From an optimization exercise on the open Yosys and OpenROAD flow, aimed at small area; shortcuts taken in it are not production practice. RTL that was checked went through simulation tests only; none was proved equivalent to the original. Not every run is shown, and edits may drop behaviour that the tests do not exercise. For runs 2 and 8, only the layout was checked, not whether the RTL still works. Power and IR drop assume default switching activity.

run_1/m2.png
(2 px per um)
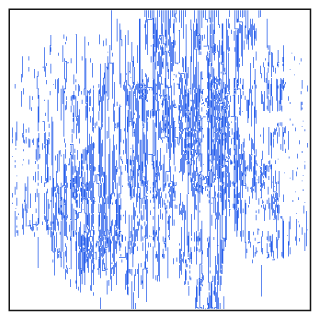
run_1/util_map.png
(2 px per um) The die is cut into 15 by 15 equal tiles; dark blue is low, red is high, 0 to 100% covered.
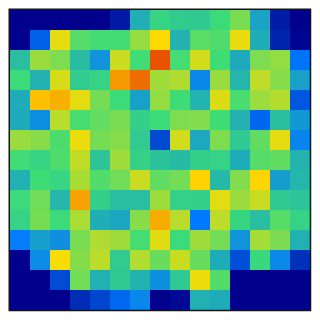
run_1/layers.png
(4 px per um)
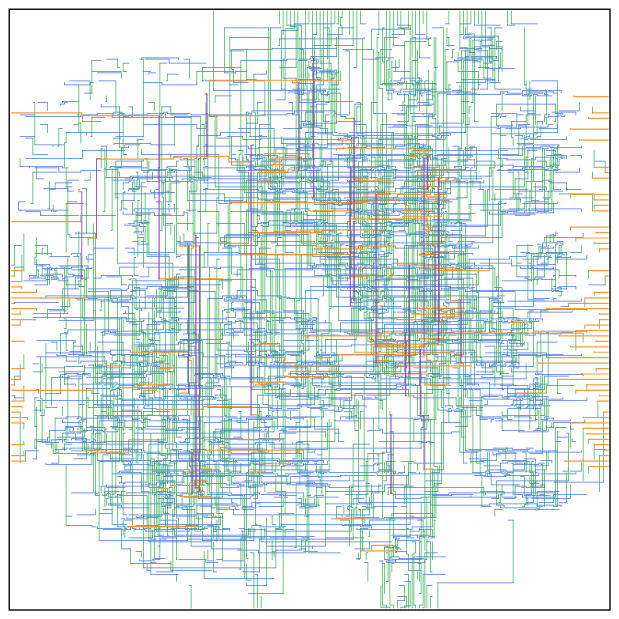
==> flow/design.v <==
module calculator (
    input   logic           clk_i,
    input   logic           rst_i,
    input   logic [22:0]    buttons_i,
    output  logic [63:0]    display_segments_o,
    output  logic [36:0]    display_o,
    output  logic [7:0]     segments_cathode_o,
    output  logic [7:0]     segments_anode_o
);
logic [2:0]  cnt;            
logic        pnz;            
logic        d_err, d_sign;
logic [2:0]  d_exp;
logic [31:0] d_sig;
logic        u_sign;
logic [2:0]  u_exp;
logic [31:0] u_sig;          
logic [3:0]  cc;             
logic        dot, minus, pend, lock;
logic [3:0]  ph;             
logic        run;            
logic [3:0]  tmp;            
logic        cy;             
localparam logic [3:0] P_IDLE  = 4'd0,
                       P_DIGK = 4'd1,    
                       P_DIGC = 4'd2,    
                       P_CLR  = 4'd3,    
                       P_SWAP = 4'd4,    
                       P_ADD  = 4'd5,    
                       P_COMP = 4'd6,    
                       P_RSH  = 4'd7,    
                       P_LSH  = 4'd8;    
assign display_o = {d_err, d_sign, d_exp, d_sig};
wire any_btn = |buttons_i;
wire press   = any_btn && !pnz && (ph == P_IDLE) && !lock;
wire k_on   = buttons_i[22];
wire hi_nop = |buttons_i[21:16];
wire k_md   = !k_on && !hi_nop && (buttons_i[15] || buttons_i[14]);
wire above13 = k_on || hi_nop || buttons_i[15] || buttons_i[14];
wire k_sub  = !above13 && buttons_i[13];
wire k_add  = !above13 && !buttons_i[13] && buttons_i[12];
wire k_eq   = !above13 && !(|buttons_i[13:12]) && buttons_i[11];
wire k_dot  = !above13 && !(|buttons_i[13:11]) && buttons_i[10];
wire k_dig  = !above13 && !(|buttons_i[13:10]);
logic [3:0] kval;
always_comb begin
    kval = 4'd0;
    for (int i = 1; i <= 9; i++)
        if (buttons_i[i]) kval = 4'(10 - i);
end
wire [3:0] d_out = d_sig[3:0];
wire [3:0] u_out = u_sig[3:0];
wire       sub  = d_sign ^ u_sign;
wire [2:0] dd   = d_exp - u_exp;             
wire       d_lt = d_exp < u_exp;
wire [2:0] cnt_n = cnt + 3'd1;
logic [7:0] nz;
always_comb for (int k = 0; k < 8; k++) nz[k] = |d_sig[4*k +: 4];
wire d_zero = ~|nz;
logic [2:0] z;
always_comb begin
    logic stop;
    z = 3'd0;
    stop = 1'b0;
    for (int i = 0; i < 7; i++) begin
        if (!stop && (3'(i) < d_exp) && !nz[7-i]) z = 3'(i + 1);
        else stop = 1'b1;
    end
end
logic st;            
logic [2:0] fin;     
always_comb begin
    st  = 1'b0;
    fin = 3'd0;
    unique case (ph)
        P_DIGK, P_DIGC, P_CLR, P_SWAP: st = (cnt == 3'd0);
        P_ADD:  begin st = !d_lt && (cnt == dd); fin = dd; end
        P_COMP: begin st = (cnt == dd); fin = dd; end
        P_LSH:  st = (z != 3'd0) && (cnt == z);
        default: ;
    endcase
end
wire rot  = run || st;
wire last = rot && (cnt_n == fin);
wire first = st && !run;
logic       p_en, p_inv, q_u, q_t, cin;
always_comb begin
    p_en = 1'b0; p_inv = 1'b0; q_u = 1'b0; q_t = 1'b0; cin = 1'b0;
    unique case (ph)
        P_DIGK, P_DIGC: begin
            if (cnt == 3'(-cc[2:0])) q_t = 1'b1;
            else p_en = (cc[3:1] != 3'd0);
        end
        P_SWAP: q_u = 1'b1;
        P_ADD: if (run || !d_lt) begin
            p_en = 1'b1; p_inv = sub; q_u = (cnt >= dd); cin = run ? cy : sub;
        end
        P_COMP: begin p_en = 1'b1; p_inv = 1'b1; cin = run ? cy : 1'b1; end
        P_RSH:  cin = 1'b1;
        P_LSH:  p_en = 1'b1;
        default: ;
    endcase
end
wire [3:0] pd = p_en ? (p_inv ? 4'd9 - d_out : d_out) : 4'd0;
wire [3:0] qd = q_u ? u_out : (q_t ? tmp : 4'd0);
wire [4:0] s5 = {1'b0, pd} + {1'b0, qd} + {4'd0, cin};
wire       co = (s5 >= 5'd10);
wire [3:0] top_in = co ? 4'(s5 + 5'd6) : s5[3:0];
wire d_shift = rot || (ph == P_ADD && d_lt) || (ph == P_RSH);
logic [3:0] u_in;
always_comb begin
    u_in = u_out;
    if (rot && (ph == P_DIGC || ph == P_SWAP)) u_in = d_out;
    if (ph == P_CLR) u_in = 4'd0;
end
always_ff @(posedge clk_i) begin
    cnt <= rst_i ? 3'd0 : cnt_n;
    pnz <= !rst_i && any_btn;
    u_sig <= {u_in, u_sig[31:4]};
    if (d_shift) d_sig <= {top_in, d_sig[31:4]};
    if (rot) cy <= co;
end
always_ff @(posedge clk_i) begin
    if (rst_i) begin
        ph <= P_CLR;
        run <= 1'b0;
        d_err <= 1'b0; d_sign <= 1'b0; d_exp <= 3'd0;
        u_sign <= 1'b0; u_exp <= 3'd0;
        cc <= 4'd0;
        dot <= 1'b0; minus <= 1'b0; pend <= 1'b0; lock <= 1'b0;
    end else begin
        if (ph != P_IDLE) run <= rot && !last;
        if (press) begin
            if (k_on) begin
                ph <= P_CLR;
                d_err <= 1'b0; d_sign <= 1'b0; d_exp <= 3'd0;
                u_sign <= 1'b0; u_exp <= 3'd0;
                cc <= 4'd0;
                dot <= 1'b0; minus <= 1'b0; pend <= 1'b0;
            end else if (d_err) begin
            end else if (k_dig) begin
                if (cc != 4'd8) begin
                    tmp <= kval;
                    ph <= pend ? P_DIGC : P_DIGK;
                    if (pend) begin
                        u_sign <= d_sign;
                        u_exp <= d_exp;
                    end
                    if (cc == 4'd0) begin
                        d_sign <= 1'b0;
                        d_exp <= 3'd0;
                        if (kval != 4'd0) cc <= 4'd1;
                    end else begin
                        if (!dot) d_exp <= d_exp + 3'd1;
                        cc <= cc + 4'd1;
                    end
                end
            end else if (k_dot) begin
                if (!dot) begin
                    dot <= 1'b1;
                    if (cc == 4'd0) begin
                        tmp <= 4'd0;
                        ph <= P_DIGK;
                        d_sign <= 1'b0;
                        d_exp <= 3'd0;
                        cc <= 4'd1;
                    end
                end
            end else if (k_md) begin
                d_sign <= d_sign ^ minus;
                cc <= 4'd0;
                lock <= 1'b1;
            end else if (k_add || k_sub || k_eq) begin
                d_sign <= d_sign ^ minus;
                cc <= 4'd0;
                dot <= 1'b0;
                minus <= k_sub;
                pend <= !k_eq;
                if (pend) ph <= P_SWAP;
                else if (k_eq) ph <= P_ADD;
            end
        end
        unique case (ph)
            P_DIGK, P_DIGC, P_CLR: if (last) ph <= P_IDLE;
            P_SWAP: begin
                if (first) begin
                    d_sign <= u_sign; u_sign <= d_sign;
                    d_exp <= u_exp;   u_exp <= d_exp;
                end
                if (last) ph <= P_ADD;
            end
            P_ADD: begin
                if (!run && d_lt) d_exp <= d_exp + 3'd1;
                if (last) begin
                    if (sub) begin
                        if (co) begin
                            d_sign <= !d_sign;
                            ph <= P_LSH;
                        end else begin
                            ph <= P_COMP;
                        end
                    end else begin
                        ph <= co ? P_RSH : P_LSH;
                    end
                end
            end
            P_COMP: if (last) ph <= P_LSH;
            P_RSH: begin
                d_exp <= d_exp + 3'd1;
                if (d_exp == 3'd7) d_err <= 1'b1;
                ph <= P_IDLE;
            end
            P_LSH: begin
                if (!run) begin
                    if (d_zero) d_sign <= 1'b0;
                    if (z == 3'd0) ph <= P_IDLE;
                    else if (st) d_exp <= d_exp - z;
                end
                if (last) ph <= P_IDLE;
            end
            default: ;
        endcase
    end
end
wire [2:0] nfd = ~d_exp;         
logic [2:0] shamt;
always_comb begin
    if (cc != 4'd0) begin
        shamt = 3'(-cc[2:0]);
    end else begin
        shamt = nfd;
        for (int i = 7; i >= 0; i--)
            if (nz[i] && (3'(i) < nfd)) shamt = 3'(i);
    end
end
wire [2:0] dp = nfd - shamt;
wire [31:0] sh1 = shamt[2] ? {16'hffff, d_sig[31:16]} : d_sig;
wire [31:0] sh2 = shamt[1] ? {8'hff, sh1[31:8]} : sh1;
wire [31:0] sh3 = shamt[0] ? {4'hf, sh2[31:4]} : sh2;
function automatic logic [6:0] seg7(input logic [3:0] b);
    case (b)
        4'd0: seg7 = 7'b1111110;
        4'd1: seg7 = 7'b0110000;
        4'd2: seg7 = 7'b1101101;
        4'd3: seg7 = 7'b1111001;
        4'd4: seg7 = 7'b0110011;
        4'd5: seg7 = 7'b1011011;
        4'd6: seg7 = 7'b1011111;
        4'd7: seg7 = 7'b1110000;
        4'd8: seg7 = 7'b1111111;
        4'd9: seg7 = 7'b1111011;
        4'd15: seg7 = 7'b0000000;
        default: seg7 = 7'bxxxxxxx;
    endcase
endfunction
always_comb begin
    for (int i = 0; i < 8; i++)
        display_segments_o[8*i +: 8] = {3'(i) == dp, seg7(sh3[4*i +: 4])};
end
wire [3:0] cur = sh3[4*cnt +: 4];
assign segments_cathode_o = ~{cnt == dp, seg7(cur)};
always_comb
    for (int i = 0; i < 8; i++)
        segments_anode_o[i] = rst_i || (cnt != 3'(i));
endmodule
==> flow/run.sh <==
#!/bin/bash
# synth_recipe.tcl (not shown) runs the flow's synth.tcl, then flattens the netlist and writes it again
# the make line also repeats each setting of config.mk as NAME=value (left out here)
make -C /OpenROAD-flow-scripts/flow DESIGN_CONFIG=/design/flow/config.mk WORK_HOME=/design/flow/orfs CLKGATE_MAP_FILE= SYNTH_SCRIPT=/design/flow/synth_recipe.tcl finish
==> flow/config.mk <==
export PLATFORM = sky130hd
export DESIGN_NAME = calculator
export DESIGN_NICKNAME = calculator
export VERILOG_FILES = /design/flow/design.v
export SDC_FILE = /design/flow/constraint.sdc
export NUM_CORES = 4
export LEC_CHECK = 0
export CAP_MARGIN = 20
export CORE_MARGIN = 2
export CORE_UTILIZATION = 40
export SLEW_MARGIN = 20
==> flow/constraint.sdc <==
create_clock -name core_clock -period 10.0 [get_ports {clk_i}]
set_input_delay 2.0000 -clock core_clock [delete_from_list [all_inputs] [get_ports {clk_i}]]
set_output_delay 2.0000 -clock core_clock [all_outputs]
set_load 0.01 [all_outputs]
==> key figures, run 1 <==
Status
  • Status: timing/DRC/antenna clean

Cells and area
  • Count of non-CTS buffers in the layout: roughly 150
  • Most common cell after layout, fill and taps aside: clkdlybuf4s50_1
  • Area delta synth->final: 22.0%
  • # nets final: between 1000 and 1500
  • Most frequent cells in the layout: clkdlybuf4s50_1, nor2_1, nand2_1
  • Sequential portion of the cell area: 0.219
  • Area occupied by multi-input gates: about 5700 sq um
  • Largest registers: d_sig (32), u_sig (32)
  • Filler instances: 2082
  • Fin util: 0.495
  • #MultiIn Comb: between 800 and 900
  • Fraction of area in multi-input gates: 0.550

Critical path
  • Worst EP arrival: between 5 and 6 ns
  • WP depth: 20
  • Worst R2R Path Depth: 20
  • Max incr delay on CP: roughly 0.55 ns
  • Worst path cell trace: inv_1 > ha_1 > or3b_1 > nand2_1 > o31a_1 > nor2_4 > inv_4 > o211ai_1 > and2_1 > a21o_1 > inv_1 > a21oi_1 > nand2_1 > nand4_1 > inv_1 > ha_1 > o31a_1 > a2bb2oi_1 > nor2_1 > clkdlybuf4s50_1
  • CP required: ~8.0 ns
  • Worst path most repeated cell: inv_1
  • Worst r2r src: d_exp[0]$_SDFF_PP0_
  • Max FO, Critical Path: 19
  • CP Launch Point: cc[0]$_SDFFE_PP0P_
  • Critical path capture point type: primary output
  • CP startpoint kind: flop
  • Reg-to-Reg End: ph[2]$_SDFF_PP0_

Place
  • GPL Wtd Cong: 0.945
  • Placed inst area: ~10000 sq um
  • Port bufs: about 140
  • Placed Cells: 1422

Power and ir drop
  • Top power group: combinational logic
  • Comb power frac: 0.663
  • Seq. pwr: around 0.75 mW
  • Sw Ratio: 0.467
  • Internal Dissipation: ~1.8 mW

Drt
  • Final ANT Viol Nets: 0
  • Post-DR wirelength/cell: 19.2 um
  • DRT iter0 DRCs: 764
  • DR top layer: met4
  • DR vias: roughly 8500
  • First-pass detailed-route iteration total: 5

Logic synthesis
  • Mapped Area: 8510 sq um
  • Post-synthesis xor/xnor area fraction: 0.0259
  • Yosys reg bits: 95
  • Commonest register cell after synthesis: dfxtp_1
  • Synth Instances: 1051
  • Yosys top cell area share: 0.137
  • Sequential area share after synthesis: 0.267
  • Unique masters post-synth: 97
  • Post-Synth Adder-Cell Area: 0.127
  • Synth area leaders: dfxtp_1, edfxtp_1, ha_1
  • Number of synthesized flops with an enable pin: 37
  • Mean Syn Cell Area: 8.09 sq um

Die
  • Tap Cells: between 200 and 300
  • Row count: 53
  • Die width: 150 um
  • IO Count: about 140
  • Die area: roughly 22000 sq um
  • Chip Height: about 150 um

Worst hold path
  • Hold path start: u_sig[12]$_DFF_P_
  • Hold depth: 0
  • Hold crit path type: flop to flop

GRT
  • Met2 Usage GRT: 0.397
  • Global-route wire length before repair: between 40000 and 50000 um
  • Grt peak-use layer: met2
  • Initial antenna violation count: 0
  • M1 GR Usage: 0.334

STA
  • Skew final: just over 0.007 ns
  • Final Slew Violations: 0
  • Endpoints failing hold: 0
  • RSZ-0062 raised after global routing: no
  • Relative slew slack: 0.367
  • FMAX: ~0.14 GHz
  • Final Cycle Share: 0.735
  • Setup TNS: 0 ns
  • Final worst slack: approximately 2.7 ns

Clock network
  • TritonCTS buffer count: 9
  • Skew-Pair Late Insertion Delay: ~0.36 ns
  • Setup Buffers After CTS: 0
  • CTS max path bufs: 2
  • Post-cts sizing count: 0
  • CTS clock-pin slew for the worst setup and hold paths: ~0.08 ns
  • CTS H-Tree Depth: 3
About m2.png:
- main direction: vertical
- longest straight run: 70.4 um
- nets with wire on the layer: 1016
- share of all routed wire: 46%

About util_map.png:
- nearly empty tiles: 11%
- emptiest ninth of the die: lower right
- mean over tiles: 45%
- fullest tile: 91%
- tiles over 75% full: 4.4%

About layers.png:
- M2: green (wire length 12700 um)
- M4: purple (wire length 740 um)
- M1: blue (wire length 12600 um)
- M3: orange (wire length 1650 um)

run_1/critical_path.png
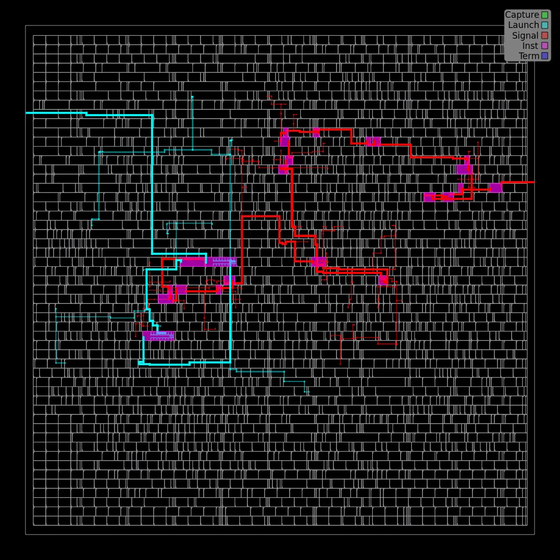

==> run 2: changes to the inputs <==
--- a/flow/design.v
+++ b/flow/design.v
@@ -55,17 +55,27 @@
 wire       d_lt = d_exp < u_exp;
 wire [2:0] cnt_n = cnt + 3'd1;
+wire [7:1] ge;
+assign ge[1] = |d_exp;
+assign ge[2] = d_exp[2] | d_exp[1];
+assign ge[3] = d_exp[2] | (d_exp[1] & d_exp[0]);
+assign ge[4] = d_exp[2];
+assign ge[5] = d_exp[2] & (d_exp[1] | d_exp[0]);
+assign ge[6] = d_exp[2] & d_exp[1];
+assign ge[7] = &d_exp;
 logic [7:0] nz;
 always_comb for (int k = 0; k < 8; k++) nz[k] = |d_sig[4*k +: 4];
 wire d_zero = ~|nz;
-logic [2:0] z;
-always_comb begin
-    logic stop;
-    z = 3'd0;
-    stop = 1'b0;
-    for (int i = 0; i < 7; i++) begin
-        if (!stop && (3'(i) < d_exp) && !nz[7-i]) z = 3'(i + 1);
-        else stop = 1'b1;
-    end
-end
+wire [7:1] zl;       
+assign zl[1] = ge[1] & !nz[7];
+assign zl[2] = zl[1] & ge[2] & !nz[6];
+assign zl[3] = zl[2] & ge[3] & !nz[5];
+assign zl[4] = zl[3] & ge[4] & !nz[4];
+assign zl[5] = zl[4] & ge[5] & !nz[3];
+assign zl[6] = zl[5] & ge[6] & !nz[2];
+assign zl[7] = zl[6] & ge[7] & !nz[1];
+wire [2:0] z;
+assign z[0] = (zl[1] & !zl[2]) | (zl[3] & !zl[4]) | (zl[5] & !zl[6]) | zl[7];
+assign z[1] = (zl[2] & !zl[4]) | zl[6];
+assign z[2] = zl[4];
 logic st;            
 logic [2:0] fin;     
@@ -77,5 +87,5 @@
         P_ADD:  begin st = !d_lt && (cnt == dd); fin = dd; end
         P_COMP: begin st = (cnt == dd); fin = dd; end
-        P_LSH:  st = (z != 3'd0) && (cnt == z);
+        P_LSH:  st = zl[1] && (cnt == z);
         default: ;
     endcase
@@ -89,5 +99,5 @@
     unique case (ph)
         P_DIGK, P_DIGC: begin
-            if (cnt == 3'(-cc[2:0])) q_t = 1'b1;
+            if (cnt == ncc) q_t = 1'b1;
             else p_en = (cc[3:1] != 3'd0);
         end
@@ -102,9 +112,17 @@
     endcase
 end
-wire [3:0] pd = p_en ? (p_inv ? 4'd9 - d_out : d_out) : 4'd0;
+logic [3:0] pd;
+assign pd[0] = p_en & (d_out[0] ^ p_inv);
+assign pd[1] = p_en & d_out[1];
+assign pd[2] = p_en & (d_out[2] ^ (p_inv & d_out[1]));
+assign pd[3] = p_en & (p_inv ? !(d_out[3] | d_out[2] | d_out[1]) : d_out[3]);
 wire [3:0] qd = q_u ? u_out : (q_t ? tmp : 4'd0);
 wire [4:0] s5 = {1'b0, pd} + {1'b0, qd} + {4'd0, cin};
-wire       co = (s5 >= 5'd10);
-wire [3:0] top_in = co ? 4'(s5 + 5'd6) : s5[3:0];
+wire       co = s5[4] | (s5[3] & (s5[2] | s5[1]));
+wire [3:0] top_in;
+assign top_in[0] = s5[0];
+assign top_in[1] = s5[1] ^ co;
+assign top_in[2] = s5[2] ^ (co & !s5[1]);
+assign top_in[3] = s5[3] ^ (co & (s5[2] | s5[1]));
 wire d_shift = rot || (ph == P_ADD && d_lt) || (ph == P_RSH);
 logic [3:0] u_in;
@@ -224,18 +242,21 @@
 end
 wire [2:0] nfd = ~d_exp;         
-logic [2:0] shamt;
-always_comb begin
-    if (cc != 4'd0) begin
-        shamt = 3'(-cc[2:0]);
-    end else begin
-        shamt = nfd;
-        for (int i = 7; i >= 0; i--)
-            if (nz[i] && (3'(i) < nfd)) shamt = 3'(i);
-    end
-end
+wire [7:0] m;
+assign m[7] = 1'b1;
+generate for (genvar i = 0; i < 7; i++) begin : g_m
+    assign m[i] = nz[i] | ge[7-i];
+end endgenerate
+wire [2:0] tz;
+assign tz[0] = !m[0] & (m[1] | (!m[2] & (m[3] | (!m[4] & (m[5] | !m[6])))));
+assign tz[1] = !m[0] & !m[1] & (m[2] | m[3] | (!m[4] & !m[5]));
+assign tz[2] = !m[0] & !m[1] & !m[2] & !m[3];
+wire typing = (cc != 4'd0);
+wire [2:0] ncc = 3'(-cc[2:0]);
+wire [2:0] shamt = typing ? ncc : tz;
 wire [2:0] dp = nfd - shamt;
-wire [31:0] sh1 = shamt[2] ? {16'hffff, d_sig[31:16]} : d_sig;
-wire [31:0] sh2 = shamt[1] ? {8'hff, sh1[31:8]} : sh1;
-wire [31:0] sh3 = shamt[0] ? {4'hf, sh2[31:4]} : sh2;
+localparam logic [3:0] BLANK = 4'd14;
+wire [31:0] sh1 = shamt[2] ? {{4{BLANK}}, d_sig[31:16]} : d_sig;
+wire [31:0] sh2 = shamt[1] ? {{2{BLANK}}, sh1[31:8]} : sh1;
+wire [31:0] sh3 = shamt[0] ? {BLANK, sh2[31:4]} : sh2;
 function automatic logic [6:0] seg7(input logic [3:0] b);
     case (b)
@@ -250,6 +271,10 @@
         4'd8: seg7 = 7'b1111111;
         4'd9: seg7 = 7'b1111011;
-        4'd15: seg7 = 7'b0000000;
-        default: seg7 = 7'bxxxxxxx;
+        4'd10: seg7 = 7'b1101101;
+        4'd11: seg7 = 7'b1100001;
+        4'd12: seg7 = 7'b0111011;
+        4'd13: seg7 = 7'b0011011;
+        4'd14: seg7 = 7'b0000000;
+        default: seg7 = 7'b0100000;
     endcase
 endfunction
==> flow/flow/run.sh (new file) <==
#!/bin/bash
# Layout flow: the standard flow (standard.sh) with two changes:
#  - synthesis skips Yosys's extract_fa step (ORFS's synth.tcl otherwise unchanged,
#    the standard flow's synth_recipe.tcl wrapper otherwise unchanged);
#  - input/output ports are buffered with sky130_fd_sc_hd__buf_1 cells.
set -euo pipefail
W=$PWD
# synthesis script: ORFS's synth.tcl without the extract_fa call
sed 's/^\(\s*\)extract_fa /\1# extract_fa /' "$FLOW_HOME/scripts/synth.tcl" > "$W/synth_nofa.tcl"
grep -q '# extract_fa ' "$W/synth_nofa.tcl"
sed "s#source \$::env(SCRIPTS_DIR)/synth.tcl#source $W/synth_nofa.tcl#" "$W/synth_recipe.tcl" > "$W/synth_recipe_nofa.tcl"
grep -q "source $W/synth_nofa.tcl" "$W/synth_recipe_nofa.tcl"
# the standard flow, pointed at that synthesis script
sed "s#SYNTH_SCRIPT=[^ ]*#SYNTH_SCRIPT=$W/synth_recipe_nofa.tcl#" "$W/standard.sh" > "$W/standard_nofa.sh"
grep -q "SYNTH_SCRIPT=$W/synth_recipe_nofa.tcl" "$W/standard_nofa.sh"
export BUFFER_PORTS_ARGS="-buffer_cell sky130_fd_sc_hd__buf_1"
bash "$W/standard_nofa.sh" > "$W/flow.log" 2>&1
==> flow/standard.sh (new file) <==
#!/bin/bash
# synth_recipe.tcl (not shown) runs the flow's synth.tcl, then flattens the netlist and writes it again
# the make line also repeats each setting of config.mk as NAME=value (left out here)
make -C /OpenROAD-flow-scripts/flow DESIGN_CONFIG=/design/flow/config.mk WORK_HOME=/design/flow/orfs CLKGATE_MAP_FILE= SYNTH_SCRIPT=/design/flow/synth_recipe.tcl "${@:-finish}"
removed: flow/run.sh
run_2/critical_path.png
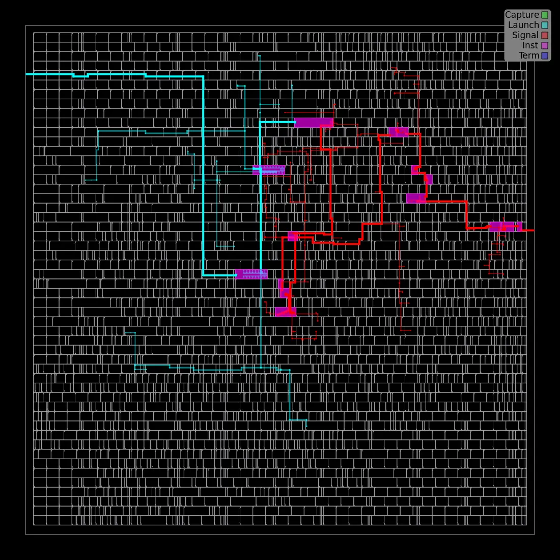
Setup TNS: 0 ns
fin util: 0.450
Layout Cells excl Fill: 1445
min Tclk post-route: 7.53 ns
final worst slack: 2.47 ns

==> run 2 against run 1 <==
Against the previous run: die area is 4.7% lower; sequential power is 25% lower; register-to-register slack better by 1.4 ns; combinational power is 57% lower; synthesized cell count is 2.9% higher; global-route usage is 0.96 points higher; critical path depth is 8 lower; clock-buffer cell count stayed put; clock skew is 0.00075 ns lower; worst setup slack worse by 0.18 ns; critical path type unchanged; critical endpoint is now segments_cathode_o[6]; highest routed layer unchanged.
==> key figures, run 2 <==
Cells and area
  • Largest registers: d_sig (32), u_sig (32)
  • Most common cell after layout, fill and taps aside: buf_1
  • # nets final: 1195
  • Fraction of area in multi-input gates: 0.600
  • Area occupied by multi-input gates: 5420 sq um
  • Most frequent cells in the layout: buf_1, nor2_1, nand2_1
  • Area delta synth->final: 11.5%

Logic synthesis
  • Yosys reg bits: 95
  • Unique masters post-synth: 94
  • Yosys top cell area share: 0.143
  • Number of synthesized flops with an enable pin: 37
  • Synth Instances: about 1100
  • Post-synthesis xor/xnor area fraction: 0.0396
  • Synth area leaders: dfxtp_1, edfxtp_1, nor2_1

GRT
  • M1 GR Usage: 0.353

Critical path
  • Worst path cell trace: or4_1 > nor3_4 > a211o_1 > nand2_1 > or3_1 > a21oi_2 > a21oi_1 > a21oi_1 > nor4b_2 > or3b_1 > mux2i_1 > buf_1
  • CP Launch Point: d_sig[13]$_DFFE_PP_
  • Worst R2R Path Depth: 11
  • Max incr delay on CP: ~0.72 ns
  • Critical path capture point type: primary output
  • Worst path most repeated cell: a21oi_1
  • Worst EP arrival: between 5 and 6 ns
  • WP depth: 12

Worst hold path
  • Hold depth: 0

Status
  • Status: timing/DRC/antenna clean

Place
  • Placed Cells: ~1400
  • Placed inst area: slightly below 9000 sq um

Clock network
  • Setup Buffers After CTS: 0
  • CTS max path bufs: 2
  • CTS clock-pin slew for the worst setup and hold paths: 0.08 ns
  • Post-cts sizing count: 0

Power and ir drop
  • Sw Ratio: 0.481
  • Comb power frac: 0.506
  • Seq. pwr: 0.565 mW

Drt
  • DRT iter0 DRCs: a little over 800
  • DR vias: approximately 8700
  • Post-DR wirelength/cell: between 15 and 20 um
  • Final ANT Viol Nets: 0

Die
  • Row count: 52
  • Die width: ~150 um

STA
  • RSZ-0062 raised after global routing: no
  • Skew final: roughly 0.0063 ns
  • FMAX: about 0.13 GHz
  • Endpoints failing hold: 0
  • Relative slew slack: 0.264
run_2/cts.png
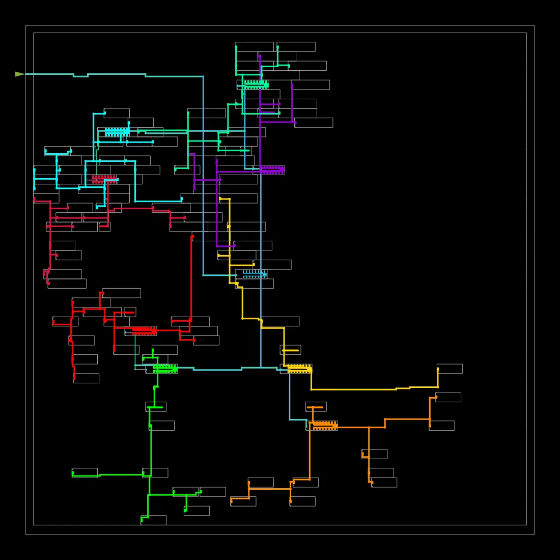
FF+latch count: 95
CTS Sinks: 95
CTS H-Tree Depth: 3
clk root buf: clkbuf_16

run_2/layers.png
(4 px per um)
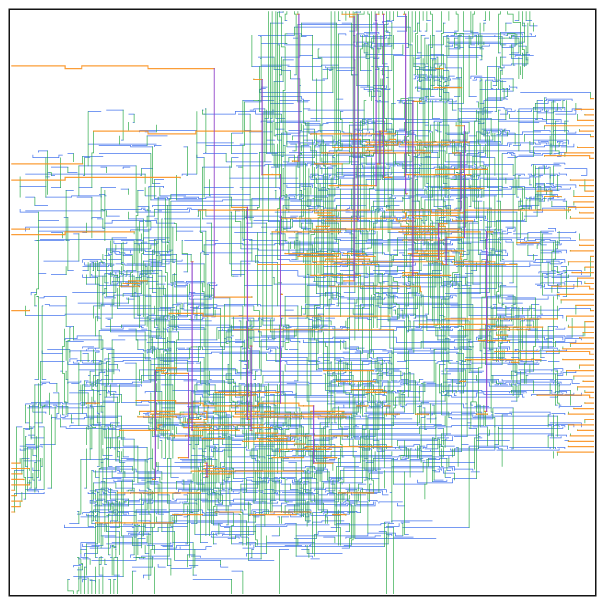

--- run 3 (changed files replaced; the others as in run 2) ---
==> flow/design.v <==
module calc_keys (
    input  logic [22:0] b,
    output logic        k_on,
    output logic        k_md,        
    output logic        k_sub,
    output logic        k_add,
    output logic        k_eq,
    output logic        k_dot,
    output logic        k_dig,
    output logic [3:0]  kval         
);
    wire above13 = |b[22:14];
    assign k_on  = b[22];
    assign k_md  = !(|b[22:16]) && (b[15] || b[14]);
    assign k_sub = !above13 && b[13];
    assign k_add = !above13 && !b[13] && b[12];
    assign k_eq  = !above13 && !(|b[13:12]) && b[11];
    assign k_dot = !above13 && !(|b[13:11]) && b[10];
    assign k_dig = !above13 && !(|b[13:10]);
    always_comb begin
        kval = 4'd0;
        for (int i = 1; i <= 9; i++)
            if (b[i]) kval = 4'(10 - i);
    end
endmodule
module calc_bcd (
    input  logic [3:0] d,        
    input  logic       p_en,
    input  logic       p_inv,
    input  logic [3:0] q,
    input  logic       cin,
    output logic [3:0] s,
    output logic       co
);
    logic [3:0] p;
    assign p[0] = p_en & (d[0] ^ p_inv);
    assign p[1] = p_en & d[1];
    assign p[2] = p_en & (d[2] ^ (p_inv & d[1]));
    assign p[3] = p_en & (p_inv ? !(d[3] | d[2] | d[1]) : d[3]);
    wire [4:0] t = {1'b0, p} + {1'b0, q} + {4'd0, cin};
    assign co = t[4] | (t[3] & (t[2] | t[1]));
    assign s[0] = t[0];
    assign s[1] = t[1] ^ co;
    assign s[2] = t[2] ^ (co & !t[1]);
    assign s[3] = t[3] ^ (co & (t[2] | t[1]));
endmodule
module calc_disp (
    input  logic [31:0] sig,
    input  logic [2:0]  exp_i,
    input  logic [7:0]  nz,
    input  logic [7:1] ge,
    input  logic [3:0]  cc,
    input  logic [2:0]  cnt,
    output logic [63:0] segs,
    output logic [7:0]  cathode
);
    wire [2:0] nfd = ~exp_i;         
    wire [7:0] m;
    assign m[7] = 1'b1;
    for (genvar i = 0; i < 7; i++) begin : g_m
        assign m[i] = nz[i] | ge[7-i];
    end
    wire [2:0] tz;
    assign tz[0] = !m[0] & (m[1] | (!m[2] & (m[3] | (!m[4] & (m[5] | !m[6])))));
    assign tz[1] = !m[0] & !m[1] & (m[2] | m[3] | (!m[4] & !m[5]));
    assign tz[2] = !m[0] & !m[1] & !m[2] & !m[3];
    wire typing = (cc != 4'd0);
    wire [2:0] shamt = typing ? 3'(-cc[2:0]) : tz;
    wire [2:0] dp = nfd - shamt;
    localparam logic [3:0] BLANK = 4'd15;
    wire [31:0] sh1 = shamt[2] ? {{4{BLANK}}, sig[31:16]} : sig;
    wire [31:0] sh2 = shamt[1] ? {{2{BLANK}}, sh1[31:8]} : sh1;
    wire [31:0] sh3 = shamt[0] ? {BLANK, sh2[31:4]} : sh2;
    function automatic logic [6:0] seg7(input logic [3:0] b);
        case (b)
            4'd0: seg7 = 7'b1111110;
            4'd1: seg7 = 7'b0110000;
            4'd2: seg7 = 7'b1101101;
            4'd3: seg7 = 7'b1111001;
            4'd4: seg7 = 7'b0110011;
            4'd5: seg7 = 7'b1011011;
            4'd6: seg7 = 7'b1011111;
            4'd7: seg7 = 7'b1110000;
            4'd8: seg7 = 7'b1111111;
            4'd9: seg7 = 7'b1111011;
            BLANK: seg7 = 7'b0000000;
            default: seg7 = 7'bxxxxxxx;
        endcase
    endfunction
    always_comb
        for (int i = 0; i < 8; i++)
            segs[8*i +: 8] = {3'(i) == dp, seg7(sh3[4*i +: 4])};
    wire [3:0] cur = sh3[4*cnt +: 4];
    assign cathode = ~{cnt == dp, seg7(cur)};
endmodule
module calculator (
    input   logic           clk_i,
    input   logic           rst_i,
    input   logic [22:0]    buttons_i,
    output  logic [63:0]    display_segments_o,
    output  logic [36:0]    display_o,
    output  logic [7:0]     segments_cathode_o,
    output  logic [7:0]     segments_anode_o
);
logic [2:0]  cnt;            
logic        pnz;            
logic        d_err, d_sign;
logic [2:0]  d_exp;
logic [31:0] d_sig;
logic        u_sign;
logic [2:0]  u_exp;
logic [31:0] u_sig;          
logic [3:0]  cc;             
logic        dot, minus, pend, lock;
logic [3:0]  ph;             
logic        run;            
logic [3:0]  tmp;            
logic        cy;             
localparam logic [3:0] P_IDLE  = 4'd0,
                       P_DIGK = 4'd1,    
                       P_DIGC = 4'd2,    
                       P_CLR  = 4'd3,    
                       P_SWAP = 4'd4,    
                       P_ADD  = 4'd5,    
                       P_COMP = 4'd6,    
                       P_RSH  = 4'd7,    
                       P_LSH  = 4'd8;    
assign display_o = {d_err, d_sign, d_exp, d_sig};
logic k_on, k_md, k_sub, k_add, k_eq, k_dot, k_dig;
logic [3:0] kval;
calc_keys keys (
    .b(buttons_i), .k_on, .k_md, .k_sub, .k_add, .k_eq, .k_dot, .k_dig, .kval
);
wire any_btn = |buttons_i;
wire press   = any_btn && !pnz && (ph == P_IDLE) && !lock;
wire [3:0] d_out = d_sig[3:0];
wire [3:0] u_out = u_sig[3:0];
wire       sub  = d_sign ^ u_sign;
wire [2:0] dd   = d_exp - u_exp;             
wire       d_lt = d_exp < u_exp;
wire [2:0] cnt_n = cnt + 3'd1;
wire [2:0] ncc  = 3'(-cc[2:0]);
wire [7:1] ge;
assign ge[1] = |d_exp;
assign ge[2] = d_exp[2] | d_exp[1];
assign ge[3] = d_exp[2] | (d_exp[1] & d_exp[0]);
assign ge[4] = d_exp[2];
assign ge[5] = d_exp[2] & (d_exp[1] | d_exp[0]);
assign ge[6] = d_exp[2] & d_exp[1];
assign ge[7] = &d_exp;
logic [7:0] nz;
always_comb for (int k = 0; k < 8; k++) nz[k] = |d_sig[4*k +: 4];
wire d_zero = ~|nz;
wire [7:1] zl;       
assign zl[1] = ge[1] & !nz[7];
assign zl[2] = zl[1] & ge[2] & !nz[6];
assign zl[3] = zl[2] & ge[3] & !nz[5];
assign zl[4] = zl[3] & ge[4] & !nz[4];
assign zl[5] = zl[4] & ge[5] & !nz[3];
assign zl[6] = zl[5] & ge[6] & !nz[2];
assign zl[7] = zl[6] & ge[7] & !nz[1];
wire [2:0] z;
assign z[0] = (zl[1] & !zl[2]) | (zl[3] & !zl[4]) | (zl[5] & !zl[6]) | zl[7];
assign z[1] = (zl[2] & !zl[4]) | zl[6];
assign z[2] = zl[4];
logic st;            
logic [2:0] fin;     
always_comb begin
    st  = 1'b0;
    fin = 3'd0;
    unique case (ph)
        P_DIGK, P_DIGC, P_CLR, P_SWAP: st = (cnt == 3'd0);
        P_ADD:  begin st = !d_lt && (cnt == dd); fin = dd; end
        P_COMP: begin st = (cnt == dd); fin = dd; end
        P_LSH:  st = zl[1] && (cnt == z);
        default: ;
    endcase
end
wire rot  = run || st;
wire last = rot && (cnt_n == fin);
wire first = st && !run;
logic       p_en, p_inv, q_u, q_t, cin;
always_comb begin
    p_en = 1'b0; p_inv = 1'b0; q_u = 1'b0; q_t = 1'b0; cin = 1'b0;
    unique case (ph)
        P_DIGK, P_DIGC: begin
            if (cnt == ncc) q_t = 1'b1;
            else p_en = (cc[3:1] != 3'd0);
        end
        P_SWAP: q_u = 1'b1;
        P_ADD: if (run || !d_lt) begin
            p_en = 1'b1; p_inv = sub; q_u = (cnt >= dd); cin = run ? cy : sub;
        end
        P_COMP: begin p_en = 1'b1; p_inv = 1'b1; cin = run ? cy : 1'b1; end
        P_RSH:  cin = 1'b1;
        P_LSH:  p_en = 1'b1;
        default: ;
    endcase
end
wire [3:0] qd = q_u ? u_out : (q_t ? tmp : 4'd0);
logic [3:0] top_in;
logic       co;
calc_bcd bcd (.d(d_out), .p_en, .p_inv, .q(qd), .cin, .s(top_in), .co);
wire d_shift = rot || (ph == P_ADD && d_lt) || (ph == P_RSH);
logic [3:0] u_in;
always_comb begin
    u_in = u_out;
    if (rot && (ph == P_DIGC || ph == P_SWAP)) u_in = d_out;
    if (ph == P_CLR) u_in = 4'd0;
end
wire idle   = (ph == P_IDLE);
wire newnum = (cc == 4'd0);
wire pr     = press;                             
wire pe     = pr && !d_err;                      
wire e_on   = pr && k_on;
wire e_dig  = pe && k_dig && !cc[3];
wire e_dot  = pe && k_dot && !dot;
wire e_md   = pe && k_md;
wire e_op   = pe && (k_add || k_sub || k_eq);
wire is_dig  = (ph == P_DIGK) || (ph == P_DIGC) || (ph == P_CLR);
wire is_swap = (ph == P_SWAP);
wire is_add  = (ph == P_ADD);
wire is_comp = (ph == P_COMP);
wire is_rsh  = (ph == P_RSH);
wire is_lsh  = (ph == P_LSH);
wire swp     = is_swap && first;
wire a_last  = is_add && last;
wire lsh_go  = is_lsh && !run;
wire exp_clr = e_on || ((e_dig || e_dot) && newnum);
wire exp_inc = (e_dig && !newnum && !dot) || (is_add && !run && d_lt) || is_rsh;
wire exp_dec = lsh_go && st;
wire sgn_clr = exp_clr || (lsh_go && d_zero);
wire sgn_flp = ((e_op || e_md) && minus) || (a_last && sub && co);
wire u_ld    = (e_dig && pend) || swp;
logic [3:0] ph_n;
always_comb begin
    ph_n = ph;
    if (e_on) ph_n = P_CLR;
    if (e_dig) ph_n = pend ? P_DIGC : P_DIGK;
    if (e_dot && newnum) ph_n = P_DIGK;
    if (e_op && pend) ph_n = P_SWAP;
    if (e_op && !pend && k_eq) ph_n = P_ADD;
    if (is_dig && last) ph_n = P_IDLE;
    if (is_swap && last) ph_n = P_ADD;
    if (a_last) ph_n = sub ? (co ? P_LSH : P_COMP) : (co ? P_RSH : P_LSH);
    if (is_comp && last) ph_n = P_LSH;
    if (is_rsh) ph_n = P_IDLE;
    if ((lsh_go && (z == 3'd0)) || (is_lsh && last)) ph_n = P_IDLE;
end
always_ff @(posedge clk_i) begin
    cnt <= rst_i ? 3'd0 : cnt_n;
    pnz <= !rst_i && any_btn;
    u_sig <= {u_in, u_sig[31:4]};
    if (d_shift) d_sig <= {top_in, d_sig[31:4]};
    if (rot) cy <= co;
    if (pr) tmp <= k_dig ? kval : 4'd0;
end
always_ff @(posedge clk_i) begin
    if (rst_i) begin
        ph <= P_CLR;
        run <= 1'b0;
        d_err <= 1'b0; d_sign <= 1'b0; d_exp <= 3'd0;
        u_sign <= 1'b0; u_exp <= 3'd0;
        cc <= 4'd0;
        dot <= 1'b0; minus <= 1'b0; pend <= 1'b0; lock <= 1'b0;
    end else begin
        ph  <= ph_n;
        run <= rot && !last;
        if (exp_clr) d_exp <= 3'd0;
        else if (exp_inc) d_exp <= d_exp + 3'd1;
        else if (swp) d_exp <= u_exp;
        else if (exp_dec) d_exp <= d_exp - z;
        if (sgn_clr) d_sign <= 1'b0;
        else if (swp) d_sign <= u_sign;
        else if (sgn_flp) d_sign <= !d_sign;
        if (e_on) d_err <= 1'b0;
        else if (is_rsh && (d_exp == 3'd7)) d_err <= 1'b1;
        if (e_on) begin
            u_exp <= 3'd0; u_sign <= 1'b0;
        end else if (u_ld) begin
            u_exp <= d_exp; u_sign <= d_sign;
        end
        if (e_on || e_op || e_md) cc <= 4'd0;
        else if (e_dig) cc <= newnum ? {3'd0, kval != 4'd0} : cc + 4'd1;
        else if (e_dot && newnum) cc <= 4'd1;
        if (e_on || e_op) dot <= 1'b0;
        else if (e_dot) dot <= 1'b1;
        if (e_on) minus <= 1'b0;
        else if (e_op) minus <= k_sub;
        if (e_on) pend <= 1'b0;
        else if (e_op) pend <= !k_eq;
        if (e_md) lock <= 1'b1;
    end
end
calc_disp disp (
    .sig(d_sig), .exp_i(d_exp), .nz, .ge, .cc, .cnt,
    .segs(display_segments_o), .cathode(segments_cathode_o)
);
always_comb
    for (int i = 0; i < 8; i++)
        segments_anode_o[i] = rst_i || (cnt != 3'(i));
endmodule
==> flow/flow/run.sh <==
#!/bin/bash
# Layout flow: the standard flow (standard.sh) with these changes:
#  - synthesis (ORFS's synth.tcl inside the standard flow's synth_recipe.tcl wrapper) skips
#    Yosys's extract_fa step and maps the logic with the area-oriented ABC
#    script flow/area.abc instead of ORFS's ABC script;
#  - input/output ports are buffered with sky130_fd_sc_hd__buf_1 cells.
# Everything else (floorplan, power grid, placement, CTS, routing, finish)
# is the standard flow.
set -euo pipefail
W=$PWD
sed -e 's/^\(\s*\)extract_fa /\1# extract_fa /' \
    -e 's#^\(\s*\)log_cmd abc {\*}$abc_args#\1log_cmd abc -script '"$W"'/flow/area.abc {*}[lrange $abc_args 2 end]#' \
    "$FLOW_HOME/scripts/synth.tcl" > "$W/synth_area.tcl"
grep -q '# extract_fa ' "$W/synth_area.tcl"
grep -q "log_cmd abc -script $W/flow/area.abc" "$W/synth_area.tcl"
sed "s#source \$::env(SCRIPTS_DIR)/synth.tcl#source $W/synth_area.tcl#" "$W/synth_recipe.tcl" > "$W/synth_recipe_area.tcl"
grep -q "source $W/synth_area.tcl" "$W/synth_recipe_area.tcl"
sed "s#SYNTH_SCRIPT=[^ ]*#SYNTH_SCRIPT=$W/synth_recipe_area.tcl#" "$W/standard.sh" > "$W/standard_area.sh"
grep -q "SYNTH_SCRIPT=$W/synth_recipe_area.tcl" "$W/standard_area.sh"
export BUFFER_PORTS_ARGS="-buffer_cell sky130_fd_sc_hd__buf_1"
bash "$W/standard_area.sh" > "$W/flow.log" 2>&1
==> flow/flow/area.abc <==
&get -n
&st
&deepsyn -T 20
&dch -f
&nf -a -R 1000
&put
topo
==> flow/config.mk <==
export PLATFORM = sky130hd
export DESIGN_NAME = calculator
export DESIGN_NICKNAME = calculator
export VERILOG_FILES = /design/flow/design.v
export SDC_FILE = /design/flow/constraint.sdc
export NUM_CORES = 4
export LEC_CHECK = 0
export CAP_MARGIN = 20
export CORE_MARGIN = 2
export CORE_UTILIZATION = 40
export CTS_BUF_LIST = sky130_fd_sc_hd__clkbuf_8
export SLEW_MARGIN = 20
run_3/layers.png
(4 px per um)
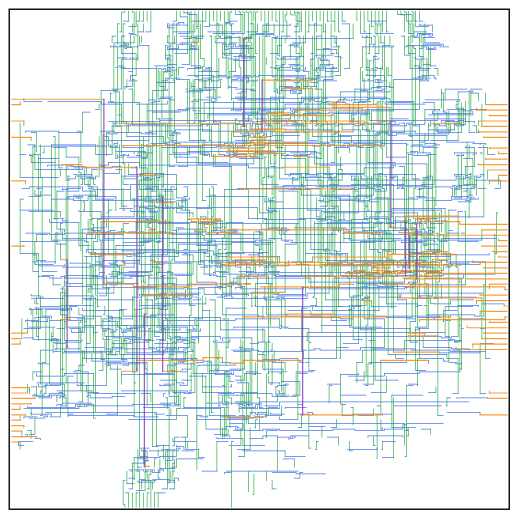
- M4: purple (wire length 329 um)
- M3: orange (wire length 1560 um)
- M2: green (wire length 8660 um)
- M1: blue (wire length 8140 um)

==> run 3 against run 2 <==
Against the previous run: still clean on timing, DRC and antenna; design area is 24% lower; worst setup slack improved by 0.0050 ns; synthesized cell count decreased by 32%; wire length is 32% lower; clock power down 24%; maximum frequency is essentially flat; core utilization is 2.5 points higher; power down 32%; hold slack gained 0.0064 ns; register-to-register slack worse by 1.3 ns; sequential cell count is the same; critical endpoint is now segments_cathode_o[4]; highest routed layer unchanged.
==> key figures, run 3 <==
Status
  • Status: timing/DRC/antenna clean

GRT
  • Met2 Usage GRT: 0.385
  • Grt peak-use layer: met2
  • Global-route wire length before repair: around 30000 um
  • Initial antenna violation count: 0
  • M1 GR Usage: 0.323
  • Largest net degree at the start of global routing: between 40 and 50

Cells and area
  • Layout Cells excl Fill: 1077
  • Most common cell after layout, fill and taps aside: buf_1
  • Area delta synth->final: 17.3%
  • Dominant kind of cell: multi-input combinational cells
  • Area occupied by multi-input gates: around 3400 sq um
  • Diodes inserted: 0
  • FF+latch count: 95
  • Sequential portion of the cell area: 0.333
  • # nets final: ~910
  • Filler instances: around 1500
  • Largest registers: d_sig (32), u_sig (32)
  • #MultiIn Comb: a little over 600
  • Seq. cell area: roughly 2300 sq um
  • Fraction of area in multi-input gates: 0.503
  • Most frequent cells in the layout: buf_1, nor2_1, nand2_1

Critical path
  • CP required: ~8 ns
  • Worst path most repeated cell: nor2_1
  • WP depth: 19
  • Worst R2R Path Depth: 23
  • CP startpoint kind: flop
  • CP Launch Point: d_sig[9]$_DFFE_PP_
  • Worst EP arrival: 5.52 ns
  • Reg-to-Reg End: d_sign$_SDFFE_PP0P_
  • Critical path capture point type: primary output
  • Max FO, Critical Path: 22
  • Worst r2r src: ph[2]$_SDFFE_PP0P_
  • Worst path cell trace: nor4_1 > nand2b_1 > a211oi_1 > o21ai_1 > buf_4 > or3_1 > o22ai_1 > nor2_1 > a21oi_1 > clkinv_1 > a222oi_1 > a21oi_1 > o21ai_0 > o31ai_1 > or2_0 > nand2_1 > nor2_1 > nor2_1 > buf_1
  • Max incr delay on CP: roughly 0.62 ns

Die
  • Die width: about 120 um
  • Die area: roughly 16000 sq um
  • IO Count: roughly 140
  • Initial Utilization: 0.405
  • Chip Height: around 120 um
  • Row count: 44
  • Tap Cells: 184

Drt
  • Post-DR wirelength/cell: around 17 um
  • First-pass detailed-route iteration total: 6
  • Final ANT Viol Nets: 0

Logic synthesis
  • Commonest register cell after synthesis: dfxtp_1
  • Post-synthesis xor/xnor area fraction: 0.0436
  • Post-Synth Adder-Cell Area: 0.00516
  • Mean Syn Cell Area: 7.93 sq um
  • Number of synthesized flops with an enable pin: 37
  • Simple-gate area share of the yosys netlist: 0.266
  • Synth Instances: around 730
  • Yosys top cell area share: 0.199
  • Mapped Area: slightly below 6000 sq um
  • Commonest cells post-synth: nor2_1, nand2_1, a21oi_1, dfxtp_1, edfxtp_1
  • Synth warn: 3
  • Sequential area share after synthesis: 0.390
  • Unique masters post-synth: 56
  • Yosys reg bits: 95

Power and ir drop
  • Comb power frac: 0.396
  • Total power: 1.28 mW
  • Internal Dissipation: 0.731 mW
  • Seq. pwr: roughly 0.5 mW
  • Sw Ratio: 0.428
  • Top power group: combinational logic
  • Clk power: ~0.27 mW

Flow run
  • Max_cap viols: 0

STA
  • RSZ-0062 raised after global routing: no
  • Endpoints failing hold: 0
  • Final Slew Violations: 0
  • Final Cycle Share: 0.752
  • FMAX: approximately 0.13 GHz
  • Setup TNS: 0 ns
  • Skew final: between 0.015 and 0.02 ns
  • Final worst slack: 2.48 ns

Clock network
  • CTS H-Tree Depth: 3
  • CTS clock-pin slew for the worst setup and hold paths: 0.10 ns
  • CTS Sinks: between 90 and 100
  • CTS max path bufs: 2
  • Skew-Pair Late Insertion Delay: 0.39 ns
  • Post-cts sizing count: 0
  • Setup Buffers After CTS: 0

Place
  • Placed inst area: ~6600 sq um
  • Placed Cells: roughly 1100
  • Port bufs: 141
  • GPL Wtd Cong: roughly 0.94

Worst hold path
  • Hold crit path type: flop to flop
run_3/cts.png
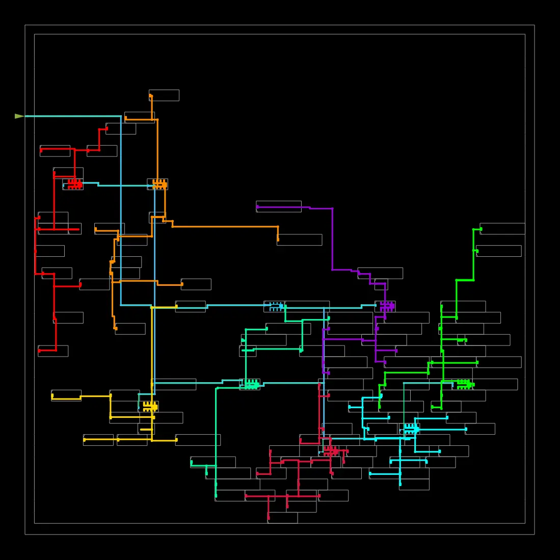
clk root buf: clkbuf_8
TritonCTS buffer count: 9

run_3/util_map.png
(3 px per um) The die is cut into 12 by 12 equal tiles; dark blue is low, red is high, 0 to 100% covered.
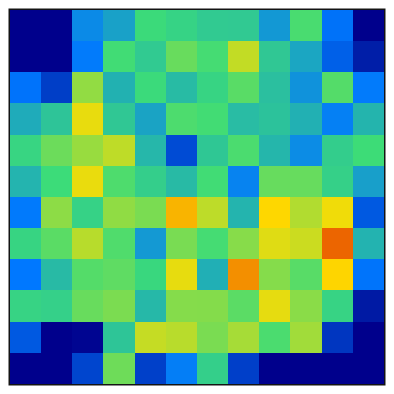

==> run 4: changes to the inputs <==
--- a/flow/config.mk
+++ b/flow/config.mk
@@ -9,4 +9,3 @@
 export CORE_MARGIN = 2
 export CORE_UTILIZATION = 40
-export CTS_BUF_LIST = sky130_fd_sc_hd__clkbuf_8
 export SLEW_MARGIN = 20
run_4/util_map.png
(3 px per um) The die is cut into 12 by 12 equal tiles; dark blue is low, red is high, 0 to 100% covered.
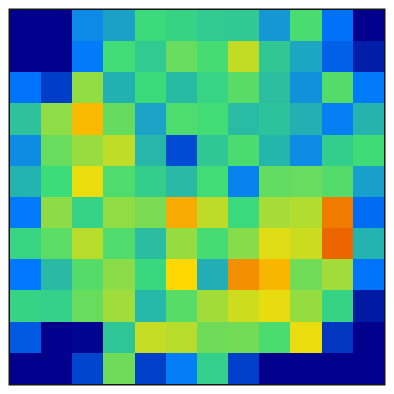
- tiles over 75% full: 4.9%
- fullest tile: 89%
- mean over tiles: 43%
- nearly empty tiles: 9.7%

run_4/m2.png
(3 px per um)
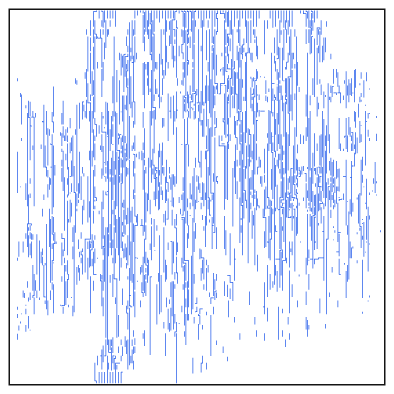
- wire length on this layer: 8610 um
- nets with wire on the layer: 768
- longest straight run: 45.4 um
- main direction: vertical

==> run 4 against run 3 <==
Against the previous run: clock power is 33% higher; highest routed layer unchanged; sequential share of layout area shrank 0.49 points; maximum frequency up 0.67%; wire length up 0.19%; synthesized cell count unchanged; global-route usage about the same; critical endpoint unchanged; largest cell class unchanged; largest power group unchanged.
==> key figures, run 4 <==
Clock network
  • Post-cts sizing count: 0
  • CTS H-Tree Depth: 3
  • CTS max path bufs: 2
  • Setup Buffers After CTS: 0
  • CTS clock-pin slew for the worst setup and hold paths: approximately 0.070 ns
  • CTS Sinks: 95

Cells and area
  • Diodes inserted: 0
  • Count of non-CTS buffers in the layout: between 100 and 150
  • Dominant kind of cell: multi-input combinational cells
  • Layout Cells excl Fill: approximately 1100
  • Most common cell after layout, fill and taps aside: buf_1
  • Seq. cell area: roughly 2300 sq um
  • #MultiIn Comb: 604
  • FF+latch count: 95

Logic synthesis
  • Synth area leaders: dfxtp_1, edfxtp_1, nor2_1
  • Synth warn: 3
  • Yosys top cell area share: 0.199
  • Sequential area share after synthesis: 0.390
  • Number of synthesized flops with an enable pin: 37
  • Yosys reg bits: 95
  • Synth Instances: between 700 and 800
  • Unique masters post-synth: between 50 and 60
  • Post-Synth Adder-Cell Area: 0.00516

Status
  • Status: timing/DRC/antenna clean

GRT
  • M1 GR Usage: 0.327
  • Global-route wire length before repair: ~30000 um

Power and ir drop
  • Clk power: 0.362 mW
  • Top power group: combinational logic
  • Sw Ratio: 0.408
  • Seq. pwr: 0.499 mW

Critical path
  • WP depth: 19
  • Critical path capture point type: primary output
  • CP required: ~8.0 ns
  • Worst R2R Path Depth: 23
  • Max FO, Critical Path: 22

Drt
  • Final ANT Viol Nets: 0
  • DR vias: roughly 6200

Die
  • IO Count: approximately 140
  • Die area: about 16000 sq um

Place
  • GPL Wtd Cong: 0.945

STA
  • FMAX: 0.134 GHz
  • RSZ-0062 raised after global routing: no

Worst hold path
  • Hold path start: u_sig[15]$_DFF_P_
  • Hold depth: 0
run_4/critical_path.png
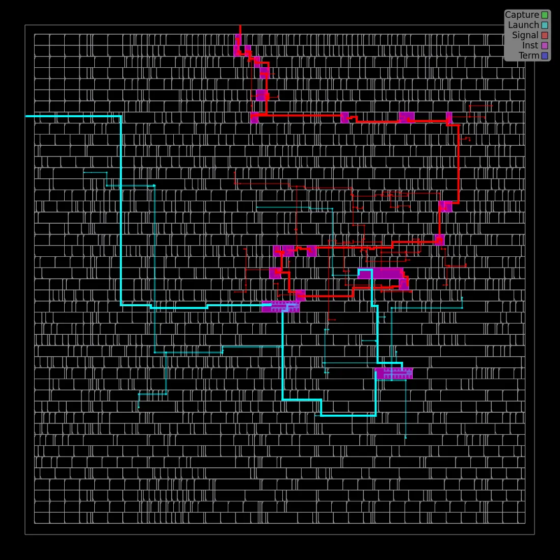

--- run 5 (changed files replaced; the others as in run 4) ---
==> flow/design.v <==
module calc_keys (
    input  logic [22:0] b,
    output logic        k_on,
    output logic        k_md,        
    output logic        k_sub,
    output logic        k_add,
    output logic        k_eq,
    output logic        k_dot,
    output logic        k_dig,
    output logic [3:0]  kval         
);
    wire above13 = |b[22:14];
    assign k_on  = b[22];
    assign k_md  = !(|b[22:16]) && (b[15] || b[14]);
    assign k_sub = !above13 && b[13];
    assign k_add = !above13 && !b[13] && b[12];
    assign k_eq  = !above13 && !(|b[13:12]) && b[11];
    assign k_dot = !above13 && !(|b[13:11]) && b[10];
    assign k_dig = !above13 && !(|b[13:10]);
    always_comb begin
        kval = 4'd0;
        for (int i = 1; i <= 9; i++)
            if (b[i]) kval = 4'(10 - i);
    end
endmodule
module calc_bcd (
    input  logic [3:0] d,        
    input  logic       p_en,
    input  logic       p_inv,
    input  logic [3:0] q,
    input  logic       cin,
    output logic [3:0] s,
    output logic       co
);
    logic [3:0] p;
    assign p[0] = p_en & (d[0] ^ p_inv);
    assign p[1] = p_en & d[1];
    assign p[2] = p_en & (d[2] ^ (p_inv & d[1]));
    assign p[3] = p_en & (p_inv ? !(d[3] | d[2] | d[1]) : d[3]);
    wire [4:0] t = {1'b0, p} + {1'b0, q} + {4'd0, cin};
    assign co = t[4] | (t[3] & (t[2] | t[1]));
    assign s[0] = t[0];
    assign s[1] = t[1] ^ co;
    assign s[2] = t[2] ^ (co & !t[1]);
    assign s[3] = t[3] ^ (co & (t[2] | t[1]));
endmodule
module calc_disp (
    input  logic [31:0] sig,
    input  logic [2:0]  exp_i,
    input  logic [7:0]  nz,
    input  logic [7:1] ge,
    input  logic [3:0]  cc,
    input  logic [2:0]  cnt,
    output logic [63:0] segs,
    output logic [7:0]  cathode
);
    wire [2:0] nfd = ~exp_i;         
    wire [7:0] m;
    assign m[7] = 1'b1;
    for (genvar i = 0; i < 7; i++) begin : g_m
        assign m[i] = nz[i] | ge[7-i];
    end
    wire [2:0] tz;
    assign tz[0] = !m[0] & (m[1] | (!m[2] & (m[3] | (!m[4] & (m[5] | !m[6])))));
    assign tz[1] = !m[0] & !m[1] & (m[2] | m[3] | (!m[4] & !m[5]));
    assign tz[2] = !m[0] & !m[1] & !m[2] & !m[3];
    wire typing = (cc != 4'd0);
    wire [2:0] shamt = typing ? 3'(-cc[2:0]) : tz;
    wire [2:0] dp = nfd - shamt;
    localparam logic [3:0] BLANK = 4'd15;
    wire [31:0] sh1 = shamt[2] ? {{4{BLANK}}, sig[31:16]} : sig;
    wire [31:0] sh2 = shamt[1] ? {{2{BLANK}}, sh1[31:8]} : sh1;
    wire [31:0] sh3 = shamt[0] ? {BLANK, sh2[31:4]} : sh2;
    function automatic logic [6:0] seg7(input logic [3:0] b);
        case (b)
            4'd0: seg7 = 7'b1111110;
            4'd1: seg7 = 7'b0110000;
            4'd2: seg7 = 7'b1101101;
            4'd3: seg7 = 7'b1111001;
            4'd4: seg7 = 7'b0110011;
            4'd5: seg7 = 7'b1011011;
            4'd6: seg7 = 7'b1011111;
            4'd7: seg7 = 7'b1110000;
            4'd8: seg7 = 7'b1111111;
            4'd9: seg7 = 7'b1111011;
            BLANK: seg7 = 7'b0000000;
            default: seg7 = 7'bxxxxxxx;
        endcase
    endfunction
    always_comb
        for (int i = 0; i < 8; i++)
            segs[8*i +: 8] = {3'(i) == dp, seg7(sh3[4*i +: 4])};
    wire [3:0] cur = sh3[4*cnt +: 4];
    assign cathode = ~{cnt == dp, seg7(cur)};
endmodule
module calculator (
    input   logic           clk_i,
    input   logic           rst_i,
    input   logic [22:0]    buttons_i,
    output  logic [63:0]    display_segments_o,
    output  logic [36:0]    display_o,
    output  logic [7:0]     segments_cathode_o,
    output  logic [7:0]     segments_anode_o
);
logic [2:0]  cnt;            
logic        pnz;            
logic        d_err, d_sign;
logic [2:0]  d_exp;
logic [31:0] d_sig;
logic        u_sign;
logic [2:0]  u_exp;
logic [31:0] u_sig;          
logic [3:0]  cc;             
logic        dot, minus, pend;
logic [3:0]  ph;             
logic        run;            
logic [3:0]  tmp;            
logic        cy;             
localparam logic [3:0] P_IDLE  = 4'd0,
                       P_DIGK = 4'd1,    
                       P_DIGC = 4'd2,    
                       P_CLR  = 4'd3,    
                       P_SWAP = 4'd4,    
                       P_ADD  = 4'd5,    
                       P_COMP = 4'd6,    
                       P_RSH  = 4'd7,    
                       P_LSHW = 4'd8,    
                       P_LSH  = 4'd9,    
                       P_LOCK = 4'd10;   
assign display_o = {d_err, d_sign, d_exp, d_sig};
logic k_on, k_md, k_sub, k_add, k_eq, k_dot, k_dig;
logic [3:0] kval;
calc_keys keys (
    .b(buttons_i), .k_on, .k_md, .k_sub, .k_add, .k_eq, .k_dot, .k_dig, .kval
);
wire any_btn = |buttons_i;
wire idle    = (ph == P_IDLE);
wire pr      = any_btn && !pnz && idle;      
wire pe      = pr && !d_err;                 
wire [3:0] d_out = d_sig[3:0];
wire [3:0] u_out = u_sig[3:0];
wire       sub  = d_sign ^ u_sign;
wire [2:0] dd   = d_exp - u_exp;             
wire       d_lt = d_exp < u_exp;
wire [2:0] cnt_n = cnt + 3'd1;
wire [2:0] ncc  = 3'(-cc[2:0]);
wire [7:1] ge;
assign ge[1] = |d_exp;
assign ge[2] = d_exp[2] | d_exp[1];
assign ge[3] = d_exp[2] | (d_exp[1] & d_exp[0]);
assign ge[4] = d_exp[2];
assign ge[5] = d_exp[2] & (d_exp[1] | d_exp[0]);
assign ge[6] = d_exp[2] & d_exp[1];
assign ge[7] = &d_exp;
logic [7:0] nz;
always_comb for (int k = 0; k < 8; k++) nz[k] = |d_sig[4*k +: 4];
wire d_zero = ~|nz;
wire is_dig  = (ph == P_DIGK) || (ph == P_DIGC) || (ph == P_CLR);
wire is_clr  = (ph == P_CLR);
wire is_swap = (ph == P_SWAP);
wire is_add  = (ph == P_ADD);
wire is_comp = (ph == P_COMP);
wire is_rsh  = (ph == P_RSH);
wire is_lshw = (ph == P_LSHW);
wire is_lsh  = (ph == P_LSH);
wire lsh_skip = is_lsh && !run && ge[1] && !nz[~cnt];
logic st;            
logic [2:0] fin;     
always_comb begin
    st  = 1'b0;
    fin = 3'd0;
    unique case (ph)
        P_DIGK, P_DIGC, P_CLR, P_SWAP: st = (cnt == 3'd0);
        P_ADD:  begin st = !d_lt && (cnt == dd); fin = dd; end
        P_COMP: begin st = (cnt == dd); fin = dd; end
        P_LSH:  st = !lsh_skip;
        default: ;
    endcase
end
wire rot  = run || st;
wire last = rot && (cnt_n == fin);
logic       p_en, p_inv, q_u, q_t, cin;
always_comb begin
    p_en = 1'b0; p_inv = 1'b0; q_u = 1'b0; q_t = 1'b0; cin = 1'b0;
    unique case (ph)
        P_DIGK, P_DIGC: begin
            if (cnt == ncc) q_t = 1'b1;
            else p_en = (cc[3:1] != 3'd0);
        end
        P_SWAP: q_u = 1'b1;
        P_ADD: if (run || !d_lt) begin
            p_en = 1'b1; p_inv = sub; q_u = (cnt >= dd); cin = run ? cy : sub;
        end
        P_COMP: begin p_en = 1'b1; p_inv = 1'b1; cin = run ? cy : 1'b1; end
        P_RSH:  cin = 1'b1;
        P_LSH:  p_en = 1'b1;
        default: ;
    endcase
end
wire [3:0] qd = q_u ? u_out : (q_t ? tmp : 4'd0);
logic [3:0] top_in;
logic       co;
calc_bcd bcd (.d(d_out), .p_en, .p_inv, .q(qd), .cin, .s(top_in), .co);
wire d_shift = rot || (is_add && d_lt) || is_rsh;
logic [3:0] u_in;
always_comb begin
    u_in = u_out;
    if (rot && (ph == P_DIGC || is_swap)) u_in = d_out;
    if (is_clr) u_in = 4'd0;
end
wire newnum = (cc == 4'd0);
wire e_on   = pr && k_on;
wire e_dig  = pe && k_dig && !cc[3];
wire e_dot  = pe && k_dot && !dot;
wire e_md   = pe && k_md;
wire e_op   = pe && (k_add || k_sub || k_eq);
wire e_swp  = e_op && pend;                  
wire a_last = is_add && last;
wire exp_clr = is_clr || ((e_dig || e_dot) && newnum);
wire exp_inc = (e_dig && !newnum && !dot) || (is_add && !run && d_lt) || is_rsh;
wire exp_dec = lsh_skip;
wire sgn_clr = exp_clr || (is_lshw && d_zero);
wire sgn_flp = ((e_op && !pend) || e_md) && minus || (a_last && sub && co);
wire u_ld    = (e_dig && pend) || e_swp;
logic [3:0] ph_n;
always_comb begin
    ph_n = ph;
    if (e_on) ph_n = P_CLR;
    if (e_dig) ph_n = pend ? P_DIGC : P_DIGK;
    if (e_dot && newnum) ph_n = P_DIGK;
    if (e_md) ph_n = P_LOCK;
    if (e_swp) ph_n = P_SWAP;
    if (e_op && !pend && k_eq) ph_n = P_ADD;
    if (is_dig && last) ph_n = P_IDLE;
    if (is_swap && last) ph_n = P_ADD;
    if (a_last) ph_n = sub ? (co ? P_LSHW : P_COMP) : (co ? P_RSH : P_LSHW);
    if (is_comp && last) ph_n = P_LSHW;
    if (is_rsh) ph_n = P_IDLE;
    if (is_lshw) ph_n = (ge[1] && !nz[7]) ? ((cnt_n == 3'd0) ? P_LSH : P_LSHW) : P_IDLE;
    if (is_lsh && last) ph_n = P_IDLE;
end
always_ff @(posedge clk_i) begin
    cnt <= rst_i ? 3'd0 : cnt_n;
    pnz <= !rst_i && any_btn;
    u_sig <= {u_in, u_sig[31:4]};
    if (d_shift) d_sig <= {top_in, d_sig[31:4]};
    if (rot) cy <= co;
    if (pr) tmp <= k_dig ? kval : 4'd0;
end
always_ff @(posedge clk_i) begin
    if (rst_i) begin
        ph  <= P_CLR;
        run <= 1'b0;
    end else begin
        ph  <= ph_n;
        run <= rot && !last;
    end
end
always_ff @(posedge clk_i) begin
    if (exp_clr) d_exp <= 3'd0;
    else if (exp_inc) d_exp <= d_exp + 3'd1;
    else if (exp_dec) d_exp <= d_exp - 3'd1;
    else if (e_swp) d_exp <= u_exp;
    if (sgn_clr) d_sign <= 1'b0;
    else if (e_swp) d_sign <= u_sign;
    else if (sgn_flp) d_sign <= !d_sign;
    if (is_clr) d_err <= 1'b0;
    else if (is_rsh && (d_exp == 3'd7)) d_err <= 1'b1;
    if (is_clr) begin
        u_exp <= 3'd0; u_sign <= 1'b0;
    end else if (u_ld) begin
        u_exp <= d_exp; u_sign <= d_sign ^ (e_op && minus);
    end
    if (is_clr || e_op || e_md) cc <= 4'd0;
    else if (e_dig) cc <= newnum ? {3'd0, kval != 4'd0} : cc + 4'd1;
    else if (e_dot && newnum) cc <= 4'd1;
    if (is_clr || e_op) dot <= 1'b0;
    else if (e_dot) dot <= 1'b1;
    if (is_clr) minus <= 1'b0;
    else if (e_op) minus <= k_sub;
    if (is_clr) pend <= 1'b0;
    else if (e_op) pend <= !k_eq;
end
calc_disp disp (
    .sig(d_sig), .exp_i(d_exp), .nz, .ge, .cc, .cnt,
    .segs(display_segments_o), .cathode(segments_cathode_o)
);
always_comb
    for (int i = 0; i < 8; i++)
        segments_anode_o[i] = rst_i || (cnt != 3'(i));
endmodule
==> flow/config.mk <==
export PLATFORM = sky130hd
export DESIGN_NAME = calculator
export DESIGN_NICKNAME = calculator
export VERILOG_FILES = /design/flow/design.v
export SDC_FILE = /design/flow/constraint.sdc
export NUM_CORES = 4
export LEC_CHECK = 0
export CAP_MARGIN = 0
export CORE_MARGIN = 2
export CORE_UTILIZATION = 40
export CTS_BUF_LIST = sky130_fd_sc_hd__clkbuf_8
export SLEW_MARGIN = 0
run_5/critical_path.png
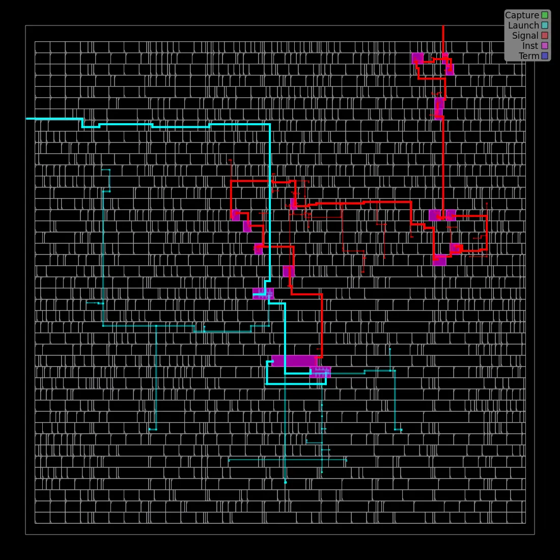
Layout Cells excl Fill: 1056
fin util: 0.482
min Tclk post-route: 7.47 ns

run_5/m2.png
(3 px per um)
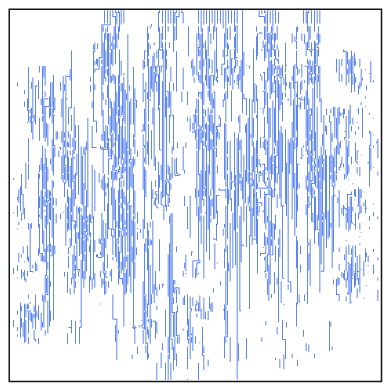
- nets with wire on the layer: 775
- share of all routed wire: 48%
- wire length on this layer: 9350 um
- main direction: vertical

==> run 5 against run 4 <==
Against the previous run: still clean; area after synthesis down 1.7%; critical path depth fell by 5; clock-buffer cell count unchanged; hold slack improved by 0.0024 ns; wire length grew 3.8%; critical path type unchanged.
==> key figures, run 5 <==
Die
  • Die width: between 100 and 150 um
  • Row count: 43
  • Die area: about 15000 sq um

Clock network
  • Post-cts sizing count: 0
  • CTS clock-pin slew for the worst setup and hold paths: about 0.090 ns
  • CTS H-Tree Depth: 3
  • CTS max path bufs: 2
  • Clk root buf: clkbuf_8

Logic synthesis
  • Unique masters post-synth: 53
  • Number of synthesized flops with an enable pin: 37
  • Post-synthesis xor/xnor area fraction: 0.0348
  • Post-Synth Adder-Cell Area: 0.00700
  • Commonest register cell after synthesis: dfxtp_1
  • Commonest cells post-synth: nor2_1, nand2_1, a21oi_1, dfxtp_1, o21ai_0
  • Synth area leaders: dfxtp_1, edfxtp_1, nor2_1
  • Mean Syn Cell Area: 7.99 sq um
  • Synth warn: 3

STA
  • Endpoints failing hold: 0
  • Final Slew Violations: 0
  • Final worst slack: 2.53 ns
  • Skew final: roughly 0.012 ns
  • Final Cycle Share: 0.747
  • FMAX: roughly 0.13 GHz
  • Relative slew slack: 0.417
  • RSZ-0062 raised after global routing: no

Cells and area
  • Diodes inserted: 0
  • Area occupied by multi-input gates: ~3400 sq um
  • Seq. cell area: roughly 2300 sq um
  • Dominant kind of cell: multi-input combinational cells
  • Area delta synth->final: 17.5%
  • Largest registers: d_sig (32), u_sig (32)
  • FF+latch count: 94
  • Most common cell after layout, fill and taps aside: buf_1
  • Filler instances: around 1400
  • # nets final: about 900
  • #MultiIn Comb: between 500 and 600
  • Count of non-CTS buffers in the layout: around 150
  • Fraction of area in multi-input gates: 0.501

Power and ir drop
  • Total power: 1.27 mW
  • Clk power: approximately 0.27 mW
  • Sw Ratio: 0.429
  • Internal Dissipation: just over 0.7 mW
  • Seq. pwr: about 0.5 mW
  • Comb power frac: 0.395

Drt
  • First-pass detailed-route iteration total: 5
  • DR vias: 6223
  • Post-DR wirelength/cell: about 18 um
  • Final ANT Viol Nets: 0
  • DRT iter0 DRCs: between 400 and 500

Place
  • GPL Wtd Cong: 0.965
  • Placed inst area: roughly 6500 sq um
  • Placed Cells: roughly 1000

Status
  • Status: timing/DRC/antenna clean

Critical path
  • CP required: ~8 ns
  • Worst path cell trace: or4_1 > nor3_1 > o21ai_0 > a21oi_1 > nand2_1 > o22a_1 > o22ai_1 > o22ai_1 > a211oi_1 > a21oi_1 > or3_1 > o211ai_1 > o21ai_0 > buf_1
  • Reg-to-Reg End: ph[3]$_SDFFE_PP0P_
  • Max incr delay on CP: slightly above 0.7 ns
  • Critical path capture point type: primary output
  • Worst R2R Path Depth: 17

Worst hold path
  • Hold depth: 0
  • Hold path start: u_sig[20]$_DFF_P_

GRT
  • Met2 Usage GRT: 0.436
  • Largest net degree at the start of global routing: 52
  • Grt peak-use layer: met2
  • M1 GR Usage: 0.324
  • Global-route wire length before repair: 29600 um
==> run 6: changes to the inputs <==
--- a/flow/config.mk
+++ b/flow/config.mk
@@ -6,7 +6,7 @@
 export NUM_CORES = 4
 export LEC_CHECK = 0
-export CAP_MARGIN = 0
+export CAP_MARGIN = 20
 export CORE_MARGIN = 2
 export CORE_UTILIZATION = 40
 export CTS_BUF_LIST = sky130_fd_sc_hd__clkbuf_8
-export SLEW_MARGIN = 0
+export SLEW_MARGIN = 20
run_6/util_map.png
(3 px per um) The die is cut into 12 by 12 equal tiles; dark blue is low, red is high, 0 to 100% covered.
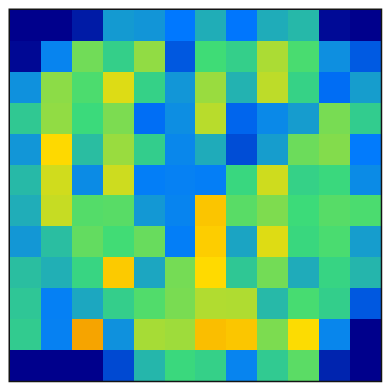
- fullest tile: 81%
- tiles over 75% full: 5.6%
- mean over tiles: 43%
- nearly empty tiles: 6.2%
- densest ninth of the die: bottom center

run_6/cts.png
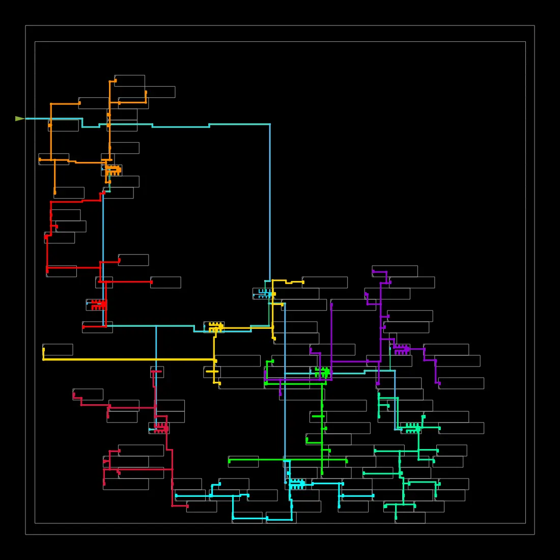
FF+latch count: 94
CTS Sinks: 94

==> run 6 against run 5 <==
Against the previous run: first-iteration DRC count did not move; sequential share of layout area stayed put; hold slack is the same; largest cell class unchanged.
==> key figures, run 6 <==
Clock network
  • Clk root buf: clkbuf_8
  • CTS max path bufs: 2
  • Setup Buffers After CTS: 0
  • TritonCTS buffer count: 9
  • CTS H-Tree Depth: 3
  • CTS clock-pin slew for the worst setup and hold paths: 0.09 ns
  • Post-cts sizing count: 0

Flow run
  • Max_cap viols: 0

Logic synthesis
  • Synth Instances: 716
  • Sequential area share after synthesis: 0.394
  • Compound-Gate Fraction of Synth Area: 0.247
  • Post-synthesis xor/xnor area fraction: 0.0348
  • Mean Syn Cell Area: roughly 8 sq um
  • Simple-gate area share of the yosys netlist: 0.264
  • Yosys top cell area share: 0.199
  • Commonest register cell after synthesis: dfxtp_1
  • Unique masters post-synth: 53
  • Commonest cells post-synth: nor2_1, nand2_1, a21oi_1, dfxtp_1, o21ai_0
  • Yosys reg bits: 94
  • Synth area leaders: dfxtp_1, edfxtp_1, nor2_1
  • Number of synthesized flops with an enable pin: 37
  • Mapped Area: approximately 5700 sq um

Die
  • Row count: 43
  • Die width: ~120 um
  • Tap Cells: 180
  • IO Count: 142
  • Initial Utilization: 0.411
  • Chip Height: 124 um

STA
  • RSZ-0062 raised after global routing: no
  • Endpoints failing hold: 0
  • Final Slew Violations: 0
  • FMAX: about 0.13 GHz
  • Final worst slack: ~2.5 ns
  • Setup TNS: 0 ns
  • Relative slew slack: 0.417
  • Final Cycle Share: 0.747
  • Min Tclk post-route: between 7 and 8 ns

Worst hold path
  • Hold path start: u_sig[20]$_DFF_P_
  • Hold depth: 0
  • Hold crit path type: flop to flop

Cells and area
  • Most common cell after layout, fill and taps aside: buf_1
  • Dominant kind of cell: multi-input combinational cells
  • # nets final: approximately 900
  • Fraction of area in multi-input gates: 0.501
  • Area occupied by multi-input gates: between 3000 and 4000 sq um
  • Fin util: 0.482
  • Most frequent cells in the layout: buf_1, nor2_1, nand2_1
  • Layout Cells excl Fill: approximately 1100
  • Largest registers: d_sig (32), u_sig (32)
  • Filler instances: 1351
  • Count of non-CTS buffers in the layout: 146

Drt
  • DRT iter0 DRCs: just under 500
  • Post-DR wirelength/cell: 18.4 um
  • First-pass detailed-route iteration total: 5
  • Final ANT Viol Nets: 0
  • DR vias: ~6200

Critical path
  • CP Launch Point: d_sig[12]$_DFFE_PP_
  • Critical path capture point type: primary output
  • Worst r2r src: d_exp[1]$_SDFFE_PP0P_
  • Max FO, Critical Path: 16
  • Worst R2R Path Depth: 17
  • CP startpoint kind: flop
  • Reg-to-Reg End: ph[3]$_SDFFE_PP0P_
  • Max incr delay on CP: 0.71 ns

Status
  • Status: timing/DRC/antenna clean

Power and ir drop
  • Internal Dissipation: between 0.7 and 0.8 mW
  • Clk power: between 0.2 and 0.3 mW
  • Comb power frac: 0.395
  • Top power group: combinational logic
  • Psw: approximately 0.55 mW
  • Seq. pwr: 0.499 mW
  • Total power: ~1.3 mW
  • Sw Ratio: 0.429

GRT
  • Grt peak-use layer: met2
  • Largest net degree at the start of global routing: 52
  • Global-route wire length before repair: ~30000 um
  • Met2 Usage GRT: 0.436
  • GRT Total Usage: 0.253
  • Initial antenna violation count: 0

Place
  • Placed inst area: about 6500 sq um
  • Port bufs: 141
  • Pre-CTS WS: approximately 3.0 ns
  • GPL Wtd Cong: approximately 0.96
run_6/layers.png
(4 px per um)
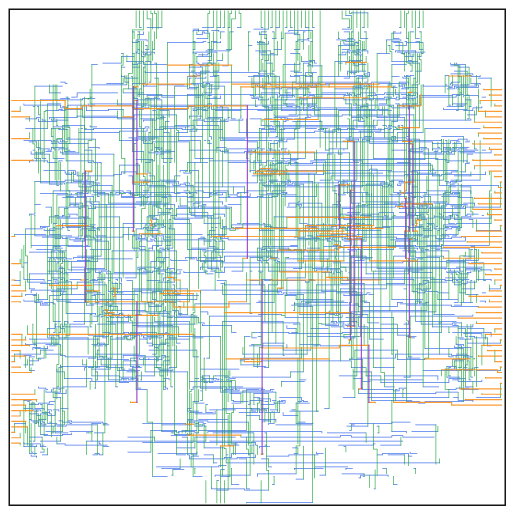

==> run 7: changes to the inputs <==
--- a/flow/flow/run.sh
+++ b/flow/flow/run.sh
@@ -4,5 +4,7 @@
 #    Yosys's extract_fa step and maps the logic with the area-oriented ABC
 #    script flow/area.abc instead of ORFS's ABC script;
-#  - input/output ports are buffered with sky130_fd_sc_hd__buf_1 cells.
+#  - input/output ports are buffered with sky130_fd_sc_hd__buf_1 cells;
+#  - clock tree synthesis uses sky130_fd_sc_hd__clkbuf_8 buffers and inserts
+#    no dummy loads.
 # Everything else (floorplan, power grid, placement, CTS, routing, finish)
 # is the standard flow.
@@ -19,3 +21,4 @@
 grep -q "SYNTH_SCRIPT=$W/synth_recipe_area.tcl" "$W/standard_area.sh"
 export BUFFER_PORTS_ARGS="-buffer_cell sky130_fd_sc_hd__buf_1"
+export CTS_ARGS="-sink_clustering_enable -repair_clock_nets -buf_list sky130_fd_sc_hd__clkbuf_8 -dont_use_dummy_load"
 bash "$W/standard_area.sh" > "$W/flow.log" 2>&1
run_7/layers.png
(4 px per um)
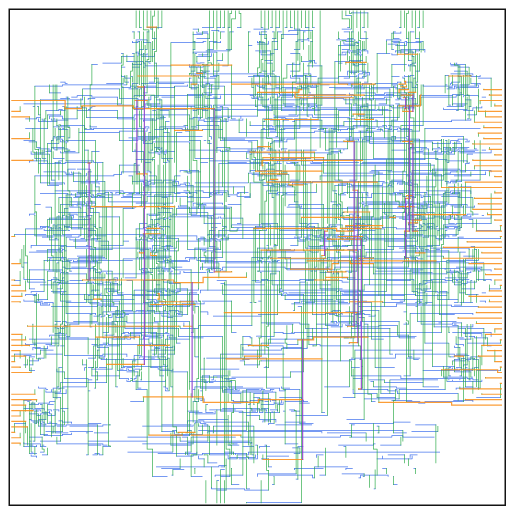
- M3: orange (wire length 1350 um)
- M1: blue (wire length 8400 um)
- M2: green (wire length 9250 um)
- M4: purple (wire length 419 um)

==> run 7 against run 6 <==
Against the previous run: cell count is 0.66% lower; worst setup slack improved by 0.012 ns; non-clock buffer count did not move; highest routed layer unchanged; core utilization down 0.62 points; clock-buffer cell count unchanged; largest cell class unchanged; critical path depth unchanged.
==> key figures, run 7 <==
Status
  • Status: timing/DRC/antenna clean

Power and ir drop
  • Total power: 1.20 mW
  • Seq. pwr: between 0.4 and 0.5 mW
  • Psw: around 0.5 mW
  • Comb power frac: 0.420
  • Sw Ratio: 0.429
  • Internal Dissipation: 0.684 mW

Place
  • Placed Cells: 1040
  • GPL Wtd Cong: 0.965
  • Port bufs: between 100 and 150
  • Placed inst area: around 6500 sq um

Logic synthesis
  • Simple-gate area share of the yosys netlist: 0.264
  • Yosys top cell area share: 0.199
  • Synth area leaders: dfxtp_1, edfxtp_1, nor2_1
  • Mapped Area: between 5000 and 6000 sq um
  • Mean Syn Cell Area: 7.99 sq um
  • Compound-Gate Fraction of Synth Area: 0.247
  • Synth Instances: ~720
  • Synth warn: 3
  • Unique masters post-synth: 53
  • Yosys reg bits: between 90 and 100

Flow run
  • Max_cap viols: 0

STA
  • Final Cycle Share: 0.745
  • Final Slew Violations: 0
  • Endpoints failing hold: 0
  • Setup TNS: 0 ns
  • Relative slew slack: 0.409
  • Skew final: ~0.026 ns
  • RSZ-0062 raised after global routing: no
  • FMAX: roughly 0.13 GHz
  • Final worst slack: approximately 2.5 ns

Die
  • Die area: between 15000 and 20000 sq um
  • Row count: 43
  • Die width: about 120 um
  • Initial Utilization: 0.411
  • Tap Cells: 180

Critical path
  • Max FO, Critical Path: 16
  • Max incr delay on CP: around 0.7 ns
  • Worst EP arrival: around 5.5 ns
  • Worst R2R Path Depth: 17
  • Critical path capture point type: primary output
  • Worst r2r src: d_exp[0]$_SDFFE_PP0P_

Worst hold path
  • Hold path start: u_sig[12]$_DFF_P_
  • Hold crit path type: flop to flop

Clock network
  • Setup Buffers After CTS: 0
  • CTS clock-pin slew for the worst setup and hold paths: around 0.09 ns
  • CTS max path bufs: 2
  • CTS H-Tree Depth: 3
  • Skew-Pair Late Insertion Delay: between 0.3 and 0.4 ns
  • CTS Sinks: 94

Drt
  • First-pass detailed-route iteration total: 5
  • Final ANT Viol Nets: 0
  • DR vias: approximately 6200

Cells and area
  • Dominant kind of cell: multi-input combinational cells
  • Diodes inserted: 0
  • Count of non-CTS buffers in the layout: 146
  • Fin util: 0.476
  • Most common cell after layout, fill and taps aside: buf_1
  • Largest registers: d_sig (32), u_sig (32)
  • FF+latch count: between 90 and 100
  • Most frequent cells in the layout: buf_1, nor2_1, nand2_1
  • Seq. cell area: around 2300 sq um
  • Filler instances: 1354
  • #MultiIn Comb: 593
  • Fraction of area in multi-input gates: 0.507

GRT
  • Global-route wire length before repair: 29700 um
  • Met2 Usage GRT: 0.433
run_7/cts.png
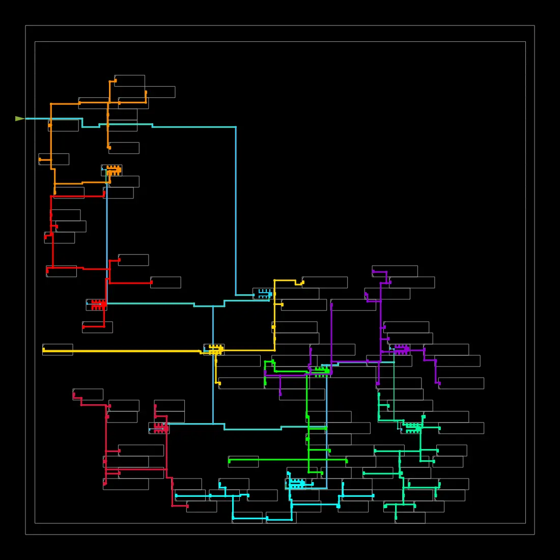

run_7/m2.png
(3 px per um)
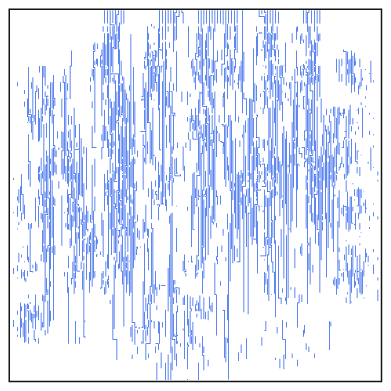

==> run 8: changes to the inputs <==
--- a/flow/design.v
+++ b/flow/design.v
@@ -50,5 +50,5 @@
     input  logic [7:0]  nz,
     input  logic [7:1] ge,
-    input  logic [3:0]  cc,
+    input  logic [3:0]  rem,
     input  logic [2:0]  cnt,
     output logic [63:0] segs,
@@ -65,11 +65,15 @@
     assign tz[1] = !m[0] & !m[1] & (m[2] | m[3] | (!m[4] & !m[5]));
     assign tz[2] = !m[0] & !m[1] & !m[2] & !m[3];
-    wire typing = (cc != 4'd0);
-    wire [2:0] shamt = typing ? 3'(-cc[2:0]) : tz;
+    wire typing = !rem[3];
+    wire [2:0] shamt = typing ? rem[2:0] : tz;
     wire [2:0] dp = nfd - shamt;
     localparam logic [3:0] BLANK = 4'd15;
-    wire [31:0] sh1 = shamt[2] ? {{4{BLANK}}, sig[31:16]} : sig;
-    wire [31:0] sh2 = shamt[1] ? {{2{BLANK}}, sh1[31:8]} : sh1;
-    wire [31:0] sh3 = shamt[0] ? {BLANK, sh2[31:4]} : sh2;
+    wire [31:0] sh1 = {sig[31:16] | {16{shamt[2]}}, sig[15:0] | (sig[31:16] & {16{shamt[2]}})};
+    wire [31:0] sh2 = {sh1[31:24] | {8{shamt[1]}},
+                       shamt[1] ? sh1[31:16] : sh1[23:8],
+                       sh1[7:0] | (sh1[15:8] & {8{shamt[1]}})};
+    wire [31:0] sh3 = {sh2[31:28] | {4{shamt[0]}},
+                       shamt[0] ? sh2[31:8] : sh2[27:4],
+                       sh2[3:0] | (sh2[7:4] & {4{shamt[0]}})};
     function automatic logic [6:0] seg7(input logic [3:0] b);
         case (b)
@@ -111,5 +115,5 @@
 logic [2:0]  u_exp;
 logic [31:0] u_sig;          
-logic [3:0]  cc;             
+logic [3:0]  rem;            
 logic        dot, minus, pend;
 logic [3:0]  ph;             
@@ -144,5 +148,4 @@
 wire       d_lt = d_exp < u_exp;
 wire [2:0] cnt_n = cnt + 3'd1;
-wire [2:0] ncc  = 3'(-cc[2:0]);
 wire [7:1] ge;
 assign ge[1] = |d_exp;
@@ -185,6 +188,6 @@
     unique case (ph)
         P_DIGK, P_DIGC: begin
-            if (cnt == ncc) q_t = 1'b1;
-            else p_en = (cc[3:1] != 3'd0);
+            if (cnt == rem[2:0]) q_t = 1'b1;
+            else p_en = !rem[3] && (rem[2:0] != 3'd7);
         end
         P_SWAP: q_u = 1'b1;
@@ -209,7 +212,7 @@
     if (is_clr) u_in = 4'd0;
 end
-wire newnum = (cc == 4'd0);
+wire newnum = rem[3];
 wire e_on   = pr && k_on;
-wire e_dig  = pe && k_dig && !cc[3];
+wire e_dig  = pe && k_dig && (rem != 4'd0);
 wire e_dot  = pe && k_dot && !dot;
 wire e_md   = pe && k_md;
@@ -272,7 +275,7 @@
         u_exp <= d_exp; u_sign <= d_sign ^ (e_op && minus);
     end
-    if (is_clr || e_op || e_md) cc <= 4'd0;
-    else if (e_dig) cc <= newnum ? {3'd0, kval != 4'd0} : cc + 4'd1;
-    else if (e_dot && newnum) cc <= 4'd1;
+    if (is_clr || e_op || e_md) rem <= 4'd8;
+    else if (e_dig) rem <= newnum ? {kval == 4'd0, {3{kval != 4'd0}}} : rem - 4'd1;
+    else if (e_dot && newnum) rem <= 4'd7;
     if (is_clr || e_op) dot <= 1'b0;
     else if (e_dot) dot <= 1'b1;
@@ -283,5 +286,5 @@
 end
 calc_disp disp (
-    .sig(d_sig), .exp_i(d_exp), .nz, .ge, .cc, .cnt,
+    .sig(d_sig), .exp_i(d_exp), .nz, .ge, .rem, .cnt,
     .segs(display_segments_o), .cathode(segments_cathode_o)
 );
run_8/m2.png
(3 px per um)
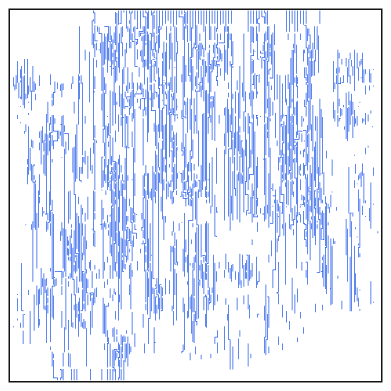
- share of all routed wire: 47%
- main direction: vertical
- wire length on this layer: 9100 um
- nets with wire on the layer: 771

run_8/layers.png
(4 px per um)
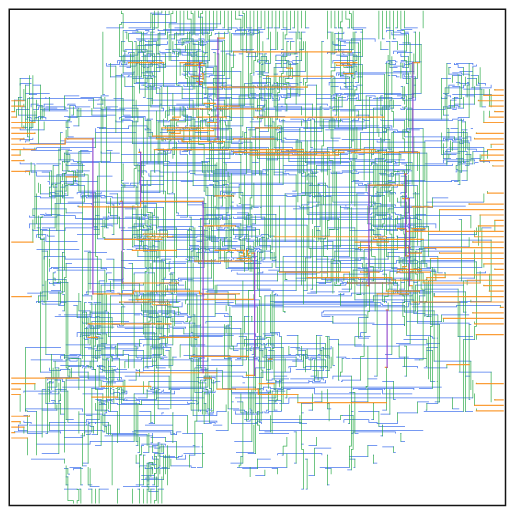
- M3: orange (wire length 1370 um)
- M1: blue (wire length 8720 um)
- M4: purple (wire length 280 um)
- M2: green (wire length 9100 um)

==> run 8 against run 7 <==
Against the previous run: critical endpoint is now segments_cathode_o[3]; area after synthesis grew 0.11%; die area grew 0.10%; global-route usage shrank 0.18 points; clock power is essentially flat; sequential power grew 3%; design area is essentially flat; critical path type unchanged; still clean on timing, DRC and antenna.
==> key figures, run 8 <==
Die
  • Row count: between 40 and 50
  • Die width: between 100 and 150 um
  • Initial Utilization: 0.411
  • Chip Height: about 120 um
  • Die area: 15300 sq um
  • Tap Cells: 180

Power and ir drop
  • Psw: 0.553 mW
  • Internal Dissipation: 0.711 mW
  • Clk power: ~0.20 mW
  • Total power: around 1.3 mW
  • Top power group: combinational logic
  • Comb power frac: 0.439
  • Seq. pwr: 0.512 mW

Drt
  • First-pass detailed-route iteration total: 6
  • DRT iter0 DRCs: approximately 700
  • DR vias: roughly 6200
  • Post-DR wirelength/cell: 18.6 um
  • DR top layer: met4

Flow run
  • Max_cap viols: 0

Clock network
  • TritonCTS buffer count: 9
  • Post-cts sizing count: 0
  • CTS max path bufs: 2
  • CTS H-Tree Depth: 3
  • CTS Sinks: 94
  • Skew-Pair Late Insertion Delay: ~0.37 ns
  • Setup Buffers After CTS: 0

Logic synthesis
  • Yosys top cell area share: 0.199
  • Commonest cells post-synth: nor2_1, nand2_1, a21oi_1, dfxtp_1, o21ai_0
  • Synth area leaders: dfxtp_1, edfxtp_1, nor2_1
  • Number of synthesized flops with an enable pin: 37
  • Yosys reg bits: 94
  • Post-synthesis xor/xnor area fraction: 0.0443
  • Post-Synth Adder-Cell Area: 0.00175
  • Synth Instances: between 700 and 800
  • Simple-gate area share of the yosys netlist: 0.279
  • Sequential area share after synthesis: 0.393
  • Unique masters post-synth: 54
  • Mapped Area: approximately 5700 sq um

Critical path
  • CP required: roughly 8.0 ns
  • Worst path cell trace: nor4_1 > nand2_1 > nor3_1 > nor2_1 > a21oi_1 > a21oi_1 > o21ai_0 > o22ai_1 > a221oi_1 > nor2_1 > a41oi_1 > nor2_1 > o21ai_0 > nand3_1 > buf_1
  • Worst R2R Path Depth: 23
  • R2R Setup Slk: between 4 and 5 ns
  • Max incr delay on CP: about 0.7 ns
  • WP depth: 15
  • CP startpoint kind: flop
  • Worst r2r src: d_exp[1]$_SDFFE_PP0P_
  • Worst EP arrival: roughly 5.0 ns
  • Critical path capture point type: primary output
  • Max FO, Critical Path: 12
  • CP Launch Point: d_sig[9]$_DFFE_PP_

GRT
  • Met2 Usage GRT: 0.412
  • GRT Total Usage: 0.252
  • Global-route wire length before repair: between 20000 and 30000 um
  • Largest net degree at the start of global routing: 33

Worst hold path
  • Hold EP: u_sig[1]$_DFF_P_
  • Hold depth: 0
  • Hold crit path type: flop to flop

Cells and area
  • Fraction of area in multi-input gates: 0.512
  • Area delta synth->final: 15.9%
  • Layout Cells excl Fill: ~1000
  • Filler instances: 1395
  • FF+latch count: 94
  • Diodes inserted: 0
  • Most frequent cells in the layout: buf_1, nor2_1, nand2_1
  • Most common cell after layout, fill and taps aside: buf_1
  • Fin util: 0.476
  • Dominant kind of cell: multi-input combinational cells
  • Largest registers: d_sig (32), u_sig (32)
  • Seq. cell area: approximately 2300 sq um
  • # nets final: roughly 890
  • Count of non-CTS buffers in the layout: roughly 150

STA
  • RSZ-0062 raised after global routing: no
  • Min Tclk post-route: 7.03 ns
  • Final worst slack: slightly below 3 ns
  • Endpoints failing hold: 0
  • Final Slew Violations: 0
  • Skew final: ~0.022 ns
  • Setup TNS: 0 ns

Status
  • Status: timing/DRC/antenna clean

Place
  • Placed Cells: slightly above 1000
  • Placed inst area: approximately 6500 sq um
  • Pre-CTS WS: 3.51 ns
run_8/util_map.png
(3 px per um) The die is cut into 12 by 12 equal tiles; dark blue is low, red is high, 0 to 100% covered.
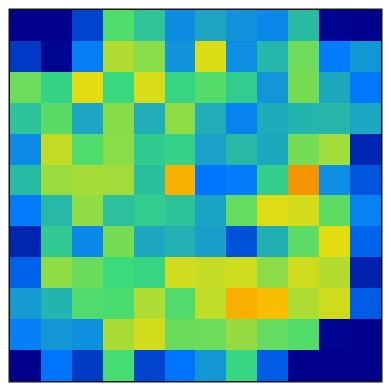

==> run 9: changes to the inputs <==
--- a/flow/design.v
+++ b/flow/design.v
@@ -248,5 +248,5 @@
     u_sig <= {u_in, u_sig[31:4]};
     if (d_shift) d_sig <= {top_in, d_sig[31:4]};
-    if (rot) cy <= co;
+    cy <= co;
     if (pr) tmp <= k_dig ? kval : 4'd0;
 end
run_9/util_map.png
(3 px per um) The die is cut into 12 by 12 equal tiles; dark blue is low, red is high, 0 to 100% covered.
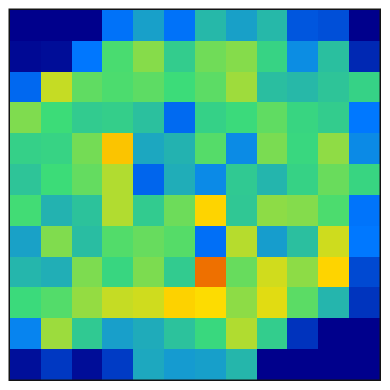
- mean over tiles: 42%
- tiles over 75% full: 3.5%
- fullest tile: 87%

run_9/cts.png
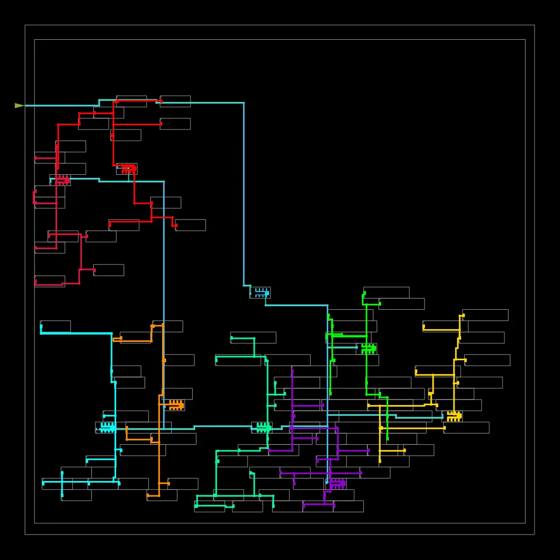

==> run 9 against run 8 <==
Against the previous run: still clean; clock-buffer cell count is the same; first-iteration DRC count decreased by 31%; maximum frequency shrank 4.4%; wire length is 5.5% lower; critical path depth rose by 6; sequential power shrank 3%; power decreased by 5.8%; critical path type unchanged; highest routed layer unchanged.
==> key figures, run 9 <==
Logic synthesis
  • Simple-gate area share of the yosys netlist: 0.283
  • Post-synthesis xor/xnor area fraction: 0.0370
  • Yosys reg bits: between 90 and 100
  • Post-Synth Adder-Cell Area: 0
  • Commonest cells post-synth: nor2_1, nand2_1, a21oi_1, dfxtp_1, o21ai_0
  • Compound-Gate Fraction of Synth Area: 0.256
  • Unique masters post-synth: 49
  • Mapped Area: roughly 5700 sq um
  • Number of synthesized flops with an enable pin: 36
  • Sequential area share after synthesis: 0.395

Cells and area
  • Fin util: 0.474
  • Area delta synth->final: 15.9%
  • Most frequent cells in the layout: buf_1, nor2_1, nand2_1
  • Count of non-CTS buffers in the layout: 146
  • Dominant kind of cell: multi-input combinational cells
  • Filler instances: around 1400

Critical path
  • Critical path capture point type: primary output
  • CP startpoint kind: flop
  • CP required: ~8 ns
  • Max FO, Critical Path: 21
  • CP Launch Point: d_sig[17]$_DFFE_PP_
  • R2R Setup Slk: approximately 4.5 ns
  • Max incr delay on CP: around 0.6 ns
  • Reg-to-Reg End: ph[3]$_SDFFE_PP0P_
  • Worst r2r src: d_exp[1]$_SDFFE_PP0P_
  • Worst path cell trace: or4_1 > or3_1 > a21oi_1 > o21ai_0 > a211o_1 > a21boi_1 > buf_4 > nor2_1 > nand2_1 > o22a_1 > a221oi_1 > a21oi_1 > nand3b_1 > nor2_1 > a22oi_1 > nand2_1 > or2_0 > nand3_1 > nand3_1 > nand2_1 > buf_1

Power and ir drop
  • Comb power frac: 0.416
  • Seq. pwr: approximately 0.5 mW
  • Internal Dissipation: between 0.6 and 0.7 mW
  • Clk power: 0.197 mW
  • Top power group: registers

STA
  • Skew final: between 0.02 and 0.025 ns
  • FMAX: between 0.1 and 0.15 GHz
  • Final worst slack: about 2.6 ns
  • Endpoints failing hold: 0
  • Setup TNS: 0 ns

GRT
  • M1 GR Usage: 0.337
  • Met2 Usage GRT: 0.389
  • GRT Total Usage: 0.246
  • Global-route wire length before repair: about 29000 um

Place
  • Port bufs: roughly 140
  • Placed Cells: 1058
  • Placed inst area: between 6000 and 7000 sq um
  • GPL Wtd Cong: roughly 0.9
  • Pre-CTS WS: 3.14 ns

Worst hold path
  • Hold EP: u_sig[2]$_DFF_P_
  • Hold path start: u_sig[6]$_DFF_P_

Clock network
  • CTS max path bufs: 2
  • Post-cts sizing count: 0
  • Setup Buffers After CTS: 0
  • CTS Sinks: 94
  • CTS H-Tree Depth: 3

Drt
  • DR top layer: met4
  • DR vias: around 6000
  • Final ANT Viol Nets: 0

Status
  • Status: timing/DRC/antenna clean

Die
  • Initial Utilization: 0.409
  • Row count: 43
run_9/critical_path.png
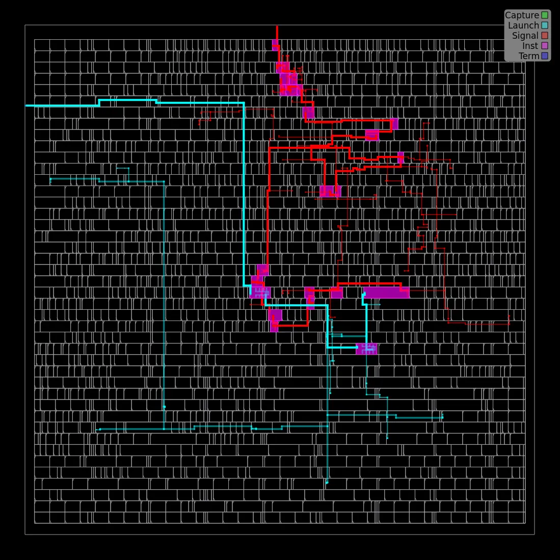

==> run 10: changes to the inputs <==
==> flow/flow/run.sh (replaced) <==
#!/bin/bash
# Layout flow: the standard flow (standard.sh) with these changes:
#  - synthesis (ORFS's synth.tcl inside the standard flow's synth_recipe.tcl wrapper) skips
#    Yosys's extract_fa step and maps the logic with area-oriented ABC scripts
#    (flow/area_s*.abc, which differ only in the random seed of &deepsyn),
#    keeping the mapping with the smallest cell area (flow/abc_best.tcl);
#  - input/output ports are buffered with sky130_fd_sc_hd__buf_1 cells;
#  - clock tree synthesis uses sky130_fd_sc_hd__clkbuf_8 buffers and inserts
#    no dummy loads.
# Everything else (floorplan, power grid, placement, routing, finish) is
# the standard flow.
set -euo pipefail
W=$PWD
sed -e 's/^\(\s*\)extract_fa /\1# extract_fa /' \
    -e 's#^\(\s*\)log_cmd abc {\*}$abc_args#\1source '"$W"'/flow/abc_best.tcl\n\1abc_best [lsort [glob '"$W"'/flow/area_s*.abc]] $lib_args [lrange $abc_args 2 end]#' \
    "$FLOW_HOME/scripts/synth.tcl" > "$W/synth_area.tcl"
grep -q '# extract_fa ' "$W/synth_area.tcl"
grep -q "abc_best \[lsort" "$W/synth_area.tcl"
sed "s#source \$::env(SCRIPTS_DIR)/synth.tcl#source $W/synth_area.tcl#" "$W/synth_recipe.tcl" > "$W/synth_recipe_area.tcl"
grep -q "source $W/synth_area.tcl" "$W/synth_recipe_area.tcl"
sed "s#SYNTH_SCRIPT=[^ ]*#SYNTH_SCRIPT=$W/synth_recipe_area.tcl#" "$W/standard.sh" > "$W/standard_area.sh"
grep -q "SYNTH_SCRIPT=$W/synth_recipe_area.tcl" "$W/standard_area.sh"
export BUFFER_PORTS_ARGS="-buffer_cell sky130_fd_sc_hd__buf_1"
export CTS_ARGS="-sink_clustering_enable -repair_clock_nets -buf_list sky130_fd_sc_hd__clkbuf_8 -dont_use_dummy_load"
bash "$W/standard_area.sh" > "$W/flow.log" 2>&1
==> flow/flow/abc_best.tcl (new file) <==
# Map the logic with each ABC script in abc_scripts and keep the mapping
# with the smallest cell area.
proc abc_best {abc_scripts lib_args other_args} {
  design -save abc_best_pre
  set best_area -1
  set best_script ""
  foreach script $abc_scripts {
    design -load abc_best_pre
    log_cmd abc -script $script {*}$other_args
    set st [tee -q -s result.string stat {*}$lib_args]
    if {![regexp {Chip area for module '[^']*': ([0-9.]+)} $st -> area]} {
      error "abc_best: no area reported for $script"
    }
    puts "abc_best: $script area $area"
    if {$best_area < 0 || $area < $best_area} {
      set best_area $area
      set best_script $script
      design -save abc_best_keep
    }
  }
  design -load abc_best_keep
  puts "abc_best: kept $best_script area $best_area"
}
==> flow/flow/area_s0.abc (new file) <==
&get -n
&st
&deepsyn -T 10 -S 0
&dch -f
&nf -a -R 1000
&put
topo
==> flow/flow/area_s1.abc (new file) <==
&get -n
&st
&deepsyn -T 10 -S 1
&dch -f
&nf -a -R 1000
&put
topo
==> flow/flow/area_s2.abc (new file) <==
&get -n
&st
&deepsyn -T 10 -S 2
&dch -f
&nf -a -R 1000
&put
topo
==> flow/flow/area_s3.abc (new file) <==
&get -n
&st
&deepsyn -T 10 -S 3
&dch -f
&nf -a -R 1000
&put
topo
==> flow/flow/area_s4.abc (new file) <==
&get -n
&st
&deepsyn -T 10 -S 4
&dch -f
&nf -a -R 1000
&put
topo
==> flow/flow/area_s5.abc (new file) <==
&get -n
&st
&deepsyn -T 10 -S 5
&dch -f
&nf -a -R 1000
&put
topo
==> flow/flow/area_s6.abc (new file) <==
&get -n
&st
&deepsyn -T 10 -S 6
&dch -f
&nf -a -R 1000
&put
topo
==> flow/flow/area_s7.abc (new file) <==
&get -n
&st
&deepsyn -T 10 -S 7
&dch -f
&nf -a -R 1000
&put
topo
removed: flow/flow/area.abc
run_10/critical_path.png
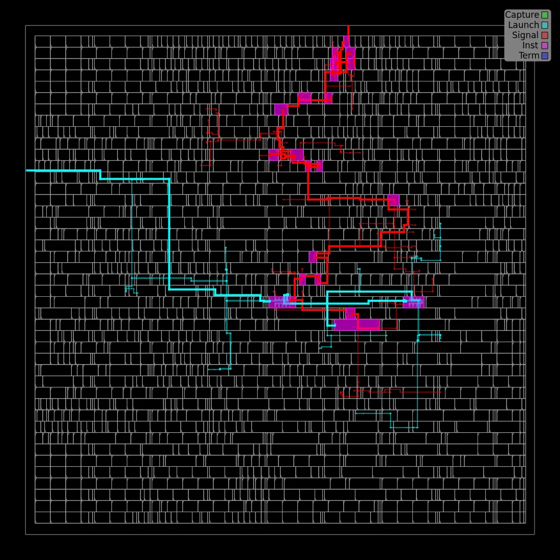
Layout Cells excl Fill: 1023
min Tclk post-route: 7.10 ns
final worst slack: 2.90 ns

==> run 10 against run 9 <==
Against the previous run: still clean on timing, DRC and antenna; first-iteration DRC count grew 17%; sequential cell count unchanged; sequential share of layout area is 0.39 points higher; global-route usage fell by 1.8 points; largest cell class unchanged; design area shrank 1.1%; clock skew is 0.0093 ns higher; wire length down 4.8%; sequential power up 5.8%; hold slack got worse by 0.0025 ns; core utilization decreased by 0.17 points; clock-buffer cell count unchanged.
==> key figures, run 10 <==
Die
  • Die area: 14900 sq um
  • IO Count: roughly 140
  • Tap Cells: 180

Clock network
  • Post-cts sizing count: 0
  • CTS clock-pin slew for the worst setup and hold paths: approximately 0.1 ns
  • TritonCTS buffer count: 9
  • CTS Sinks: 94
  • Skew-Pair Late Insertion Delay: ~0.37 ns

Critical path
  • Reg-to-Reg End: d_sign$_SDFFE_PP0P_
  • Worst EP arrival: 5.10 ns
  • Worst r2r src: d_exp[1]$_SDFFE_PP0P_
  • Max FO, Critical Path: 13

Drt
  • DR top layer: met4
  • First-pass detailed-route iteration total: 5
  • DRT iter0 DRCs: 572
  • Final ANT Viol Nets: 0

Cells and area
  • Most frequent cells in the layout: buf_1, nor2_1, nand2_1
  • #MultiIn Comb: roughly 570
  • Fin util: 0.473
  • FF+latch count: 94
  • Count of non-CTS buffers in the layout: roughly 150
  • Sequential portion of the cell area: 0.344
  • Largest registers: d_sig (32), u_sig (32)
  • Fraction of area in multi-input gates: 0.500
  • Dominant kind of cell: multi-input combinational cells

STA
  • Skew final: 0.0321 ns
  • FMAX: 0.141 GHz
  • RSZ-0062 raised after global routing: no

GRT
  • Met2 Usage GRT: 0.359
  • Largest net degree at the start of global routing: 49

Logic synthesis
  • Mean Syn Cell Area: between 8 and 9 sq um
  • Commonest register cell after synthesis: dfxtp_1
  • Yosys top cell area share: 0.208
  • Yosys reg bits: between 90 and 100

Place
  • Port bufs: around 140
  • GPL Wtd Cong: between 0.9 and 1
  • Placed Cells: slightly above 1000
  • Pre-CTS WS: approximately 3.4 ns

Power and ir drop
  • Seq. pwr: approximately 0.53 mW
  • Total power: approximately 1.3 mW
  • Psw: roughly 0.59 mW

Worst hold path
  • Hold path start: u_sig[20]$_DFF_P_
  • Hold depth: 0

Status
  • Status: timing/DRC/antenna clean
run_10/layers.png
(4 px per um)
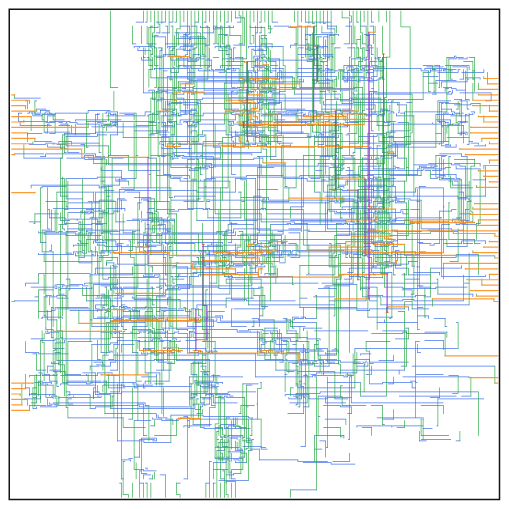
- M4: purple (wire length 291 um)
- M2: green (wire length 7960 um)
- M3: orange (wire length 1230 um)
- M1: blue (wire length 8030 um)

run_10/cts.png
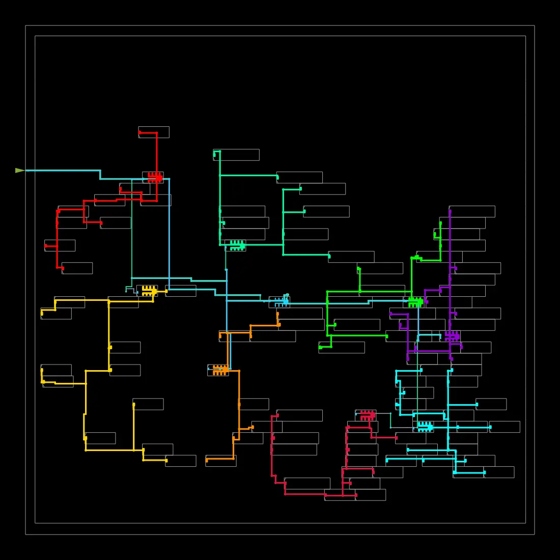

==> run 11: changes to the inputs <==
--- a/flow/config.mk
+++ b/flow/config.mk
@@ -8,5 +8,5 @@
 export CAP_MARGIN = 20
 export CORE_MARGIN = 2
-export CORE_UTILIZATION = 40
+export CORE_UTILIZATION = 55
 export CTS_BUF_LIST = sky130_fd_sc_hd__clkbuf_8
 export SLEW_MARGIN = 20
run_11/cts.png
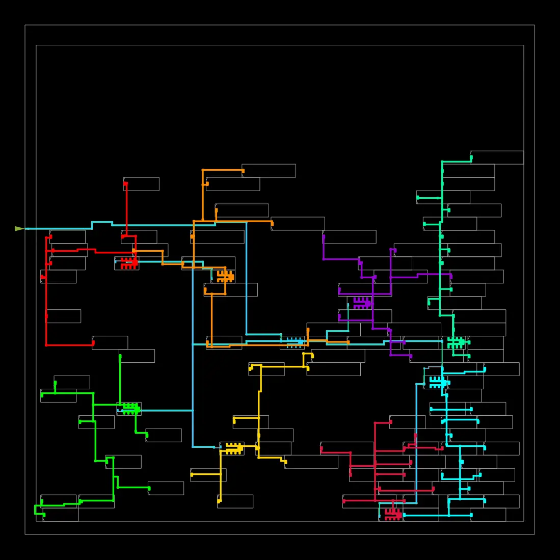

==> run 11 against run 10 <==
Against the previous run: clock-buffer cell count stayed put; sequential cell count unchanged; die area shrank 26%; clock power hardly changed; critical path type unchanged; via count grew 0.35%; largest cell class unchanged.
==> key figures, run 11 <==
Cells and area
  • Fin util: 0.657
  • Seq. cell area: approximately 2200 sq um
  • Dominant kind of cell: multi-input combinational cells
  • Layout Cells excl Fill: between 900 and 1000
  • Sequential portion of the cell area: 0.348
  • FF+latch count: 94
  • Area occupied by multi-input gates: approximately 3300 sq um
  • Filler instances: roughly 870
  • Diodes inserted: 0
  • Area delta synth->final: 15.5%
  • Most frequent cells in the layout: buf_1, nor2_1, nand2_1
  • #MultiIn Comb: ~570
  • Count of non-CTS buffers in the layout: about 150
  • Largest registers: d_sig (32), u_sig (32)
  • Fraction of area in multi-input gates: 0.506

Status
  • Status: timing/DRC/antenna clean

Critical path
  • Reg-to-Reg End: d_sign$_SDFFE_PP0P_
  • Worst r2r src: d_exp[1]$_SDFFE_PP0P_
  • Worst path most repeated cell: a21oi_1
  • CP Launch Point: d_sig[13]$_DFFE_PP_
  • Worst path cell trace: nor4_1 > and3_1 > nand2_1 > a21oi_2 > buf_4 > or2_0 > nor2_1 > a21oi_1 > nor2_1 > a21oi_1 > clkinv_1 > a22oi_1 > a21oi_1 > a21oi_1 > or2_0 > a21oi_1 > o21ai_0 > nand2_1 > or2_0 > buf_1
  • Worst EP arrival: between 5 and 6 ns
  • Critical path capture point type: primary output
  • Max incr delay on CP: roughly 0.73 ns
  • Worst R2R Path Depth: 21
  • R2R Setup Slk: between 3 and 4 ns
  • Max FO, Critical Path: 31
  • CP required: around 8.0 ns

Power and ir drop
  • Sw Ratio: 0.445
  • Top power group: combinational logic
  • Pwr/cell area: ~200 nW/um^2
  • Psw: between 0.5 and 0.6 mW
  • Comb power frac: 0.455
  • Internal Dissipation: approximately 0.73 mW
  • Total power: around 1.3 mW
  • Seq. pwr: ~0.53 mW
  • Register share of total power: 0.398

Clock network
  • Setup Buffers After CTS: 0
  • CTS clock-pin slew for the worst setup and hold paths: 0.10 ns
  • Clk root buf: clkbuf_8
  • CTS H-Tree Depth: 3
  • Post-cts sizing count: 0
  • CTS max path bufs: 2
  • CTS Sinks: 94
  • TritonCTS buffer count: 9
  • Skew-Pair Late Insertion Delay: between 0.3 and 0.4 ns

GRT
  • GRT Total Usage: 0.305
  • Grt peak-use layer: met2
  • Initial antenna violation count: 0
  • GR Overflow Total: 0
  • Global-route wire length before repair: 27000 um
  • Largest net degree at the start of global routing: slightly below 50
  • M1 GR Usage: 0.431
  • Met2 Usage GRT: 0.472

STA
  • Final worst slack: between 2 and 3 ns
  • Relative slew slack: 0.339
  • Final Cycle Share: 0.707
  • RSZ-0062 raised after global routing: no
  • Endpoints failing hold: 0
  • FMAX: 0.141 GHz
  • Setup TNS: 0 ns

Die
  • Chip Height: approximately 100 um
  • Die width: 105 um
  • IO Count: 142
  • Core Area: around 10000 sq um
  • Die area: around 11000 sq um
  • Tap Cells: roughly 130
  • Initial Utilization: 0.569
  • Row count: 36

Logic synthesis
  • Synth Instances: between 600 and 700
  • Yosys reg bits: 94
  • Post-Synth Adder-Cell Area: 0.00358
  • Commonest cells post-synth: nor2_1, nand2_1, a21oi_1, dfxtp_1, o21ai_0
  • Simple-gate area share of the yosys netlist: 0.255
  • Synth area leaders: dfxtp_1, edfxtp_1, nor2_1
  • Compound-Gate Fraction of Synth Area: 0.245
  • Number of synthesized flops with an enable pin: 36
  • Synth warn: 3
  • Combinational family with the most area after synthesis: simple AND/OR/NAND/NOR gates
  • Mean Syn Cell Area: 8.10 sq um
  • Mapped Area: 5590 sq um
  • Yosys top cell area share: 0.208
  • Unique masters post-synth: 48

Worst hold path
  • Hold path start: u_sig[22]$_DFF_P_
  • Hold crit path type: flop to flop
  • Hold EP: u_sig[18]$_DFF_P_
  • Hold depth: 0

Drt
  • DR top layer: met4
  • Met2 WL: about 7600 um
  • DRT iter0 DRCs: about 600
  • DR vias: between 6000 and 7000
  • Final ANT Viol Nets: 0
  • First-pass detailed-route iteration total: 6
  • WL met1: approximately 7300 um
  • Post-DR wirelength/cell: 17.2 um

Place
  • GPL Wtd Cong: just over 0.9
  • Placed inst area: 6320 sq um
  • Pre-CTS WS: 3.47 ns
  • Port bufs: between 100 and 150
run_11/m2.png
(4 px per um)
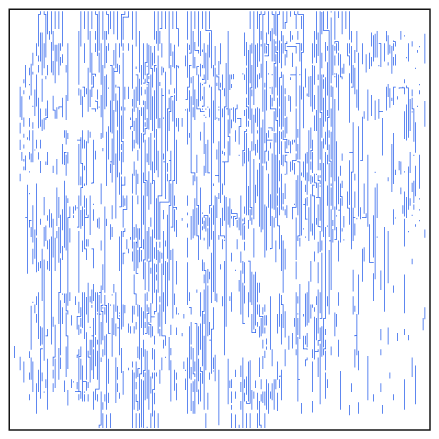
- longest straight run: 32.3 um
- nets with wire on the layer: 777

run_11/util_map.png
(4 px per um) The die is cut into 10 by 10 equal tiles; dark blue is low, red is high, 0 to 100% covered.
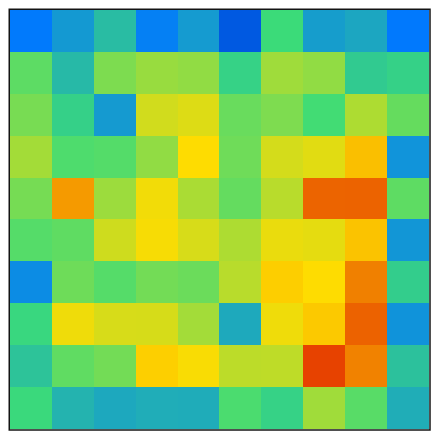

==> run 12: changes to the inputs <==
--- a/flow/flow/run.sh
+++ b/flow/flow/run.sh
@@ -22,4 +22,4 @@
 grep -q "SYNTH_SCRIPT=$W/synth_recipe_area.tcl" "$W/standard_area.sh"
 export BUFFER_PORTS_ARGS="-buffer_cell sky130_fd_sc_hd__buf_1"
-export CTS_ARGS="-sink_clustering_enable -repair_clock_nets -buf_list sky130_fd_sc_hd__clkbuf_8 -dont_use_dummy_load"
+export CTS_ARGS="-sink_clustering_enable -repair_clock_nets -buf_list {sky130_fd_sc_hd__clkbuf_4 sky130_fd_sc_hd__clkbuf_8} -dont_use_dummy_load"
 bash "$W/standard_area.sh" > "$W/flow.log" 2>&1
--- a/flow/config.mk
+++ b/flow/config.mk
@@ -8,5 +8,5 @@
 export CAP_MARGIN = 20
 export CORE_MARGIN = 2
-export CORE_UTILIZATION = 55
+export CORE_UTILIZATION = 40
 export CTS_BUF_LIST = sky130_fd_sc_hd__clkbuf_8
 export SLEW_MARGIN = 20
run_12/util_map.png
(3 px per um) The die is cut into 12 by 12 equal tiles; dark blue is low, red is high, 0 to 100% covered.
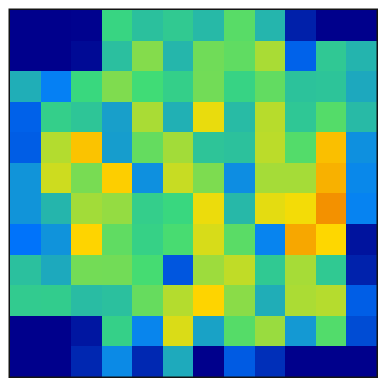
- fullest tile: 84%
- tiles over 75% full: 6.2%
- emptiest ninth of the die: upper left

run_12/m2.png
(3 px per um)
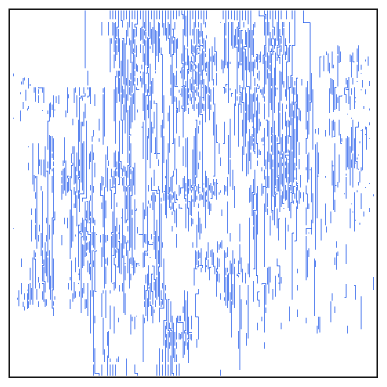
- share of all routed wire: 45%
- wire length on this layer: 7960 um
- main direction: vertical
- longest straight run: 40.1 um

==> run 12 against run 11 <==
Against the previous run: maximum frequency shrank 0.46%; still clean on timing, DRC and antenna; critical path depth shrank 1; sequential cell count is the same; largest power group unchanged; design area grew 0.93%; area after synthesis is the same; die area grew 36%; register-to-register slack gained 0.09 ns; sequential power is essentially flat; critical endpoint is now segments_cathode_o[5].
==> key figures, run 12 <==
Logic synthesis
  • Combinational family with the most area after synthesis: simple AND/OR/NAND/NOR gates
  • Synth warn: 3
  • Compound-Gate Fraction of Synth Area: 0.245
  • Commonest register cell after synthesis: dfxtp_1
  • Post-synthesis xor/xnor area fraction: 0.0392
  • Commonest cells post-synth: nor2_1, nand2_1, a21oi_1, dfxtp_1, o21ai_0
  • Yosys reg bits: 94
  • Synth area leaders: dfxtp_1, edfxtp_1, nor2_1
  • Yosys top cell area share: 0.208
  • Post-Synth Adder-Cell Area: 0.00358

Critical path
  • R2R Setup Slk: ~3.9 ns
  • Worst path most repeated cell: nand2_1
  • Worst path cell trace: nor4_1 > nand2_1 > nor2_1 > nand2_1 > o21ai_1 > buf_4 > clkinv_1 > nand2_1 > or2_0 > o22a_1 > a22o_1 > a221oi_1 > a21oi_1 > or2_0 > a21oi_1 > o21ai_0 > nand2_1 > o21ai_0 > buf_1
  • CP startpoint kind: flop
  • Worst R2R Path Depth: 21
  • Max FO, Critical Path: 13

Power and ir drop
  • Clk power: ~0.19 mW
  • Internal Dissipation: 0.733 mW
  • Psw: 0.588 mW
  • Register share of total power: 0.399

GRT
  • Initial antenna violation count: 0
  • GRT Total Usage: 0.228
  • GR Overflow Total: 0
  • M1 GR Usage: 0.320

Worst hold path
  • Hold crit path type: flop to flop
  • Hold path start: u_sig[20]$_DFF_P_
  • Hold depth: 0

Clock network
  • TritonCTS buffer count: 9
  • CTS H-Tree Depth: 3
  • CTS Sinks: 94
  • Post-cts sizing count: 0

Cells and area
  • Count of non-CTS buffers in the layout: around 150
  • Area delta synth->final: 16.5%
  • Most frequent cells in the layout: buf_1, nor2_1, nand2_1
  • Filler instances: approximately 1400
  • Largest registers: d_sig (32), u_sig (32)

STA
  • Min Tclk post-route: approximately 7.1 ns
  • Final Slew Violations: 0
  • Final worst slack: a little under 3 ns
  • Skew final: 0.0321 ns
  • Final Cycle Share: 0.710
  • Setup TNS: 0 ns
  • Relative slew slack: 0.356

Drt
  • Met2 WL: 7960 um
  • Final ANT Viol Nets: 0
  • WL met1: about 8000 um
  • DRT iter0 DRCs: about 570

Place
  • Port bufs: ~140
  • Pre-CTS WS: 3.40 ns

Status
  • Status: timing/DRC/antenna clean

Die
  • Row count: 43
  • Die area: about 15000 sq um
  • Initial Utilization: 0.406

## Gallery

Clock tree after CTS.
(a)
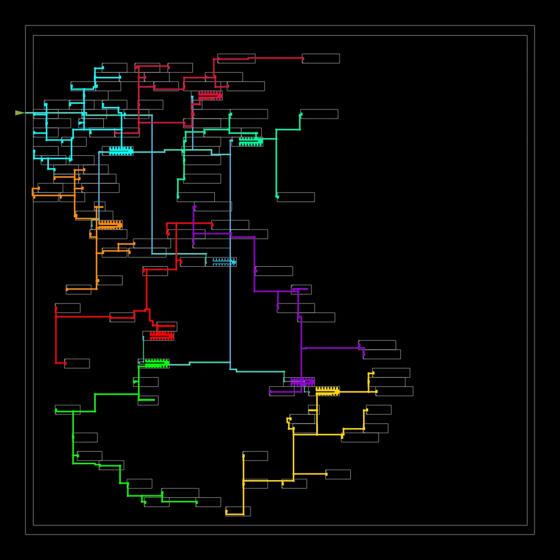
(b)
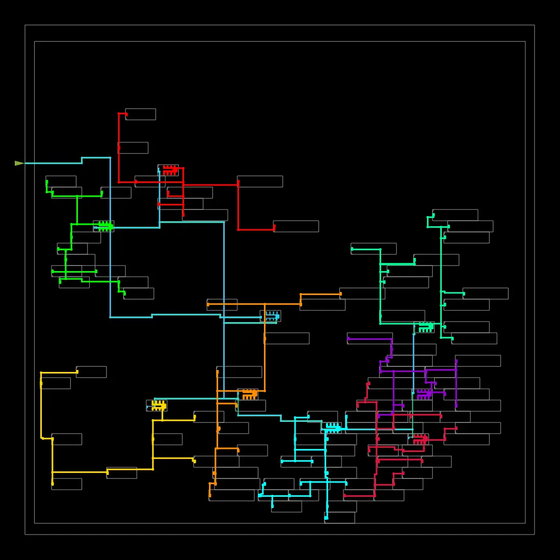
(c)
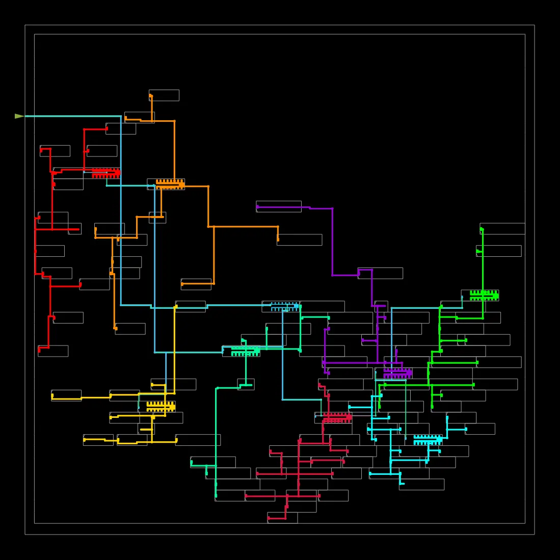
(c) -> run 4
(a) -> run 1
(b) -> run 8


==> notes/layouts.md <==
Pictures saved along the way, in no particular order.

Wiring by layer.
picture 1
(4 px per um)
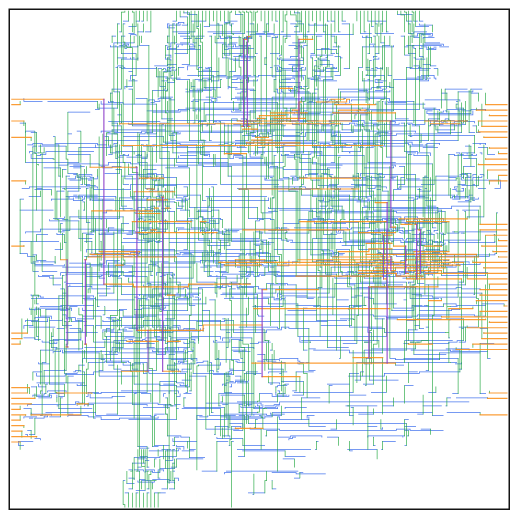
picture 2
(6 px per um)
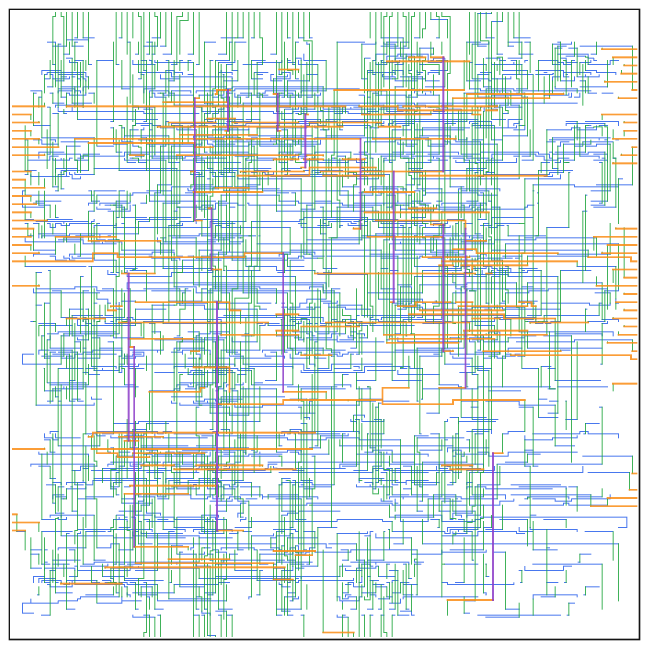
picture 3
(4 px per um)
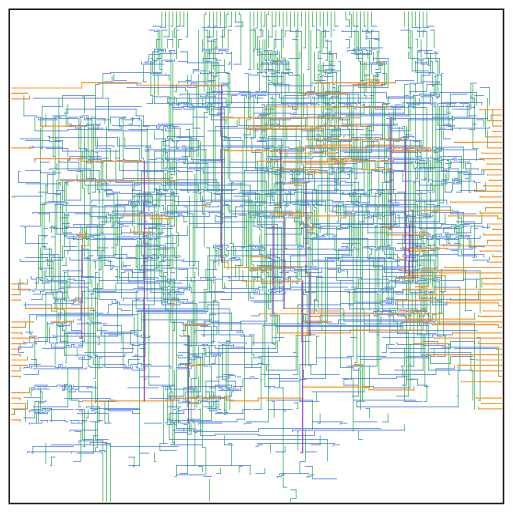
For run 11, see picture 2.
For run 4, see picture 1.
For run 9, see picture 3.

Key to picture 1:
- M3: orange (wire length 1530 um)
- M2: green (wire length 8610 um)
- M1: blue (wire length 8180 um)
- M4: purple (wire length 400 um)

separate check: timing with driven ports:
The results above use ideal ports. As a check the final layouts listed here were re-extracted and re-timed, cells and wires unchanged.
Step 1 assumes that a clkbuf_16 drives the clock port and a buf_2 every other input.
Step 2 times the ports against the registers' clock, not the clock port: input delays grow and output delays shrink by t, the midpoint of the rising clock arrivals with the driver on.
Three values: ideal, step 1, step 2; two values: the first two.
| run | t, ns | setup slack, ns | hold WS [ns] | worst setup path at the end | worst register clock-pin slew, ns |
|---|---|---|---|---|---|
| run 1 | 0.391 | 2.655 / 2.616 / 3.007 | 0.330 / 0.330 / 0.330 | register to output | 0.08 / 0.08 |
| run 2 | 0.391 | 2.472 / 2.434 / 2.825 | 0.328 / 0.328 / 0.328 | register to output | 0.08 / 0.08 |
| run 3 | 0.420 | 2.477 / 2.440 / 2.860 | 0.334 / 0.334 / 0.334 | register to output | 0.11 / 0.11 |
| run 4 | 0.394 | 2.527 / 2.485 / 2.879 | 0.326 / 0.326 / 0.326 | register to output | 0.08 / 0.08 |
| run 5 | 0.413 | 2.534 / 2.497 / 2.910 | 0.328 / 0.328 / 0.328 | register to output | 0.10 / 0.10 |
| run 6 | 0.413 | 2.534 / 2.497 / 2.910 | 0.328 / 0.328 / 0.328 | register to output | 0.10 / 0.10 |
| run 7 | 0.406 | 2.547 / 2.509 / 2.915 | 0.304 / 0.304 / 0.304 | register to output | 0.09 / 0.09 |
| run 8 | 0.394 | 2.968 / 2.932 / 3.326 | 0.325 / 0.325 / 0.325 | register to output | 0.09 / 0.09 |
| run 9 | 0.405 | 2.642 / 2.607 / 3.012 | 0.318 / 0.318 / 0.318 | register to output | 0.09 / 0.09 |
| run 10 | 0.387 | 2.900 / 2.865 / 3.252 | 0.315 / 0.315 / 0.315 | register to output | 0.10 / 0.10 |
| run 11 | 0.385 | 2.933 / 2.900 / 3.285 | 0.318 / 0.318 / 0.318 | register to output | 0.10 / 0.10 |
| run 12 | 0.387 | 2.900 / 2.865 / 3.252 | 0.315 / 0.315 / 0.315 | register to output | 0.10 / 0.10 |
After both steps setup and hold are still met in every run listed.
